Background: an optimization exercise with open tools, aiming at a short achievable clock period and few clock cycles. Do not read the settings as production practice.
Only simulation tests tie the RTL to the original design; equivalence was not proved.
The series may have gaps, and a smaller design here may also do less where the tests do not look.
Treat power and IR drop as tool artefacts here; the default activity estimate runs too high for this design.

**flow/design.v**
```verilog
module OneBitAdder (
  input A,
  input B,
  input cin,
  output sum,
  output cout
);
  assign sum = (A ^ B) ^ cin;
  assign cout = ((A ^ B) & cin) | (A & B);
endmodule
module Adder_2_bits (
  input [1:0] bit_1, bit_2,
  input c_in,
  output [1:0] s,
  output c_out
);
  wire c0;  
  OneBitAdder birler (.A(bit_1[0]), .B(bit_2[0]), .cin(c_in), .sum(s[0]), .cout(c0));
  OneBitAdder onlar (.A(bit_1[1]), .B(bit_2[1]), .cin(c0), .sum(s[1]), .cout(c_out));
endmodule
module Adder_4_bits (
  input [3:0] bit_1, bit_2,
  input c_in,
  output [3:0] s,
  output c_out
);
  wire  c0;  
  Adder_2_bits a_2_0 (.bit_1(bit_1[1:0]), .bit_2(bit_2[1:0]), .c_in(c_in), .s(s[1:0]), .c_out(c0));
  Adder_2_bits a_2_1 (.bit_1(bit_1[3:2]), .bit_2(bit_2[3:2]), .c_in(c0), .s(s[3:2]), .c_out(c_out));
endmodule
module Adder_8_bits (
  input [7:0] bit_1, bit_2,
  input c_in,
  output [7:0] s,
  output c_out
);
  wire  c0;  
  Adder_4_bits a_4_0 (.bit_1(bit_1[3:0]), .bit_2(bit_2[3:0]), .c_in(c_in), .s(s[3:0]), .c_out(c0));
  Adder_4_bits a_4_1 (.bit_1(bit_1[7:4]), .bit_2(bit_2[7:4]), .c_in(c0), .s(s[7:4]), .c_out(c_out));
endmodule
  module Adder_10_bits(
  input [9:0] bit_1,bit_2, 
  input c_in,
  output [9:0] s,
  output c_out
);
 wire  c0;  
   Adder_8_bits a_8 (.bit_1(bit_1[7:0]), .bit_2(bit_2[7:0]), .c_in(c_in), .s(s[7:0]), .c_out(c0));
   Adder_2_bits a_2 (.bit_1(bit_1[9:8]), .bit_2(bit_2[9:8]), .c_in(c0), .s(s[9:8]), .c_out(c_out));
endmodule
module Adder_16_bits (
  input [15:0] bit_1, bit_2,
  input c_in,
  output [15:0] s,
  output c_out
);
  wire  c0;  
  Adder_8_bits a_8_0 (.bit_1(bit_1[7:0]), .bit_2(bit_2[7:0]), .c_in(c_in), .s(s[7:0]), .c_out(c0));
  Adder_8_bits a_8_1 (.bit_1(bit_1[15:8]), .bit_2(bit_2[15:8]), .c_in(c0), .s(s[15:8]), .c_out(c_out));
endmodule
module Adder_18_bits (
  input [17:0] bit_1, bit_2,
  input c_in,
  output [17:0] s,
  output c_out
);
  wire  c0;  
  Adder_16_bits a_16 (.bit_1(bit_1[15:0]), .bit_2(bit_2[15:0]), .c_in(c_in), .s(s[15:0]), .c_out(c0));
  Adder_2_bits a_2 (.bit_1(bit_1[17:16]), .bit_2(bit_2[17:16]), .c_in(c0), .s(s[17:16]), .c_out(c_out));
endmodule
module ExtendValue (
  input [0:5] inp,
  output reg [0:17] out
);
  always @* begin
    out[12:17] = inp[0:5];
    if (inp[0] == 1'b0)
      out[0:11] = 12'b0;
    else
      out[0:11] = 12'hfff;
  end
endmodule
module Mux_Alu (
  input  [1:0] whichalu,
  input  [17:0] input_0, input_1, input_2, input_3,
  output reg [17:0] out
);
    always @ (input_0 or input_1 or input_2 or input_3 or whichalu)
    begin
	out=input_0;
	if(whichalu== 2'b01)
	   out=input_1;
	if(whichalu== 2'b10)
	   out=input_2;
	if(whichalu== 2'b11)
	   out=input_3;
    end
endmodule
module Mux_18bit (
  input wire select,
  input wire [17:0] input_1,  
  input wire [17:0] input_2,  
  output reg [17:0] out  
);
    always @ (select or input_1 or input_2)
    begin
        if (select == 1'b0)
            out = input_1;
        else
            out = input_2;
    end
endmodule
module aluselect (
    input wire [17:0] R1,
    input wire [17:0] R2,
    input wire [1:0] alu_op_type,
    output wire [17:0] result,
    output wire cout
);
    wire [17:0] add_result, and_result, nand_result, nor_result;
    Adder_18_bits adder (.bit_1(R1), .bit_2(R2), .c_in(1'b0), .s(add_result), .c_out(cout));
    assign and_result = R1 & R2;
    assign nand_result = ~(R1 & R2);
    assign nor_result = ~(R1 | R2);
    Mux_Alu m1 (
        .whichalu(alu_op_type),
        .input_0(add_result),
        .input_1(and_result),
        .input_2(nand_result),
        .input_3(nor_result),
        .out(result)
    );
endmodule
module Regfile (
  input [0:4] select_register, reg_1, reg_2,
  input [0:17] data,
  input clck, reset_enable, write_enable, clear,
  output reg [0:17] read_reg_1_value,
  output reg [0:17] read_reg_2_value
);
  reg [0:17] registers [0:15];  
  integer i;
  always @(posedge clck or posedge reset_enable) begin
    if (reset_enable) begin
      for (i = 0; i < 16; i = i + 1) begin
        registers[i] <= 18'b0;
      end
    end
    else if (clear) begin
      for (i = 0; i < 16; i = i + 1) begin
        registers[i] <= 18'b0;
      end
    end
    else if (write_enable) begin
      registers[select_register[1:4]] <= data;
    end
  end
  always @(posedge clck) begin
    read_reg_1_value <= registers[reg_1[1:4]];
    read_reg_2_value <= registers[reg_2[1:4]];
  end
endmodule
module ProgramCounter (
  input wire clk,
  input wire rst,
  input wire is_jump,
  input wire pc_enable,
  input wire next,
  input wire [9:0] address_input,
  output reg [9:0] current_address
);
  always @(posedge clk or posedge rst) begin
    if (rst) begin
      current_address <= 10'b0;
    end else begin
      if (is_jump) begin
        current_address <= current_address+address_input;
      end else if (pc_enable && next) begin
        current_address <= current_address + 1;
      end
    end
  end
endmodule
module cpu18 (
  input  wire        clk,
  input  wire        rst,
  output wire [9:0]  imem_addr,
  input  wire [17:0] imem_rdata,
  output wire [9:0]  dmem_addr,
  output wire [17:0] dmem_wdata,
  output wire        dmem_we,
  input  wire [17:0] dmem_rdata,
  output wire        halt
);
  localparam S_FETCH  = 2'd0;
  localparam S_DECODE = 2'd1;
  localparam S_EXEC   = 2'd2;
  localparam S_HALT   = 2'd3;
  reg  [1:0]  state;
  reg  [17:0] ir;
  reg         zf, cf;
  wire [9:0]  pc;
  wire [3:0] opcode = ir[17:14];
  wire [3:0] f_dst  = ir[13:10];
  wire [3:0] f_src1 = ir[9:6];
  wire [3:0] f_src2 = ir[3:0];
  wire [5:0] f_imm  = ir[5:0];
  wire [9:0] f_addr = ir[9:0];
  wire is_alu = (opcode[3:2] == 2'b00);           
  wire is_imm = (opcode[3:1] == 3'b010);          
  wire is_ld  = (opcode == 4'b0110);
  wire is_st  = (opcode == 4'b0111);
  wire is_cmp = (opcode == 4'b1000);
  wire is_jmp = (opcode >= 4'b1001) && (opcode <= 4'b1110);
  wire is_rst = (opcode == 4'b1111);
  reg taken;
  always @* begin
    case (opcode)
      4'b1001: taken = 1'b1;           
      4'b1010: taken = zf;             
      4'b1011: taken = ~zf & ~cf;      
      4'b1100: taken = cf;             
      4'b1101: taken = ~cf;            
      4'b1110: taken = cf | zf;        
      default: taken = 1'b0;
    endcase
  end
  wire exec = (state == S_EXEC);
  wire [17:0] rv1, rv2, wb_data;
  wire [3:0]  rsel1 = is_st ? f_dst : f_src1;
  Regfile regs (
    .select_register({1'b0, f_dst}),
    .reg_1({1'b0, rsel1}),
    .reg_2({1'b0, f_src2}),
    .data(wb_data),
    .clck(clk),
    .reset_enable(rst),
    .write_enable(exec & (is_alu | is_imm | is_ld)),
    .clear(exec & is_rst),
    .read_reg_1_value(rv1),
    .read_reg_2_value(rv2)
  );
  wire [17:0] imm_ext, alu_b, alu_y;
  wire        alu_cout;
  ExtendValue ext (.inp(f_imm), .out(imm_ext));
  Mux_18bit   opb (.select(is_imm), .input_1(rv2), .input_2(imm_ext), .out(alu_b));
  aluselect   alu (.R1(rv1), .R2(alu_b), .alu_op_type(opcode[1:0]), .result(alu_y), .cout(alu_cout));
  Mux_18bit   wbm (.select(is_ld), .input_1(alu_y), .input_2(dmem_rdata), .out(wb_data));
  wire do_jump = exec & is_jmp & taken;
  ProgramCounter pcr (
    .clk(clk),
    .rst(rst),
    .is_jump(do_jump),
    .pc_enable(exec),
    .next(1'b1),
    .address_input(f_addr),
    .current_address(pc)
  );
  always @(posedge clk or posedge rst) begin
    if (rst) begin
      state <= S_FETCH;
      ir    <= 18'b0;
      zf    <= 1'b0;
      cf    <= 1'b0;
    end else begin
      case (state)
        S_FETCH: begin
          ir    <= imem_rdata;
          state <= S_DECODE;
        end
        S_DECODE: state <= S_EXEC;
        S_EXEC: begin
          if (is_cmp) begin
            zf <= (rv1 == rv2);
            cf <= (rv1 < rv2);
          end else if (is_rst) begin
            zf <= 1'b0;
            cf <= 1'b0;
          end
          if (do_jump && f_addr == 10'd0)
            state <= S_HALT;
          else
            state <= S_FETCH;
        end
        default: state <= S_HALT;
      endcase
    end
  end
  assign imem_addr  = pc;
  assign dmem_addr  = f_addr;
  assign dmem_wdata = rv1;
  assign dmem_we    = exec & is_st;
  assign halt       = (state == S_HALT);
endmodule
```
**flow/run.sh**
```bash
#!/bin/bash
# synth_recipe.tcl (not shown) runs the flow's synth.tcl, then flattens the netlist and writes it again
# the make line also repeats each setting of config.mk as NAME=value (left out here)
make -C /OpenROAD-flow-scripts/flow DESIGN_CONFIG=/design/flow/config.mk WORK_HOME=/design/flow/orfs CLKGATE_MAP_FILE= SYNTH_SCRIPT=/design/flow/synth_recipe.tcl finish
```
**flow/config.mk**
```make
export PLATFORM = sky130hd
export DESIGN_NAME = cpu18
export DESIGN_NICKNAME = cpu18
export VERILOG_FILES = /design/flow/design.v
export SDC_FILE = /design/flow/constraint.sdc
export NUM_CORES = 4
export LEC_CHECK = 0
export CAP_MARGIN = 20
export CORE_MARGIN = 2
export CORE_UTILIZATION = 40
export SLEW_MARGIN = 20
```
**flow/constraint.sdc**
```tcl
create_clock -name core_clock -period 9.0 [get_ports {clk}]
set_input_delay 1.8000 -clock core_clock [delete_from_list [all_inputs] [get_ports {clk}]]
set_output_delay 1.8000 -clock core_clock [all_outputs]
set_load 0.01 [all_outputs]
```
### IR drop map, run 1

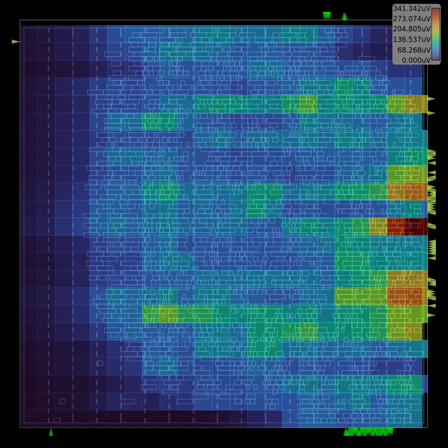

### Clock nets, run 1

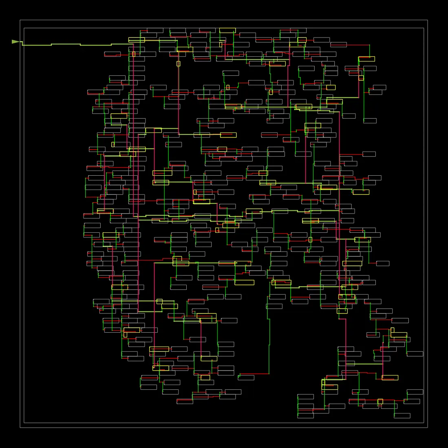
CTS buffer count: 39
clk sink count: 356

### Routed metal, one color a layer, run 1

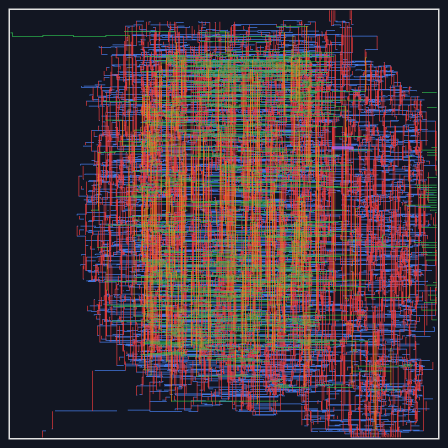
| color | layer | wire length |
|---|---|---|
| purple | met5 | 10.1 um |
| blue | met1 | 31.2 mm |
| green | met3 | 10100 um |
| red | met2 | 35.6 mm |
| orange | met4 | 6320 um |

==> results.ini, run 1 <==
[status]
status = no timing/DRC/antenna violations

[sta]
achievable-frequency_mhz = 117
rsz_0062_raised_after_global_routing = false
period_utilization_post_route_pct = 95.0
worst_pin_slew_ns = 1.29
setup_viol = 0
period_minus_slack_ns = 8.55
timing.clock.skew_ns = 0.0317
max-slew-margin-rel_pct = 13.4
totalNegativeSetupSlack_ns = 0
report.final.slew_viol_count = 0

[routing]
detail_route.wirelength.met1_um = 31200
finalWirelength_um = 83300
avgRoutedWirePerCell_um = 31.1
final_antenna_net_count = 0
dr.max_layer_used = met5
route.met3.wl_um = 10100
post-route-drc-count = 0
drt-initial-drc-count = 2676
dr_total_vias = 17700

[setup_path]
path_class = reg -> reg
crit_path_max_incr_delay_ns = 0.44
cp.buffers_inverters = 3
reg2reg_slack_ns = 0.45
reg2reg_from = ir[15]
timing.critical_path.to = regs.registers[0][1]
cp.depth = 27
cp_top_family = adder cells
critPathLaunch = ir[15]
critical_path_arrival_ns = 9.09
timing.critical_path.mode_cell = fa_2

[cells_and_area]
largest_register_ff_count = 288
layout.clock.cell_area_share_pct = 5.63
seq_cells = 356
insertedDiodeCount = 1
dominant_cells = multi-input combinational cells
postLayoutCoreUtil_pct = 46.2
fill_cells = 4754
footprint_of_the_multi_input_gates_um2 = 11300
syn2layout_area_growth_pct = 13.7
commonest_non_fill_non_tap_cells_in_the_layout = 331 x mux2_2, 316 x dfrtp_1, 115 x a22oi_1, 96 x nor2_1, 95 x nand2_1
multi_input_area_share_pct = 47.4
commonest_non_fill_non_tap_cell_in_the_layout = mux2_2
seq_share_pct = 36.6

[floorplan]
die_height_um = 233
die_w_um = 233
floorplan_core_area_um2 = 51600
ioPinCount = 78
die_area_um2 = 54300
floorplan.rows = 83

[global_routing]
groute.layer.met1.usage_pct = 38.1
antenna_found_initial = 2
gr-usage-all-layers_pct = 30.6
groute.layer.met3.usage_pct = 9.97
grt_start_max_net_pins = 157
grt_most_used_layer = met2
grt_pass1_vias = 17300
gr-usage-met2_pct = 45.8
grt_overflow_total = 0

[synthesis]
multiplexer_share_of_the_synthesized_area_pct = 20.1
post_synth_xor_area_fraction_pct = 0.209
synth.ff_latch_count = 356
yosysTopAreaCellShare_pct = 38.2
synth-seq-area-share_pct = 41.6
syn-num-nets = 2060
yosys-top-cells-count = 331 x mux2_2, 320 x dfrtp_1, 115 x a22oi_1
yosys_warnings = 7
synthesis.area_per_instance_um2 = 10.8
postSynthCellCount = 1942
synth_top_family_by_area = multiplexers
synth_edf_count = 0
synthFlopType = dfrtp_1
async_reset_ff_share_pct = 89.9
synth_top_cells_by_area = dfrtp_1 38%, mux2_2 18%, a22oi_1 4.1%
post_synth_instance_area_um2 = 21000

[clocking]
clkSlewWorstSetupHoldPaths_ns = 0.06
tritoncts_clock_tree = done
cts.repair.resized = 1
cts.htree.levels = 2

[run]
cap_viol_max_count = 0

[hold_path]
endpoint_worst_hold = pcr.current_address[9]

[placement]
preCtsSetupSlack_ns = -0.265
hpwlAfterDp_um = 53300
placement.cell_area_um2 = 22400

Testbench counts for the RTL of run 1, summed over its fixed seeds: cycles 198,764.
### Signal wires on met3, run 1

Cells faint in the background.
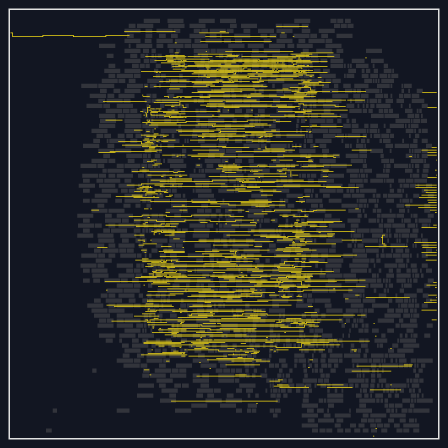

==> run 2, diff against run 1 <==
==> flow/design.v (replaced) <==
module cpu18 (
  input  wire        clk,
  input  wire        rst,
  output wire [9:0]  imem_addr,
  input  wire [17:0] imem_rdata,
  output wire [9:0]  dmem_addr,
  output wire [17:0] dmem_wdata,
  output wire        dmem_we,
  input  wire [17:0] dmem_rdata,
  output wire        halt
);
  reg  [9:0]  pc;
  reg  [17:0] R [0:15];
  reg         zf, cf;
  reg         halted;
  reg  [15:0] e_wen;      
  reg         e_wr;       
  reg  [3:0]  e_dst;
  reg         e_ld, e_st, e_cmp, e_rst;
  reg  [1:0]  e_aluop;    
  reg  [17:0] opa, opb, sdata;
  reg  [9:0]  daddr;
  reg [17:0] alu;
  always @* begin
    case (e_aluop)
      2'd0: alu = opa + opb;
      2'd1: alu = opa & opb;
      2'd2: alu = ~(opa & opb);
      default: alu = ~(opa | opb);
    endcase
  end
  wire [17:0] result = e_ld ? dmem_rdata : alu;
  wire        c_eq   = (opa == opb);
  wire        c_lt   = (opa < opb);
  wire [17:0] ins  = imem_rdata;
  wire [3:0]  op   = ins[17:14];
  wire [3:0]  dst  = ins[13:10];
  wire [3:0]  src1 = ins[9:6];
  wire [3:0]  src2 = ins[3:0];
  wire [9:0]  off  = ins[9:0];
  wire f_alu = (op[3:2] == 2'b00);
  wire f_imm = (op[3:1] == 3'b010);
  wire f_ld  = (op == 4'b0110);
  wire f_st  = (op == 4'b0111);
  wire f_cmp = (op == 4'b1000);
  wire f_rst = (op == 4'b1111);
  wire zf_n = e_cmp ? c_eq : (e_rst ? 1'b0 : zf);
  wire cf_n = e_cmp ? c_lt : (e_rst ? 1'b0 : cf);
  reg taken;
  always @* begin
    case (op)
      4'b1001: taken = 1'b1;
      4'b1010: taken = zf_n;
      4'b1011: taken = ~zf_n & ~cf_n;
      4'b1100: taken = cf_n;
      4'b1101: taken = ~cf_n;
      4'b1110: taken = cf_n | zf_n;
      default: taken = 1'b0;
    endcase
  end
  function [17:0] rd;
    input [3:0] s;
    begin
      if (e_rst)
        rd = 18'd0;
      else if (e_wr && e_dst == s)
        rd = result;
      else
        rd = R[s];
    end
  endfunction
  wire [17:0] imm_ext = {{12{ins[5]}}, ins[5:0]};
  integer k;
  always @(posedge clk or posedge rst) begin
    if (rst) begin
      pc      <= 10'd0;
      halted  <= 1'b0;
      zf      <= 1'b0;
      cf      <= 1'b0;
      e_wen   <= 16'd0;
      e_wr    <= 1'b0;
      e_dst   <= 4'd0;
      e_ld    <= 1'b0;
      e_st    <= 1'b0;
      e_cmp   <= 1'b0;
      e_rst   <= 1'b0;
      e_aluop <= 2'd0;
      opa     <= 18'd0;
      opb     <= 18'd0;
      sdata   <= 18'd0;
      daddr   <= 10'd0;
      for (k = 0; k < 16; k = k + 1)
        R[k] <= 18'd0;
    end else begin
      for (k = 0; k < 16; k = k + 1)
        if (e_rst)
          R[k] <= 18'd0;
        else if (e_wen[k])
          R[k] <= result;
      zf <= zf_n;
      cf <= cf_n;
      pc      <= taken ? pc + off : pc + 10'd1;
      halted  <= halted | (taken && off == 10'd0);
      e_wr    <= f_alu | f_imm | f_ld;
      e_dst   <= dst;
      for (k = 0; k < 16; k = k + 1)
        e_wen[k] <= (f_alu | f_imm | f_ld) && dst == k;
      e_ld    <= f_ld;
      e_st    <= f_st;
      e_cmp   <= f_cmp;
      e_rst   <= f_rst;
      e_aluop <= op[1:0];
      opa     <= rd(src1);
      opb     <= f_imm ? imm_ext : rd(src2);
      sdata   <= rd(dst);
      daddr   <= off;
    end
  end
  assign imem_addr  = pc;
  assign dmem_addr  = daddr;
  assign dmem_wdata = sdata;
  assign dmem_we    = e_st;
  assign halt       = halted;
endmodule
### Signal wires on met3, run 2

Cells faint in the background.
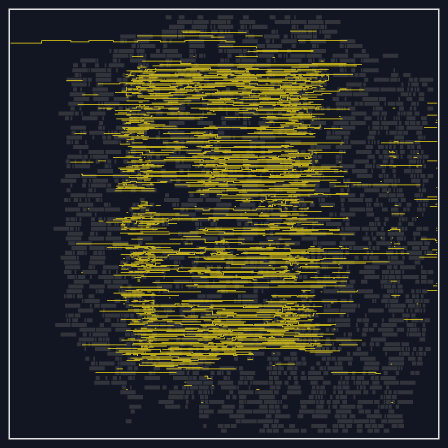
main direction: horizontal
nets with wire on the layer: 310
wire length on this layer: 14300 um
longest straight run: 116 um

### Cell classes on the final placement, run 2

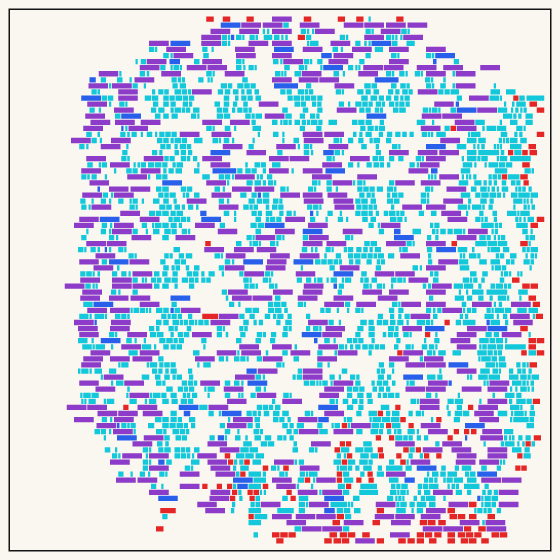
| color | class | cells | share of their area |
|---|---|---|---|
| red | other buffers and delay cells | 148 | 5.4% |
| purple | flip-flops | 392 | 40% |
| cyan | all other logic | 1762 | 49% |
| blue | clock drivers and dummy loads | 78 | 5.7% |

==> run 2 against run 1 <==
Net effect: design area increased by 7.4%; first-iteration DRC count increased by 32%; fmax increased by 65%; die area increased by 7.9%; critical endpoint is now pc[9]; largest cell class unchanged.
==> results.ini, run 2 <==
[status]
status = no timing/DRC/antenna violations

[routing]
detail_route.wirelength.met1_um = 37200
post-route-drc-count = 0
dr_total_vias = 22200
drt-initial-drc-count = 3524
final_antenna_net_count = 0
route.met3.wl_um = 14300
avgRoutedWirePerCell_um = 32.2
dr.max_layer_used = met5
finalWirelength_um = 101000

[hold_path]
hold-path-cell-count = 1
endpoint_worst_hold = halted

[cells_and_area]
commonest_non_fill_non_tap_cells_in_the_layout = 391 x dfrtp_1, 335 x nor2_1, 273 x a211oi_1, 269 x a22oi_1, 78 x a21oi_1
num-nets-final = 2450
seq_share_pct = 38.3
dominant_cells = multi-input combinational cells
syn2layout_area_growth_pct = 13.0
multi_input_area_share_pct = 46.4
seq_cells = 392
insertedDiodeCount = 2
layout.clock.cell_area_share_pct = 5.52
fill_cells = 5300

[setup_path]
critPathLaunch = opa[12]
cp.buffers_inverters = 1
cp.depth = 17
critical_path_arrival_ns = 5.72
cp_top_family = compound AO/OA/AOI/OAI gates
timing.critical_path.to = pc[9]
crit_path_max_incr_delay_ns = 0.63

[sta]
max-slew-margin-rel_pct = 23.1
report.final.slew_viol_count = 0
period_minus_slack_ns = 5.19
worst_pin_slew_ns = 1.15
achievable-frequency_mhz = 193
totalNegativeSetupSlack_ns = 0
timing.clock.skew_ns = 0.0307
setup_viol = 0
rsz_0062_raised_after_global_routing = false
period_utilization_post_route_pct = 57.7

[global_routing]
groute.layer.met1.usage_pct = 42.5
antenna_found_initial = 5
grt_most_used_layer = met2
gr-usage-all-layers_pct = 34.0
grt_pass1_vias = 21300
gr-usage-met2_pct = 49.3
groute.layer.met3.usage_pct = 14.6
grt_start_max_net_pins = 182
grt_overflow_total = 0

[synthesis]
synth_top_family_by_area = compound AO/OA/AOI/OAI gates
multiplexer_share_of_the_synthesized_area_pct = 2.73
synthFlopType = dfrtp_1
syn-num-nets = 2486
postSynthCellCount = 2383
synth-seq-area-share_pct = 43.3
async_reset_ff_share_pct = 100
post_synth_xor_area_fraction_pct = 1.27
post_synth_instance_area_um2 = 22700
synth.ff_latch_count = 392
synth_top_cells_by_area = dfrtp_1 43%, a211oi_1 9.0%, a22oi_1 8.9%
yosys-top-cells-count = 392 x dfrtp_1, 357 x nor2_1, 273 x a211oi_1
synth_edf_count = 0
yosys_warnings = 2

[floorplan]
ioPinCount = 78
floorplan.rows = 87
floorplan_core_area_um2 = 56200
die_area_um2 = 58600

[placement]
placement.cell_area_um2 = 24200
preCtsSetupSlack_ns = 3.31
hpwlAfterDp_um = 56700

[clocking]
tritoncts_clock_tree = done
cts.repair.resized = 0
clkSlewWorstSetupHoldPaths_ns = 0.06
cts-buffers-inserted = 43

[run]
cap_viol_max_count = 0

Testbench counts for the RTL of run 2, summed over its fixed seeds: cycles 66,468.
### Port wiring, run 2

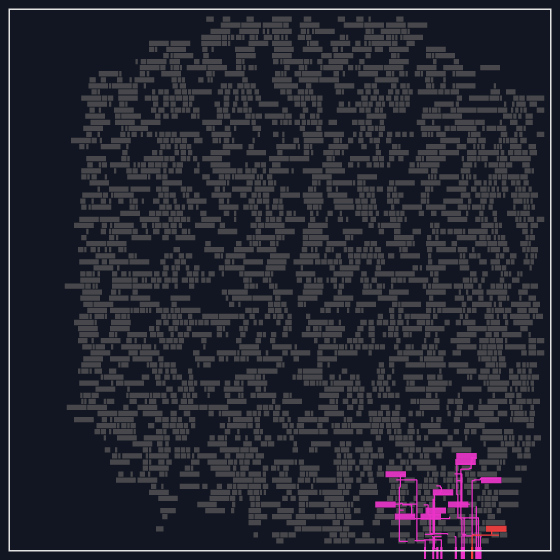

==> run 3, diff against run 2 <==
--- a/flow/config.mk
+++ b/flow/config.mk
@@ -7,5 +7,7 @@
 export LEC_CHECK = 0
 export CAP_MARGIN = 20
 export CORE_MARGIN = 2
-export CORE_UTILIZATION = 40
+export CORE_UTILIZATION = 30
+export SETUP_SLACK_MARGIN = 5
 export SLEW_MARGIN = 20
+export TNS_END_PERCENT = 100
### Port wiring, run 3

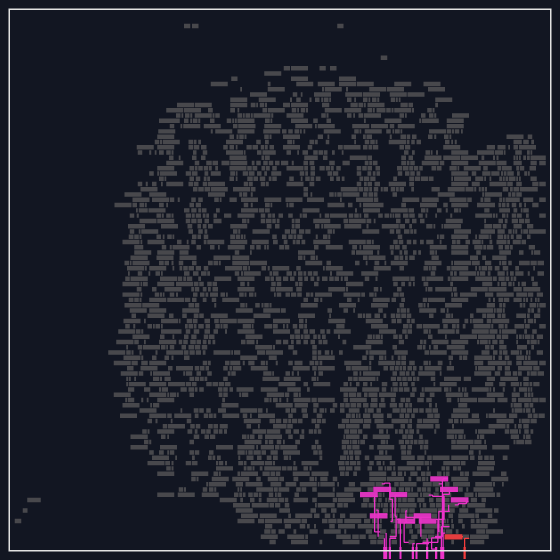
| color | port | bits | direction | edge | end cells | buffers | wire |
|---|---|---|---|---|---|---|---|
| red | dmem_we | 1 | output | bottom | 1 | 1 | 8.70 um |
| magenta | imem_addr | 10 | output | bottom | 10 | 10 | 382 um |

### IR drop map, run 3

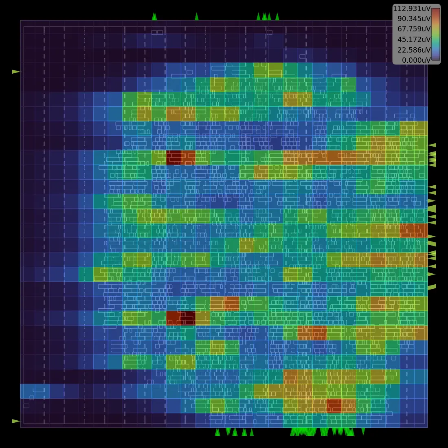

==> run 3 against run 2 <==
Net effect: still clean; first-iteration DRC count increased by 2.0%; clock-buffer cell count rose by 5; fmax up 29%; die area increased by 33%; global-route usage decreased by 6.9 points; highest routed layer unchanged.
==> results.ini, run 3 <==
[floorplan]
floorplan_core_area_um2 = 74700
die_w_um = 279
die_height_um = 279
die_area_um2 = 77800
floorplan.rows = 100

[clocking]
clock-sinks = 392
tritoncts_clock_tree = done
cts.repair.resized = 111
cts-buffers-inserted = 43
clkSlewWorstSetupHoldPaths_ns = 0.06
cts.htree.levels = 2

[setup_path]
reg2reg_slack_ns = 5.06
path_class = in -> reg
cp.buffers_inverters = 3
critical_path_arrival_ns = 4.51
timing.critical_path.to = opb[3]
crit_path_max_incr_delay_ns = 0.47
critPathLaunch = imem_rdata[3]
cp.depth = 11
cp_top_family = buffers and inverters
reg2reg_from = opb[14]

[synthesis]
synth_top_cells_by_area = dfrtp_1 43%, a211oi_1 9.0%, a22oi_1 8.9%
post_synth_instance_area_um2 = 22700
multiplexer_share_of_the_synthesized_area_pct = 2.73
yosys_warnings = 2
syn-num-nets = 2486
post_synth_xor_area_fraction_pct = 1.27
synth.ff_latch_count = 392
synth-seq-area-share_pct = 43.3
yosysTopAreaCellShare_pct = 43.3
yosys-top-cells-count = 392 x dfrtp_1, 357 x nor2_1, 273 x a211oi_1
synth_most_common_cell = dfrtp_1
synthFlopType = dfrtp_1
postSynthCellCount = 2383

[cells_and_area]
num-nets-final = 2535
fill_cells = 7386
insertedDiodeCount = 5
seq_share_pct = 36.1
layout.clock.cell_area_share_pct = 5.13
postLayoutCoreUtil_pct = 36.4
footprint_of_the_multi_input_gates_um2 = 12400
largest_register_ff_count = 288
commonest_non_fill_non_tap_cells_in_the_layout = 387 x dfrtp_1, 340 x nor2_1, 272 x a211oi_1, 269 x a22oi_1, 132 x buf_4
syn2layout_area_growth_pct = 19.9
seq_cells = 392

[hold_path]
hold-path-cell-count = 1
endpoint_worst_hold = halted

[global_routing]
grt_overflow_total = 0
grt_pass1_vias = 22100
groute.layer.met1.usage_pct = 33.2
gr-usage-met2_pct = 39.3
gr-usage-all-layers_pct = 27.1
grt_start_max_net_pins = 171
antenna_found_initial = 4
groute.layer.met3.usage_pct = 11.4

[routing]
dr_total_vias = 22600
final_antenna_net_count = 0
avgRoutedWirePerCell_um = 31.1
dr.max_layer_used = met5
route.met3.wl_um = 14400
drt-initial-drc-count = 3596
detail_route.wirelength.met1_um = 38800
post-route-drc-count = 0
finalWirelength_um = 107000

[sta]
worst_pin_slew_ns = 1.06
achievable-frequency_mhz = 248
period_utilization_post_route_pct = 44.8
setup_ws_ns = 4.97
setup_viol = 0
rsz_0062_raised_after_global_routing = true
max-slew-margin-rel_pct = 29.2
report.final.slew_viol_count = 0
period_minus_slack_ns = 4.03
timing.clock.skew_ns = 0.0162

[placement]
placement.cell_area_um2 = 24600
hpwlAfterDp_um = 59700
preCtsSetupSlack_ns = 3.48

[status]
status = no timing/DRC/antenna violations

[run]
cap_viol_max_count = 0

### Clock nets, run 3

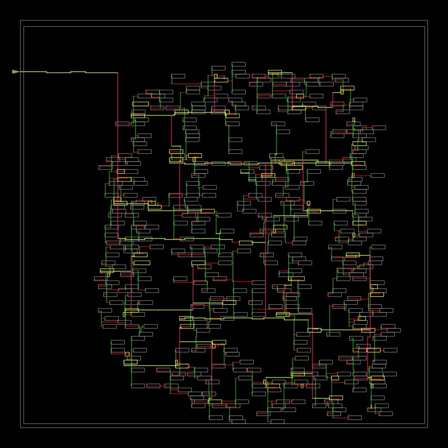

==> run 4, diff against run 3 <==
--- a/flow/design.v
+++ b/flow/design.v
@@ -44,20 +44,55 @@
   wire f_st  = (op == 4'b0111);
   wire f_cmp = (op == 4'b1000);
   wire f_rst = (op == 4'b1111);
-  wire zf_n = e_cmp ? c_eq : (e_rst ? 1'b0 : zf);
-  wire cf_n = e_cmp ? c_lt : (e_rst ? 1'b0 : cf);
-  reg taken;
-  always @* begin
-    case (op)
-      4'b1001: taken = 1'b1;
-      4'b1010: taken = zf_n;
-      4'b1011: taken = ~zf_n & ~cf_n;
-      4'b1100: taken = cf_n;
-      4'b1101: taken = ~cf_n;
-      4'b1110: taken = cf_n | zf_n;
-      default: taken = 1'b0;
-    endcase
-  end
+  wire zf_n = e_cmp ? c_eq : ~e_rst & zf;
+  wire cf_n = e_cmp ? c_lt : ~e_rst & cf;
+  function cond;
+    input [3:0] o;
+    input z, c;
+    begin
+      case (o)
+        4'b1001: cond = 1'b1;
+        4'b1010: cond = z;
+        4'b1011: cond = ~z & ~c;
+        4'b1100: cond = c;
+        4'b1101: cond = ~c;
+        4'b1110: cond = c | z;
+        default: cond = 1'b0;
+      endcase
+    end
+  endfunction
+  function [9:0] add10;
+    input [9:0] a, b;
+    reg [9:0] g, p, gg, pp, gn, pn;
+    integer i, d;
+    begin
+      g = a & b;
+      p = a ^ b;
+      gg = g;
+      pp = p;
+      for (d = 1; d < 10; d = d * 2) begin
+        gn = gg;
+        pn = pp;
+        for (i = d; i < 10; i = i + 1) begin
+          gn[i] = gg[i] | (pp[i] & gg[i-d]);
+          pn[i] = pp[i] & pp[i-d];
+        end
+        gg = gn;
+        pp = pn;
+      end
+      add10 = p ^ {gg[8:0], 1'b0};
+    end
+  endfunction
+  wire [9:0] pc1  = pc + 10'd1;
+  wire [9:0] tgt  = add10(pc, off);
+  wire       tk_n = cond(op, 1'b0, 1'b0);
+  wire       tk_z = cond(op, 1'b1, 1'b0);
+  wire       tk_c = cond(op, 1'b0, 1'b1);
+  wire [9:0] pc_n = tk_n ? tgt : pc1;
+  wire [9:0] pc_z = tk_z ? tgt : pc1;
+  wire [9:0] pc_c = tk_c ? tgt : pc1;
+  wire [9:0] pc_next = zf_n ? pc_z : cf_n ? pc_c : pc_n;
+  wire       taken   = zf_n ? tk_z : cf_n ? tk_c : tk_n;
   function [17:0] rd;
     input [3:0] s;
     begin
@@ -99,7 +134,7 @@
           R[k] <= result;
       zf <= zf_n;
       cf <= cf_n;
-      pc      <= taken ? pc + off : pc + 10'd1;
+      pc      <= pc_next;
       halted  <= halted | (taken && off == 10'd0);
       e_wr    <= f_alu | f_imm | f_ld;
       e_dst   <= dst;
==> flow/flow/run.sh (new file) <==
#!/bin/bash
# The standard layout, with timing repair aiming for a tighter target than
# the 9 ns clock (a larger setup slack margin); constraints are unchanged.
set -euo pipefail
bash standard.sh SETUP_SLACK_MARGIN=6 finish > make_finish.log 2>&1
==> flow/standard.sh (new file) <==
#!/bin/bash
# synth_recipe.tcl (not shown) runs the flow's synth.tcl, then flattens the netlist and writes it again
# the make line also repeats each setting of config.mk as NAME=value (left out here)
make -C /OpenROAD-flow-scripts/flow DESIGN_CONFIG=/design/flow/config.mk WORK_HOME=/design/flow/orfs CLKGATE_MAP_FILE= SYNTH_SCRIPT=/design/flow/synth_recipe.tcl "${@:-finish}"
==> flow/config.mk (replaced) <==
export PLATFORM = sky130hd
export DESIGN_NAME = cpu18
export DESIGN_NICKNAME = cpu18
export VERILOG_FILES = /design/flow/design.v
export SDC_FILE = /design/flow/constraint.sdc
export NUM_CORES = 4
export LEC_CHECK = 0
export CAP_MARGIN = 40
export CORE_MARGIN = 2
export CORE_UTILIZATION = 30
export SLEW_MARGIN = 40
export TNS_END_PERCENT = 100
removed: flow/run.sh
### Clock nets, run 4

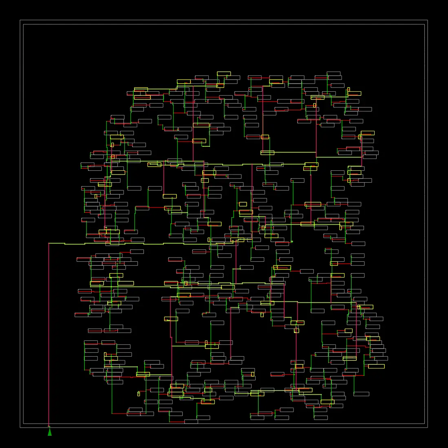
CTS buffer count: 45
clock network latency to the later pin of the worst-skew pair: 0.61 ns

==> run 4 against run 3 <==
Net effect: critical path depth rose by 2; clock skew rose by 0.0073 ns; first-iteration DRC count rose by 22%; still clean; via count rose by 8.0%; fmax rose by 27%; largest cell class unchanged.
==> results.ini, run 4 <==
[status]
status = no timing/DRC/antenna violations

[placement]
placement.cell_area_um2 = 26000
hpwlAfterDp_um = 67100

[setup_path]
timing.critical_path.to = opb[7]
reg2reg_from = opa[1]
crit_path_max_incr_delay_ns = 0.29
critical_path_arrival_ns = 3.64
cp.buffers_inverters = 6
reg2reg_slack_ns = 5.86
path_class = in -> reg
timing.critical_path.mode_cell = buf_12

[synthesis]
yosysTopAreaCellShare_pct = 42.8
synthesis.area_per_instance_um2 = 9.29
synth-seq-area-share_pct = 42.8
yosys-top-cells-count = 392 x dfrtp_1, 380 x nor2_1, 257 x a22oi_1
synth.ff_latch_count = 392
multiplexer_share_of_the_synthesized_area_pct = 7.15
synth_edf_count = 0
post_synth_instance_area_um2 = 22900
yosys_warnings = 2
async_reset_ff_share_pct = 100
post_synth_xor_area_fraction_pct = 1.30
postSynthCellCount = 2466
synth_top_family_by_area = compound AO/OA/AOI/OAI gates
synth_most_common_cell = dfrtp_1

[sta]
setup_ws_ns = 5.81
totalNegativeSetupSlack_ns = 0
achievable-frequency_mhz = 314
worst_pin_slew_ns = 0.994
report.final.slew_viol_count = 0
rsz_0062_raised_after_global_routing = true
period_utilization_post_route_pct = 35.4
setup_viol = 0
max-slew-margin-rel_pct = 33.3
timing.clock.skew_ns = 0.0235

[floorplan]
ioPinCount = 78
die_area_um2 = 78600

[clocking]
clock-sinks = 392
cts.repair.resized = 428
clkSlewWorstSetupHoldPaths_ns = 0.06
cts.htree.levels = 2
tritoncts_clock_tree = done

[routing]
post-route-drc-count = 0
route.met3.wl_um = 16200
dr.max_layer_used = met5
dr_total_vias = 24400
final_antenna_net_count = 0
finalWirelength_um = 117000

[global_routing]
groute.layer.met1.usage_pct = 36.4
grt_overflow_total = 0
grt_most_used_layer = met2
gr-usage-met2_pct = 42.2
groute.layer.met3.usage_pct = 11.7
grt_start_max_net_pins = 95
antenna_found_initial = 2
gr-usage-all-layers_pct = 28.8

[cells_and_area]
commonest_non_fill_non_tap_cell_in_the_layout = dfrtp_1
layout.clock.cell_area_share_pct = 5.03
insertedDiodeCount = 2
fill_cells = 7073
syn2layout_area_growth_pct = 38.4
num-nets-final = 2790
multi_input_area_share_pct = 45.4
largest_register_ff_count = 288

[run]
cap_viol_max_count = 0

[hold_path]
endpoint_worst_hold = cf

Testbench counts for the RTL of run 4, summed over its fixed seeds: cycles 66,468.
### Cell classes on the final placement, run 4

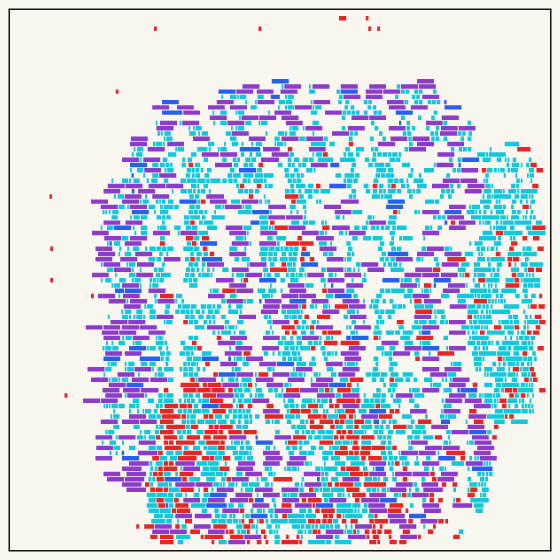
| color | class | cells | share of their area |
|---|---|---|---|
| blue | clock drivers and dummy loads | 82 | 5.2% |
| purple | flip-flops | 392 | 32% |
| cyan | all other logic | 1865 | 48% |
| red | other buffers and delay cells | 382 | 14% |
floorplan core area: 75800 um^2
utilization after layout: 41.8%
share of the final layout cell area in sequential cells: 31.1%

### Port wiring, run 4

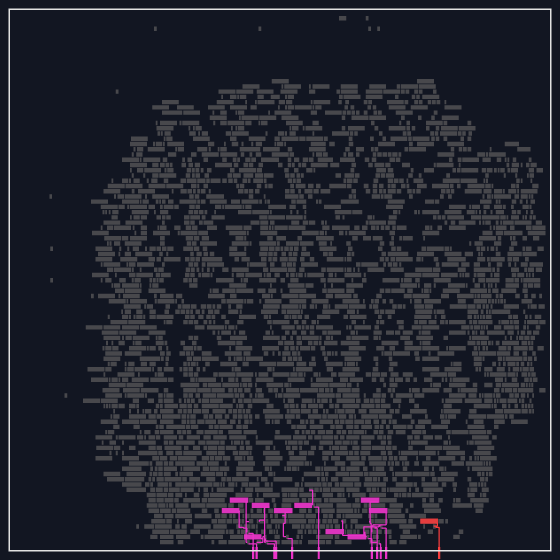

==> run 5, diff against run 4 <==
--- a/flow/design.v
+++ b/flow/design.v
@@ -17,19 +17,25 @@
   reg         e_wr;       
   reg  [3:0]  e_dst;
   reg         e_ld, e_st, e_cmp, e_rst;
+  reg         e_sum;      
   reg  [1:0]  e_aluop;    
   reg  [17:0] opa, opb, sdata;
   reg  [9:0]  daddr;
-  reg [17:0] alu;
+  reg [17:0] lres;
   always @* begin
-    case (e_aluop)
-      2'd0: alu = opa + opb;
-      2'd1: alu = opa & opb;
-      2'd2: alu = ~(opa & opb);
-      default: alu = ~(opa | opb);
-    endcase
+    if (e_rst)
+      lres = 18'd0;
+    else if (e_ld)
+      lres = dmem_rdata;
+    else
+      case (e_aluop)
+        2'd1: lres = opa & opb;
+        2'd2: lres = ~(opa & opb);
+        default: lres = ~(opa | opb);
+      endcase
   end
-  wire [17:0] result = e_ld ? dmem_rdata : alu;
+  wire [17:0] sum    = opa + opb;
+  wire [17:0] result = e_sum ? sum : lres;
   wire        c_eq   = (opa == opb);
   wire        c_lt   = (opa < opb);
   wire [17:0] ins  = imem_rdata;
@@ -96,9 +102,7 @@
   function [17:0] rd;
     input [3:0] s;
     begin
-      if (e_rst)
-        rd = 18'd0;
-      else if (e_wr && e_dst == s)
+      if (e_rst || (e_wr && e_dst == s))
         rd = result;
       else
         rd = R[s];
@@ -114,42 +118,38 @@
       cf      <= 1'b0;
       e_wen   <= 16'd0;
       e_wr    <= 1'b0;
-      e_dst   <= 4'd0;
       e_ld    <= 1'b0;
       e_st    <= 1'b0;
       e_cmp   <= 1'b0;
       e_rst   <= 1'b0;
-      e_aluop <= 2'd0;
-      opa     <= 18'd0;
-      opb     <= 18'd0;
-      sdata   <= 18'd0;
-      daddr   <= 10'd0;
+      e_sum   <= 1'b0;
       for (k = 0; k < 16; k = k + 1)
         R[k] <= 18'd0;
     end else begin
       for (k = 0; k < 16; k = k + 1)
-        if (e_rst)
-          R[k] <= 18'd0;
-        else if (e_wen[k])
+        if (e_wen[k])
           R[k] <= result;
       zf <= zf_n;
       cf <= cf_n;
       pc      <= pc_next;
       halted  <= halted | (taken && off == 10'd0);
       e_wr    <= f_alu | f_imm | f_ld;
-      e_dst   <= dst;
       for (k = 0; k < 16; k = k + 1)
-        e_wen[k] <= (f_alu | f_imm | f_ld) && dst == k;
+        e_wen[k] <= f_rst || ((f_alu | f_imm | f_ld) && dst == k);
       e_ld    <= f_ld;
       e_st    <= f_st;
       e_cmp   <= f_cmp;
       e_rst   <= f_rst;
-      e_aluop <= op[1:0];
-      opa     <= rd(src1);
-      opb     <= f_imm ? imm_ext : rd(src2);
-      sdata   <= rd(dst);
-      daddr   <= off;
+      e_sum   <= (f_alu | f_imm) && op[1:0] == 2'd0;
     end
+  end
+  always @(posedge clk) begin
+    e_dst   <= dst;
+    e_aluop <= op[1:0];
+    opa     <= rd(src1);
+    opb     <= f_imm ? imm_ext : rd(src2);
+    sdata   <= rd(dst);
+    daddr   <= off;
   end
   assign imem_addr  = pc;
   assign dmem_addr  = daddr;
### Port wiring, run 5

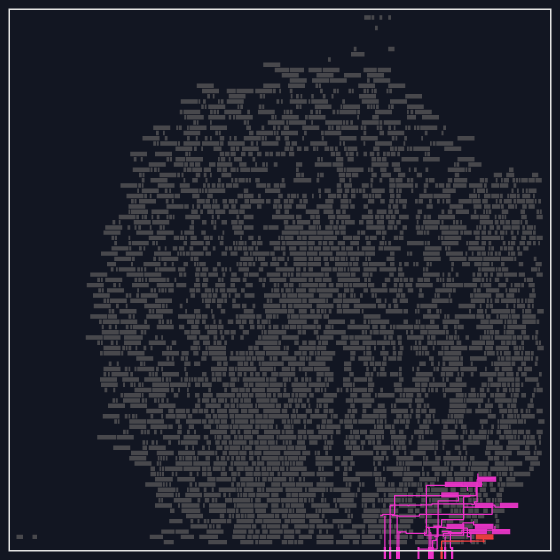
| color | port | bits | direction | edge | end cells | buffers | wire |
|---|---|---|---|---|---|---|---|
| magenta | imem_addr | 10 | output | bottom | 10 | 10 | 638 um |
| red | dmem_we | 1 | output | bottom | 1 | 1 | 33.9 um |
number of buffer cells added on primary ports: 77
io pins: 78

### Routed metal, one color a layer, run 5

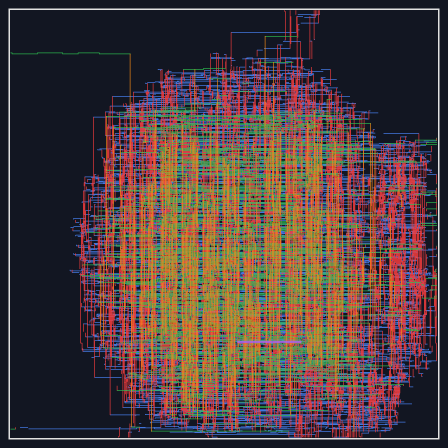
global router's overall resource usage: 33.3%
number of vias in the routed layout: 26400
post-detailed-route wirelength per cell: 34.1 um

==> run 5 against run 4 <==
Net effect: largest cell class unchanged; hold slack got worse by 0.014 ns; sequential cell count grew 1; design area increased by 1.2%; utilization is 0.57 points higher; setup slack better by 0.025 ns; via count grew 8.2%; fmax rose by 0.78%; still clean on timing, DRC and antenna; critical path depth is 2 lower.
==> results.ini, run 5 <==
[sta]
setup_ws_ns = 5.84
totalNegativeSetupSlack_ns = 0
timing.clock.skew_ns = 0.0362
achievable-frequency_mhz = 316
period_utilization_post_route_pct = 35.1
worst_pin_slew_ns = 0.867
max-slew-margin-rel_pct = 42.2
report.final.slew_viol_count = 0
rsz_0062_raised_after_global_routing = true
period_minus_slack_ns = 3.16
setup_viol = 0

[setup_path]
critical_path_arrival_ns = 3.68
cp_top_family = compound AO/OA/AOI/OAI gates
reg2reg_slack_ns = 6.00
critPathLaunch = imem_rdata[1]
cp.buffers_inverters = 2
timing.critical_path.to = pc[9]
reg2reg_from = opa[6]
cp.depth = 11
path_class = in -> reg
worstReg2RegEnd = pc[1]
crit_path_max_incr_delay_ns = 0.34

[synthesis]
synthFlopType = dfrtp_1
yosysTopAreaCellShare_pct = 35.4
synth.ff_latch_count = 393
synth_top_cells_by_area = dfrtp_1 35%, a21oi_1 8.9%, nor2_1 6.9%
synth_simple_gate_area_share_pct = 14.6
yosys_warnings = 2
synth_most_common_cell = nor2_1
synth_edf_count = 0
synth_cell_types = 83
synthesis.area_per_instance_um2 = 8.63
synth-seq-area-share_pct = 41.5
yosys-top-cells-count = 419 x nor2_1, 405 x a21oi_1, 323 x dfrtp_1
post_synth_instance_area_um2 = 22900
post_synth_xor_area_fraction_pct = 1.42
postSynthCellCount = 2647
async_reset_ff_share_pct = 82.2
synth_top_family_by_area = compound AO/OA/AOI/OAI gates
syn-num-nets = 2753

[cells_and_area]
num-nets-final = 3034
dominant_cells = multi-input combinational cells
footprint_of_the_multi_input_gates_um2 = 14100
multi_input_area_share_pct = 43.9
insertedDiodeCount = 14
largest_register_ff_count = 288
final_layout_size_suffix_gt1_share_pct = 28.8
postLayoutCoreUtil_pct = 42.4
seq_share_pct = 29.8
layout.clock.cell_area_share_pct = 4.65
commonest_non_fill_non_tap_cell_in_the_layout = a21oi_1
commonest_non_fill_non_tap_cells_in_the_layout = 390 x a21oi_1, 378 x nor2_1, 306 x dfrtp_1, 237 x buf_4, 134 x nand2_1
seq_cells = 393
fill_cells = 7192
syn2layout_area_growth_pct = 40.5
sequential_cell_area_um2 = 9570

[routing]
detail_route.wirelength.met1_um = 48000
dr.max_layer_used = met5
finalWirelength_um = 135000
drt-initial-drc-count = 4896
post-route-drc-count = 0
final_antenna_net_count = 0
route.met3.wl_um = 21400

[global_routing]
grt_most_used_layer = met2
gr-usage-met2_pct = 45.3
groute.layer.met3.usage_pct = 17.3
grt_start_max_net_pins = 153
grt_pass1_vias = 24000
grt_first_pass_wirelength_um = 185000
antenna_found_initial = 11
grt_overflow_total = 0
groute.layer.met1.usage_pct = 40.1

[placement]
dpl.cell_count = 3562
hpwlAfterDp_um = 78100
placement.cell_area_um2 = 25500

[clocking]
cts-buffers-inserted = 45
cts.repair.resized = 369
tritoncts_clock_tree = done
cts.htree.levels = 2
clock-sinks = 393
insertion_delay_ns = 0.65

[floorplan]
die_w_um = 280
die_area_um2 = 78400
floorplan.rows = 101
floorplan_core_area_um2 = 75700
die_height_um = 280

[hold_path]
hold-path-cell-count = 1
endpoint_worst_hold = R[4][6]

[status]
status = no timing/DRC/antenna violations

[run]
cap_viol_max_count = 0

Testbench counts for the RTL of run 5, summed over its fixed seeds: cycles 66,468.
### Signal wires on met3, run 5

Cells faint in the background.
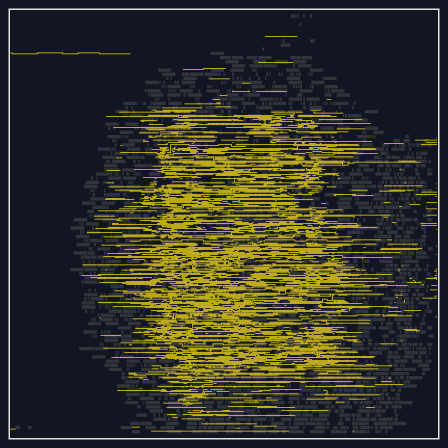

==> run 6: a larger rewrite; changed files in full <==
==> flow/design.v <==
module cpu18 (
  input  wire        clk,
  input  wire        rst,
  output wire [9:0]  imem_addr,
  input  wire [17:0] imem_rdata,
  output wire [9:0]  dmem_addr,
  output wire [17:0] dmem_wdata,
  output wire        dmem_we,
  input  wire [17:0] dmem_rdata,
  output wire        halt
);
  function is_wr;  input [3:0] op; is_wr  = (op[3:2] == 2'b00) || (op[3:1] == 3'b010) || (op == 4'b0110); endfunction
  function is_imm; input [3:0] op; is_imm = (op[3:1] == 3'b010); endfunction
  function is_mem; input [3:0] op; is_mem = (op[3:1] == 3'b011); endfunction
  function is_jmp; input [3:0] op; is_jmp = (op >= 4'b1001) && (op <= 4'b1110); endfunction
  function is_sum; input [3:0] op; is_sum = (op == 4'b0000) || (op == 4'b0100); endfunction
  function cond;
    input [3:0] op;
    input z, c;
    begin
      case (op)
        4'b1001: cond = 1'b1;
        4'b1010: cond = z;
        4'b1011: cond = ~z & ~c;
        4'b1100: cond = c;
        4'b1101: cond = ~c;
        4'b1110: cond = c | z;
        default: cond = 1'b0;
      endcase
    end
  endfunction
  function [15:0] rmask;
    input [17:0] w;
    begin
      rmask = 16'd0;
      case (w[17:14])
        4'b0000, 4'b0001, 4'b0010, 4'b0011, 4'b1000: begin
          rmask[w[9:6]] = 1'b1;
          rmask[w[3:0]] = 1'b1;
        end
        4'b0100, 4'b0101: rmask[w[9:6]] = 1'b1;
        4'b0111:          rmask[w[13:10]] = 1'b1;
        default: ;
      endcase
    end
  endfunction
  function [15:0] wmask;
    input [17:0] w;
    begin
      wmask = 16'd0;
      if (is_wr(w[17:14]))
        wmask[w[13:10]] = 1'b1;
    end
  endfunction
  function compat;
    input [17:0] a, b;
    reg [15:0] rb;
    begin
      rb = rmask(b);
      compat = a[17:14] != 4'b1111 && b[17:14] != 4'b1111 &&
               !(is_mem(a[17:14]) && is_mem(b[17:14])) &&
               !(is_wr(a[17:14]) && rb[a[13:10]]) &&
               !(a[17:14] == 4'b1000 && is_jmp(b[17:14]) && b[17:14] != 4'b1001) &&
               !(is_jmp(b[17:14]) && b[9:0] == 10'd0);
    end
  endfunction
  function [9:0] add10;
    input [9:0] a, b;
    reg [9:0] g, p, gg, pp, gn, pn;
    integer i, d;
    begin
      g = a & b;
      p = a ^ b;
      gg = g;
      pp = p;
      for (d = 1; d < 10; d = d * 2) begin
        gn = gg;
        pn = pp;
        for (i = d; i < 10; i = i + 1) begin
          gn[i] = gg[i] | (pp[i] & gg[i-d]);
          pn[i] = pp[i] & pp[i-d];
        end
        gg = gn;
        pp = pn;
      end
      add10 = p ^ {gg[8:0], 1'b0};
    end
  endfunction
  reg  [9:0]  pc;
  reg  [9:0]  pc1, pc2;   
  reg  [17:0] R [0:15];
  reg         zf, cf;
  reg         halted;
  localparam CW = 10 + 1 + 18;
  reg  [15:0]   c_val;
  reg  [5:0]    c_tag [0:15];
  reg  [CW-1:0] c_dat [0:15];
  reg  [7:0]    j_val;
  reg  [6:0]    j_tag [0:7];
  reg  [CW-1:0] j_dat [0:7];
  reg           j1_v, j2_v, j3_v;
  reg  [9:0]    j1_a, j2_a, j3_a;
  reg           pw_v, pw2_v, fv;
  reg  [17:0]   pw, pw2;
  reg  [9:0]    fk;    
  reg  [9:0]    ft;    
  reg           s1_v;
  reg  [CW-1:0] s1;
  wire [17:0] ins1 = s1[17:0];
  wire        ps1  = s1[18];
  wire [9:0]  tgt1 = s1[28:19];
  wire [3:0]  op1  = ins1[17:14];
  reg  [15:0] e0_wen;           
  reg  [15:0] e1_wm;            
  reg         e1_v;             
  reg         e0_ld, e1_ld, e0_cmp, e1_cmp, e0_sum, e1_sum;
  reg         e_rst, e_st;
  reg  [1:0]  e0_aluop, e1_aluop;  
  reg  [17:0] opa0, opb0, opa1, opb1, sdata;
  reg  [9:0]  daddr;
  function [17:0] logic_op;
    input [1:0]  f;
    input [17:0] a, b;
    begin
      case (f)
        2'd1: logic_op = a & b;
        2'd2: logic_op = ~(a & b);
        default: logic_op = ~(a | b);
      endcase
    end
  endfunction
  wire [17:0] lres0 = e_rst ? 18'd0 : e0_ld ? dmem_rdata : logic_op(e0_aluop, opa0, opb0);
  wire [17:0] lres1 = e1_ld ? dmem_rdata : logic_op(e1_aluop, opa1, opb1);
  wire [17:0] sum0  = opa0 + opb0;
  wire [17:0] sum1  = opa1 + opb1;
  wire [17:0] result0 = e0_sum ? sum0 : lres0;
  wire [17:0] result1 = e1_sum ? sum1 : lres1;
  wire [15:0] e1_wen  = e1_v ? e1_wm : 16'd0;
  wire zf_n = e1_cmp ? (opa1 == opb1) : e0_cmp ? (opa0 == opb0) : ~e_rst & zf;
  wire cf_n = e1_cmp ? (opa1 <  opb1) : e0_cmp ? (opa0 <  opb0) : ~e_rst & cf;
  wire [17:0] ins0 = imem_rdata;
  wire [3:0]  op0  = ins0[17:14];
  wire [3:0]  d0   = ins0[13:10];
  wire        halt0 = ins0[9:0] == 10'd0;
  wire [9:0] tgt0  = add10(pc,  ins0[9:0]);
  wire [9:0] tgt0a = add10(pc1, ins0[9:0]);   
  wire [9:0] tgt0b = add10(pc2, ins0[9:0]);   
  wire [9:0] pc3   = pc2 + 10'd1;
  wire [9:0] pc4   = pc2 + 10'd2;
  wire [9:0] tgt1a = tgt1 + 10'd1;
  wire [9:0] tgt1b = tgt1 + 10'd2;
  function [CW:0] lookup;
    input [9:0] a;
    begin
      lookup = {c_val[a[3:0]] && c_tag[a[3:0]] == a[9:4], c_dat[a[3:0]]};
    end
  endfunction
  wire [CW:0] l_pc1  = lookup(pc1);
  wire [CW:0] l_pc2  = lookup(pc2);
  wire [CW:0] l_tgt1 = lookup(tgt1);
  wire [CW:0] l_jmp  = {j_val[pc[2:0]] && j_tag[pc[2:0]] == pc[9:3], j_dat[pc[2:0]]};
  wire pairable = s1_v & ps1;
  wire tk0_n = cond(op0, 1'b0, 1'b0), tk1_n = cond(op1, 1'b0, 1'b0);
  wire tk0_z = cond(op0, 1'b1, 1'b0), tk1_z = cond(op1, 1'b1, 1'b0);
  wire tk0_c = cond(op0, 1'b0, 1'b1), tk1_c = cond(op1, 1'b0, 1'b1);
  wire pr_n = pairable & ~tk0_n;
  wire pr_z = pairable & ~tk0_z;
  wire pr_c = pairable & ~tk0_c;
  wire [9:0] pc_n = pr_n ? (tk1_n ? tgt1 : pc2) : (tk0_n ? tgt0 : pc1);
  wire [9:0] pc_z = pr_z ? (tk1_z ? tgt1 : pc2) : (tk0_z ? tgt0 : pc1);
  wire [9:0] pc_c = pr_c ? (tk1_c ? tgt1 : pc2) : (tk0_c ? tgt0 : pc1);
  wire [9:0] pa_n = pr_n ? (tk1_n ? tgt1a : pc3) : (tk0_n ? tgt0a : pc2);
  wire [9:0] pa_z = pr_z ? (tk1_z ? tgt1a : pc3) : (tk0_z ? tgt0a : pc2);
  wire [9:0] pa_c = pr_c ? (tk1_c ? tgt1a : pc3) : (tk0_c ? tgt0a : pc2);
  wire [9:0] pb_n = pr_n ? (tk1_n ? tgt1b : pc4) : (tk0_n ? tgt0b : pc3);
  wire [9:0] pb_z = pr_z ? (tk1_z ? tgt1b : pc4) : (tk0_z ? tgt0b : pc3);
  wire [9:0] pb_c = pr_c ? (tk1_c ? tgt1b : pc4) : (tk0_c ? tgt0b : pc3);
  wire [CW:0] s1_n = pr_n ? (tk1_n ? l_tgt1 : l_pc2) : (tk0_n ? l_jmp : l_pc1);
  wire [CW:0] s1_z = pr_z ? (tk1_z ? l_tgt1 : l_pc2) : (tk0_z ? l_jmp : l_pc1);
  wire [CW:0] s1_c = pr_c ? (tk1_c ? l_tgt1 : l_pc2) : (tk0_c ? l_jmp : l_pc1);
  wire        pair     = zf_n ? pr_z : cf_n ? pr_c : pr_n;
  wire        tk0      = zf_n ? tk0_z : cf_n ? tk0_c : tk0_n;
  wire [9:0]  pc_next  = zf_n ? pc_z : cf_n ? pc_c : pc_n;
  wire [9:0]  pc1_next = zf_n ? pa_z : cf_n ? pa_c : pa_n;
  wire [9:0]  pc2_next = zf_n ? pb_z : cf_n ? pb_c : pb_n;
  wire [CW:0] s1_next  = zf_n ? s1_z : cf_n ? s1_c : s1_n;
  function [17:0] rd;
    input [3:0] s;
    begin
      if (e1_wen[s])
        rd = result1;
      else if (e0_wen[s])
        rd = result0;
      else
        rd = R[s];
    end
  endfunction
  wire [9:0] pcm1 = pc - 10'd1;
  integer k;
  always @(posedge clk or posedge rst) begin
    if (rst) begin
      pc       <= 10'd0;
      pc1      <= 10'd1;
      pc2      <= 10'd2;
      halted   <= 1'b0;
      zf       <= 1'b0;
      cf       <= 1'b0;
      c_val    <= 16'd0;
      pw_v     <= 1'b0;
      pw2_v    <= 1'b0;
      fv       <= 1'b0;
      j_val    <= 8'd0;
      j1_v     <= 1'b0;
      j2_v     <= 1'b0;
      j3_v     <= 1'b0;
      s1_v     <= 1'b0;
      e0_wen   <= 16'd0;
      e1_v     <= 1'b0;
      e0_ld    <= 1'b0;
      e1_ld    <= 1'b0;
      e0_cmp   <= 1'b0;
      e1_cmp   <= 1'b0;
      e0_sum   <= 1'b0;
      e1_sum   <= 1'b0;
      e_rst    <= 1'b0;
      e_st     <= 1'b0;
      for (k = 0; k < 16; k = k + 1)
        R[k] <= 18'd0;
    end else begin
      for (k = 0; k < 16; k = k + 1)
        if (e1_wen[k])
          R[k] <= result1;
        else if (e0_wen[k])
          R[k] <= result0;
      zf <= zf_n;
      cf <= cf_n;
      if (fv)
        c_val[fk[3:0]] <= 1'b1;
      fv       <= 1'b1;
      if (j3_v)
        j_val[j3_a[2:0]] <= 1'b1;
      j1_v     <= tk0 & ~halt0;
      j2_v     <= j1_v & ~pair & ~tk0;
      j3_v     <= j2_v;
      pw_v     <= ~pair & ~tk0;
      pw2_v    <= pw_v;
      pc       <= pc_next;
      pc1      <= pc1_next;
      pc2      <= pc2_next;
      s1_v     <= s1_next[CW];
      halted   <= halted | (tk0 && halt0);
      e0_wen   <= op0 == 4'b1111 ? 16'hffff : wmask(ins0);
      e0_ld    <= op0 == 4'b0110;
      e0_cmp   <= op0 == 4'b1000;
      e0_sum   <= is_sum(op0);
      e_rst    <= op0 == 4'b1111;
      e1_v     <= pair;
      e1_ld    <= op1 == 4'b0110;
      e1_cmp   <= pair && op1 == 4'b1000;
      e1_sum   <= is_sum(op1);
      e_st     <= op0 == 4'b0111 || (pair && op1 == 4'b0111);
    end
  end
  always @(posedge clk) begin
    e0_aluop <= op0[1:0];
    opa0     <= rd(ins0[9:6]);
    opb0     <= is_imm(op0) ? {{12{ins0[5]}}, ins0[5:0]} : rd(ins0[3:0]);
    e1_wm    <= wmask(ins1);
    e1_aluop <= op1[1:0];
    opa1     <= rd(ins1[9:6]);
    opb1     <= is_imm(op1) ? {{12{ins1[5]}}, ins1[5:0]} : rd(ins1[3:0]);
    daddr    <= is_mem(op0) ? ins0[9:0] : ins1[9:0];
    sdata    <= is_mem(op0) ? rd(d0) : rd(ins1[13:10]);
    pw       <= ins0;
    pw2      <= pw;
    fk       <= pcm1;
    ft       <= tgt0;
    s1       <= s1_next[CW-1:0];
    j1_a     <= pc;
    j2_a     <= j1_a;
    j3_a     <= j2_a;
    if (j3_v) begin
      j_tag[j3_a[2:0]] <= j3_a[9:3];
      j_dat[j3_a[2:0]] <= {ft, pw2_v && compat(pw2, pw), pw};
    end
    c_tag[fk[3:0]] <= fk[9:4];
    c_dat[fk[3:0]] <= {ft, pw2_v && compat(pw2, pw), pw};
  end
  assign imem_addr  = pc;
  assign dmem_addr  = daddr;
  assign dmem_wdata = sdata;
  assign dmem_we    = e_st;
  assign halt       = halted;
endmodule
### Signal wires on met3, run 6

Cells faint in the background.
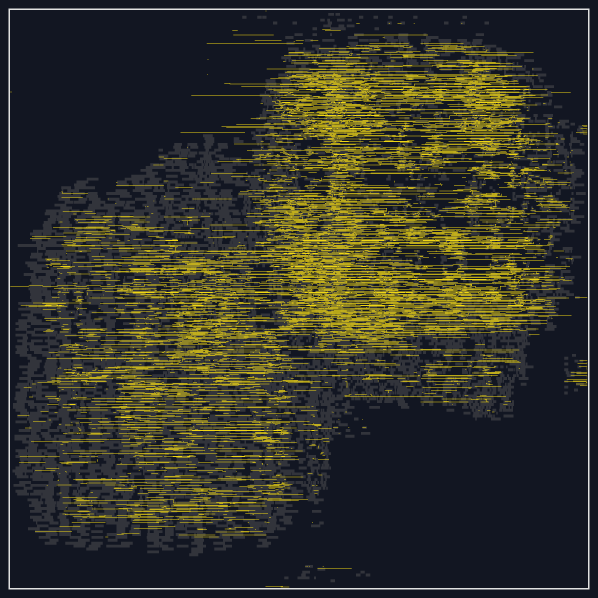
longest straight run: 162 um
nets with wire on the layer: 1370
wire length on this layer: 71.2 mm

### IR drop map, run 6

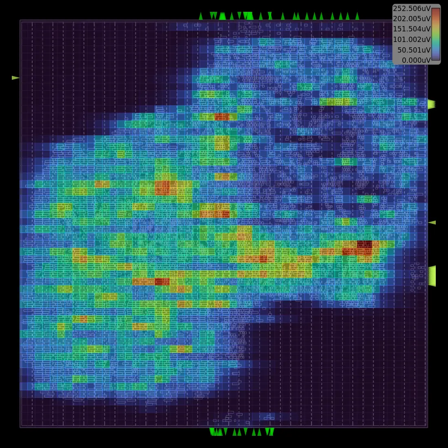

==> run 6 against run 5 <==
Net effect: sequential cell count grew 1055; hold slack worse by 0.15 ns; register-to-register slack worse by 0.53 ns; fmax is 10% lower; cell count rose to 3.0 times the previous value; utilization is 4.5 points lower; via count rose to 3.1 times the previous value; setup slack got worse by 0.36 ns; area after synthesis grew to 3.8 times the previous value.
==> results.ini, run 6 <==
[status]
status = no timing/DRC/antenna violations

[cells_and_area]
commonest_non_fill_non_tap_cells_in_the_layout = 848 x edfxtp_1, 647 x mux4_2, 575 x nand2_1, 568 x a22oi_1, 364 x buf_4
final_layout_size_suffix_gt1_share_pct = 31.7
largest_register_ff_count = 464
multi_input_area_share_pct = 44.2
num-nets-final = 8059
fill_cells = 27300
syn2layout_area_growth_pct = 25.8
postLayoutCoreUtil_pct = 37.9
sequential_cell_area_um2 = 39700
seq_share_pct = 36.0

[setup_path]
cp_top_family = simple AND/OR/NAND/NOR gates
critical_path_arrival_ns = 4.34
crit_path_max_incr_delay_ns = 0.55
timing.critical_path.to = s1[17]
critPathLaunch = opa0[17]
reg2reg_from = opa0[17]

[global_routing]
grt_first_pass_wirelength_um = 641000
grt_start_max_net_pins = 98
groute.layer.met1.usage_pct = 36.5
antenna_found_initial = 40
grt_overflow_total = 0

[sta]
rsz_0062_raised_after_global_routing = true
report.final.slew_viol_count = 0
max-slew-margin-rel_pct = 31.4
timing.clock.skew_ns = 0.116

[placement]
port-buffer-count = 77

[floorplan]
die_height_um = 544
floorplan.rows = 198
floorplan_core_area_um2 = 291000

[synthesis]
post_synth_instance_area_um2 = 87500
synthesis.area_per_instance_um2 = 11.6
postSynthCellCount = 7567
async_reset_ff_share_pct = 26.0
post_synth_xor_area_fraction_pct = 1.28
yosysTopAreaCellShare_pct = 29.1

[routing]
detail_route.wirelength.met1_um = 163000
drt-initial-drc-count = 15300
dr.max_layer_used = met5

[clocking]
clock-sinks = 1448

[hold_path]
hold-path-cell-count = 0

[run]
cap_viol_max_count = 0

Testbench counts for the RTL of run 6, summed over its fixed seeds: cycles 55,825.
### Routed metal, one color a layer, run 6

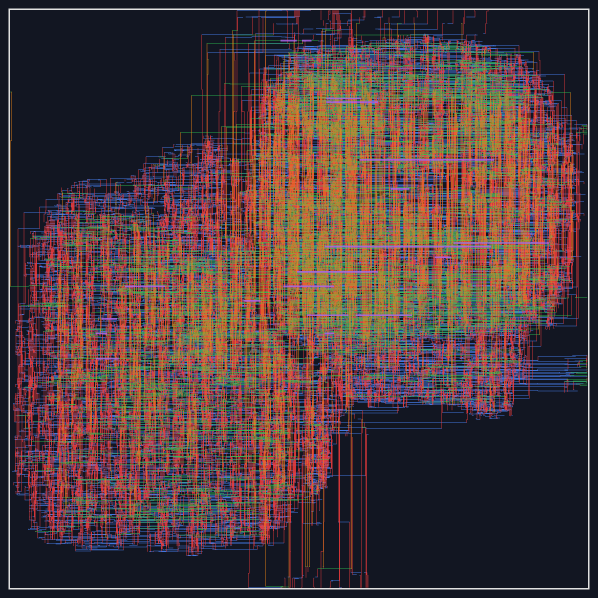

==> run 7, diff against run 6 <==
--- a/flow/config.mk
+++ b/flow/config.mk
@@ -8,5 +8,6 @@
 export CAP_MARGIN = 40
 export CORE_MARGIN = 2
 export CORE_UTILIZATION = 30
+export PLACE_DENSITY = 0.42
 export SLEW_MARGIN = 40
 export TNS_END_PERCENT = 100
### Routed metal, one color a layer, run 7

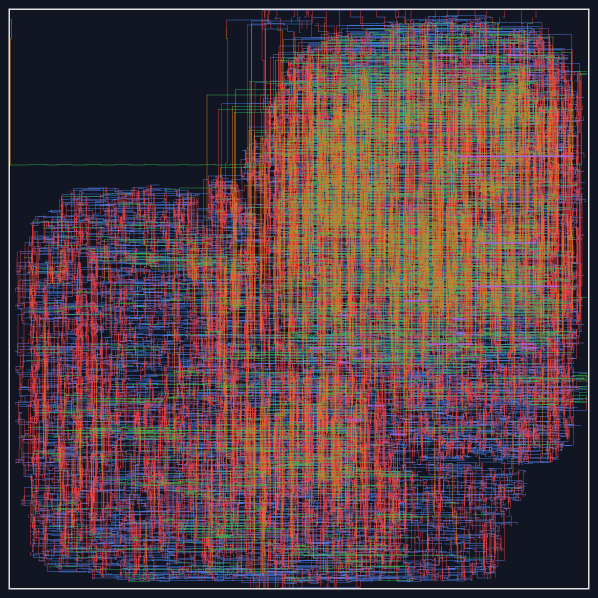
| color | layer | wire length |
|---|---|---|
| orange | met4 | 48.5 mm |
| purple | met5 | 504 um |
| green | met3 | 69.8 mm |
| blue | met1 | 199 mm |
| red | met2 | 216 mm |

### Signal wires on met3, run 7

Cells faint in the background.
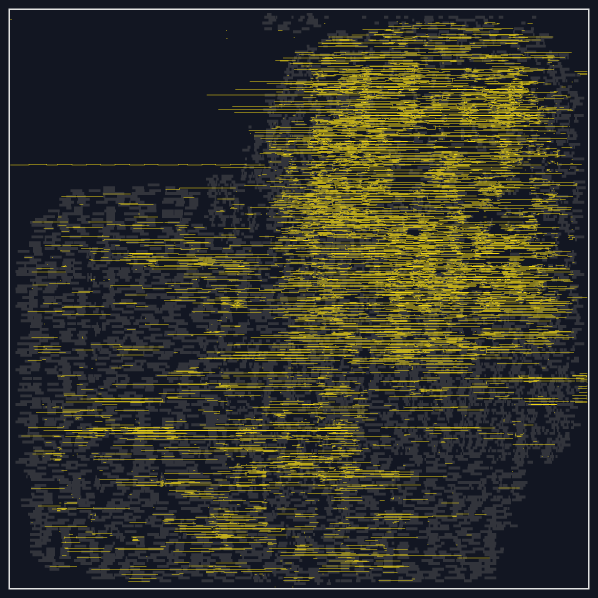
GR Layer Usage met3: 14.1%
total wirelength of the detailed-routed design: 534000 um
number of vias in the routed layout: 83500

==> run 7 against run 6 <==
Net effect: largest cell class unchanged; clock skew decreased by 0.013 ns; first-iteration DRC count decreased by 9.3%; critical endpoint is now opb0[12]; fmax decreased by 2.5%; critical path depth fell by 3.
==> results.ini, run 7 <==
[status]
status = no timing/DRC/antenna violations

[clocking]
tritoncts_clock_tree = done
cts.htree.levels = 4
cts.repair.resized = 1366
clkSlewWorstSetupHoldPaths_ns = 0.07
clock-sinks = 1448

[synthesis]
postSynthCellCount = 7567
syn-num-nets = 7787
synth_simple_gate_area_share_pct = 8.40
synth_most_common_cell = edfxtp_1
post_synth_xor_area_fraction_pct = 1.28
yosys_warnings = 2
synthesis.area_per_instance_um2 = 11.6
synth_cell_types = 95
synth.ff_latch_count = 1448
post_synth_instance_area_um2 = 87500
synth_edf_count = 848

[global_routing]
antenna_found_initial = 56
gr-usage-met2_pct = 48.9
groute.layer.met1.usage_pct = 43.1
gr-usage-all-layers_pct = 34.9
grt_first_pass_wirelength_um = 707000
grt_start_max_net_pins = 107
grt_most_used_layer = met2

[floorplan]
die_w_um = 544
floorplan.rows = 198
floorplan_core_area_um2 = 291000
die_height_um = 544
die_area_um2 = 296000
ioPinCount = 78

[hold_path]
endpoint_worst_hold = j2_a[6]
hold-path-cell-count = 0

[sta]
report.final.slew_viol_count = 0
setup_viol = 0
period_minus_slack_ns = 3.62
worst_pin_slew_ns = 1.01

[cells_and_area]
layout.clock.cell_area_share_pct = 5.53
largest_register_ff_count = 464
num-nets-final = 8289
commonest_non_fill_non_tap_cells_in_the_layout = 848 x edfxtp_1, 648 x mux4_2, 556 x a22oi_1, 536 x nand2_1, 434 x buf_4
syn2layout_area_growth_pct = 32.1
final_layout_size_suffix_gt1_share_pct = 36.3
dominant_cells = multi-input combinational cells
fill_cells = 27200
commonest_non_fill_non_tap_cell_in_the_layout = edfxtp_1
sequential_cell_area_um2 = 39700
insertedDiodeCount = 30
seq_cells = 1448
footprint_of_the_multi_input_gates_um2 = 50300

[placement]
preCtsSetupSlack_ns = 3.72
dpl.cell_count = 11100
port-buffer-count = 77

[setup_path]
cp.buffers_inverters = 3
worstReg2RegEnd = s1[9]
path_class = in -> reg
reg2reg_from = opa0[16]

[routing]
dr.max_layer_used = met5
detail_route.wirelength.met1_um = 199000
final_antenna_net_count = 0


==> gallery <==
Cell classes on the final placement.
picture 1
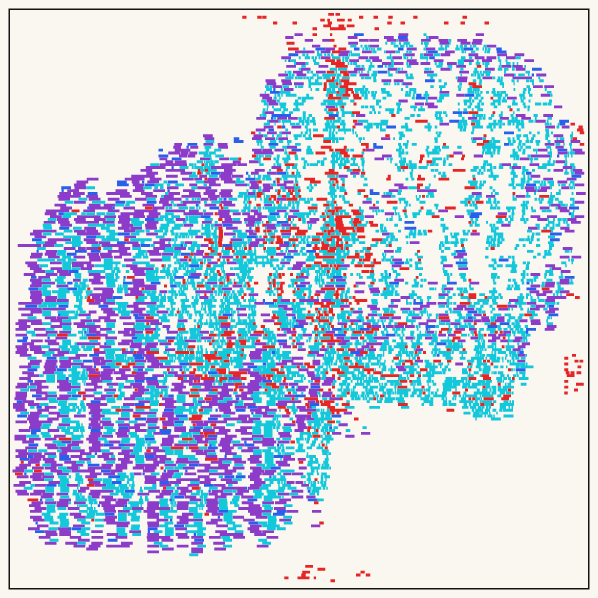
picture 2
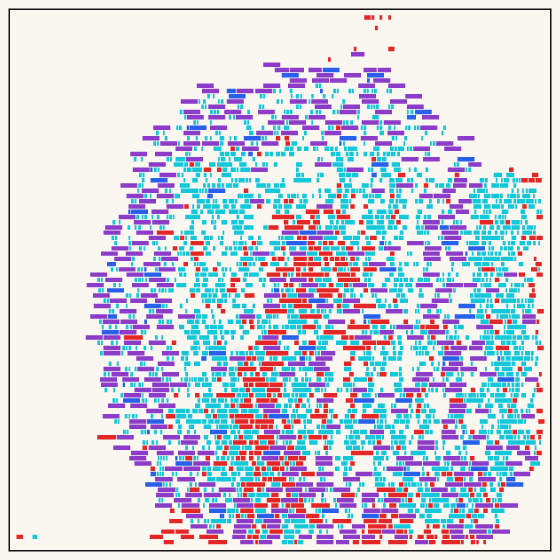
picture 3
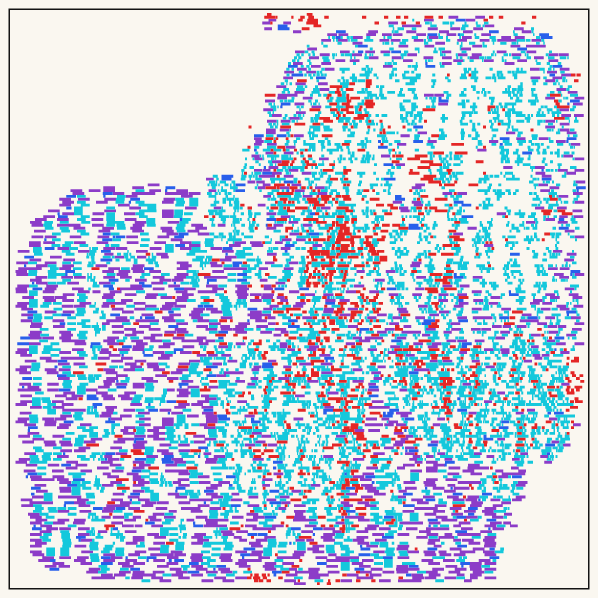
Of these, fewest sequential cells: picture 2
Of these, fewest cells: picture 2
picture 1 -> run 6
picture 3 -> run 7
picture 2 -> run 5


==> layout pictures side by side <==
Clock nets.
panel A
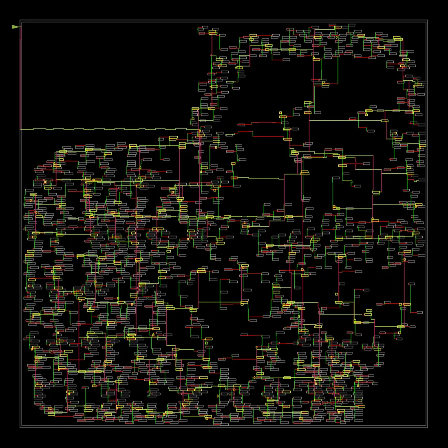
panel B
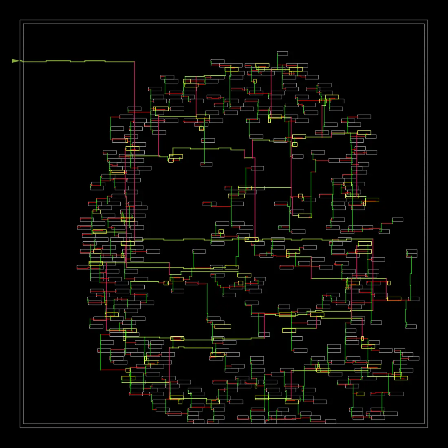
panel C
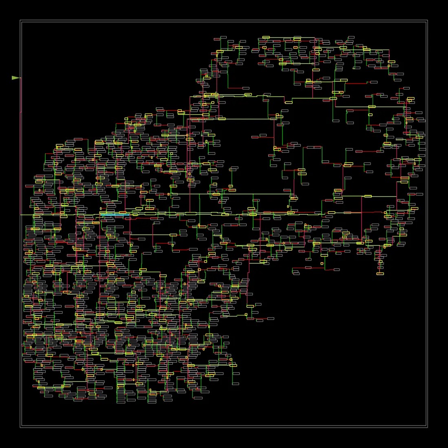
panel D
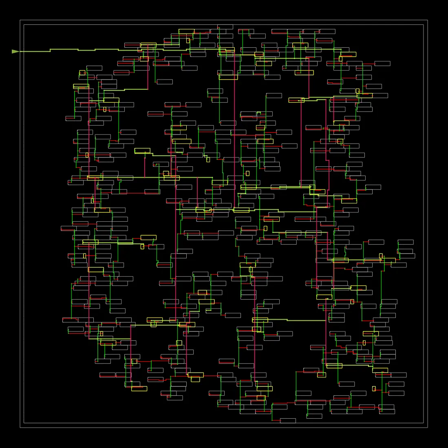
- panel B = run 5
- panel D = run 2
- panel C = run 6
- panel A = run 7

==> port drivers added, routing unchanged <==
The results above use ideal ports. As a check the final layouts listed here were re-extracted and re-timed, cells and wires unchanged. Step 1: set_driving_cell puts a clkbuf_16 on clk and a buf_2 on each other input, an assumption about the parent block. Step 2 also shifts input and output timing later by t, the mid clock arrival at the registers, as if the neighbouring blocks saw the same clock. a / b / c = ideal ports / drivers / drivers and shift; a / b = the first two.
run | t (ns) | slack for setup (ns) | worst setup path at the end
run 1 | 0.647 | 0.448 / 0.448 / 0.448 | register to register
run 2 | 0.653 | 3.811 / 3.811 / 3.271 | input to register
run 3 | 0.645 | 4.967 / 4.998 / 4.354 | input to register
run 4 | 0.657 | 5.812 / 5.845 / 5.188 | input to register
run 5 | 0.705 | 5.837 / 5.679 / 4.974 | input to register
run 6 | 0.961 | 5.473 / 5.473 / 4.645 | input to register
run 7 | 0.970 | 5.385 / 5.355 / 4.396 | input to register
After both steps setup and hold are still met in every run listed. The setup slack of run 7, which loses most, moves by -0.030 ns with the drivers and by -0.989 ns with both steps.
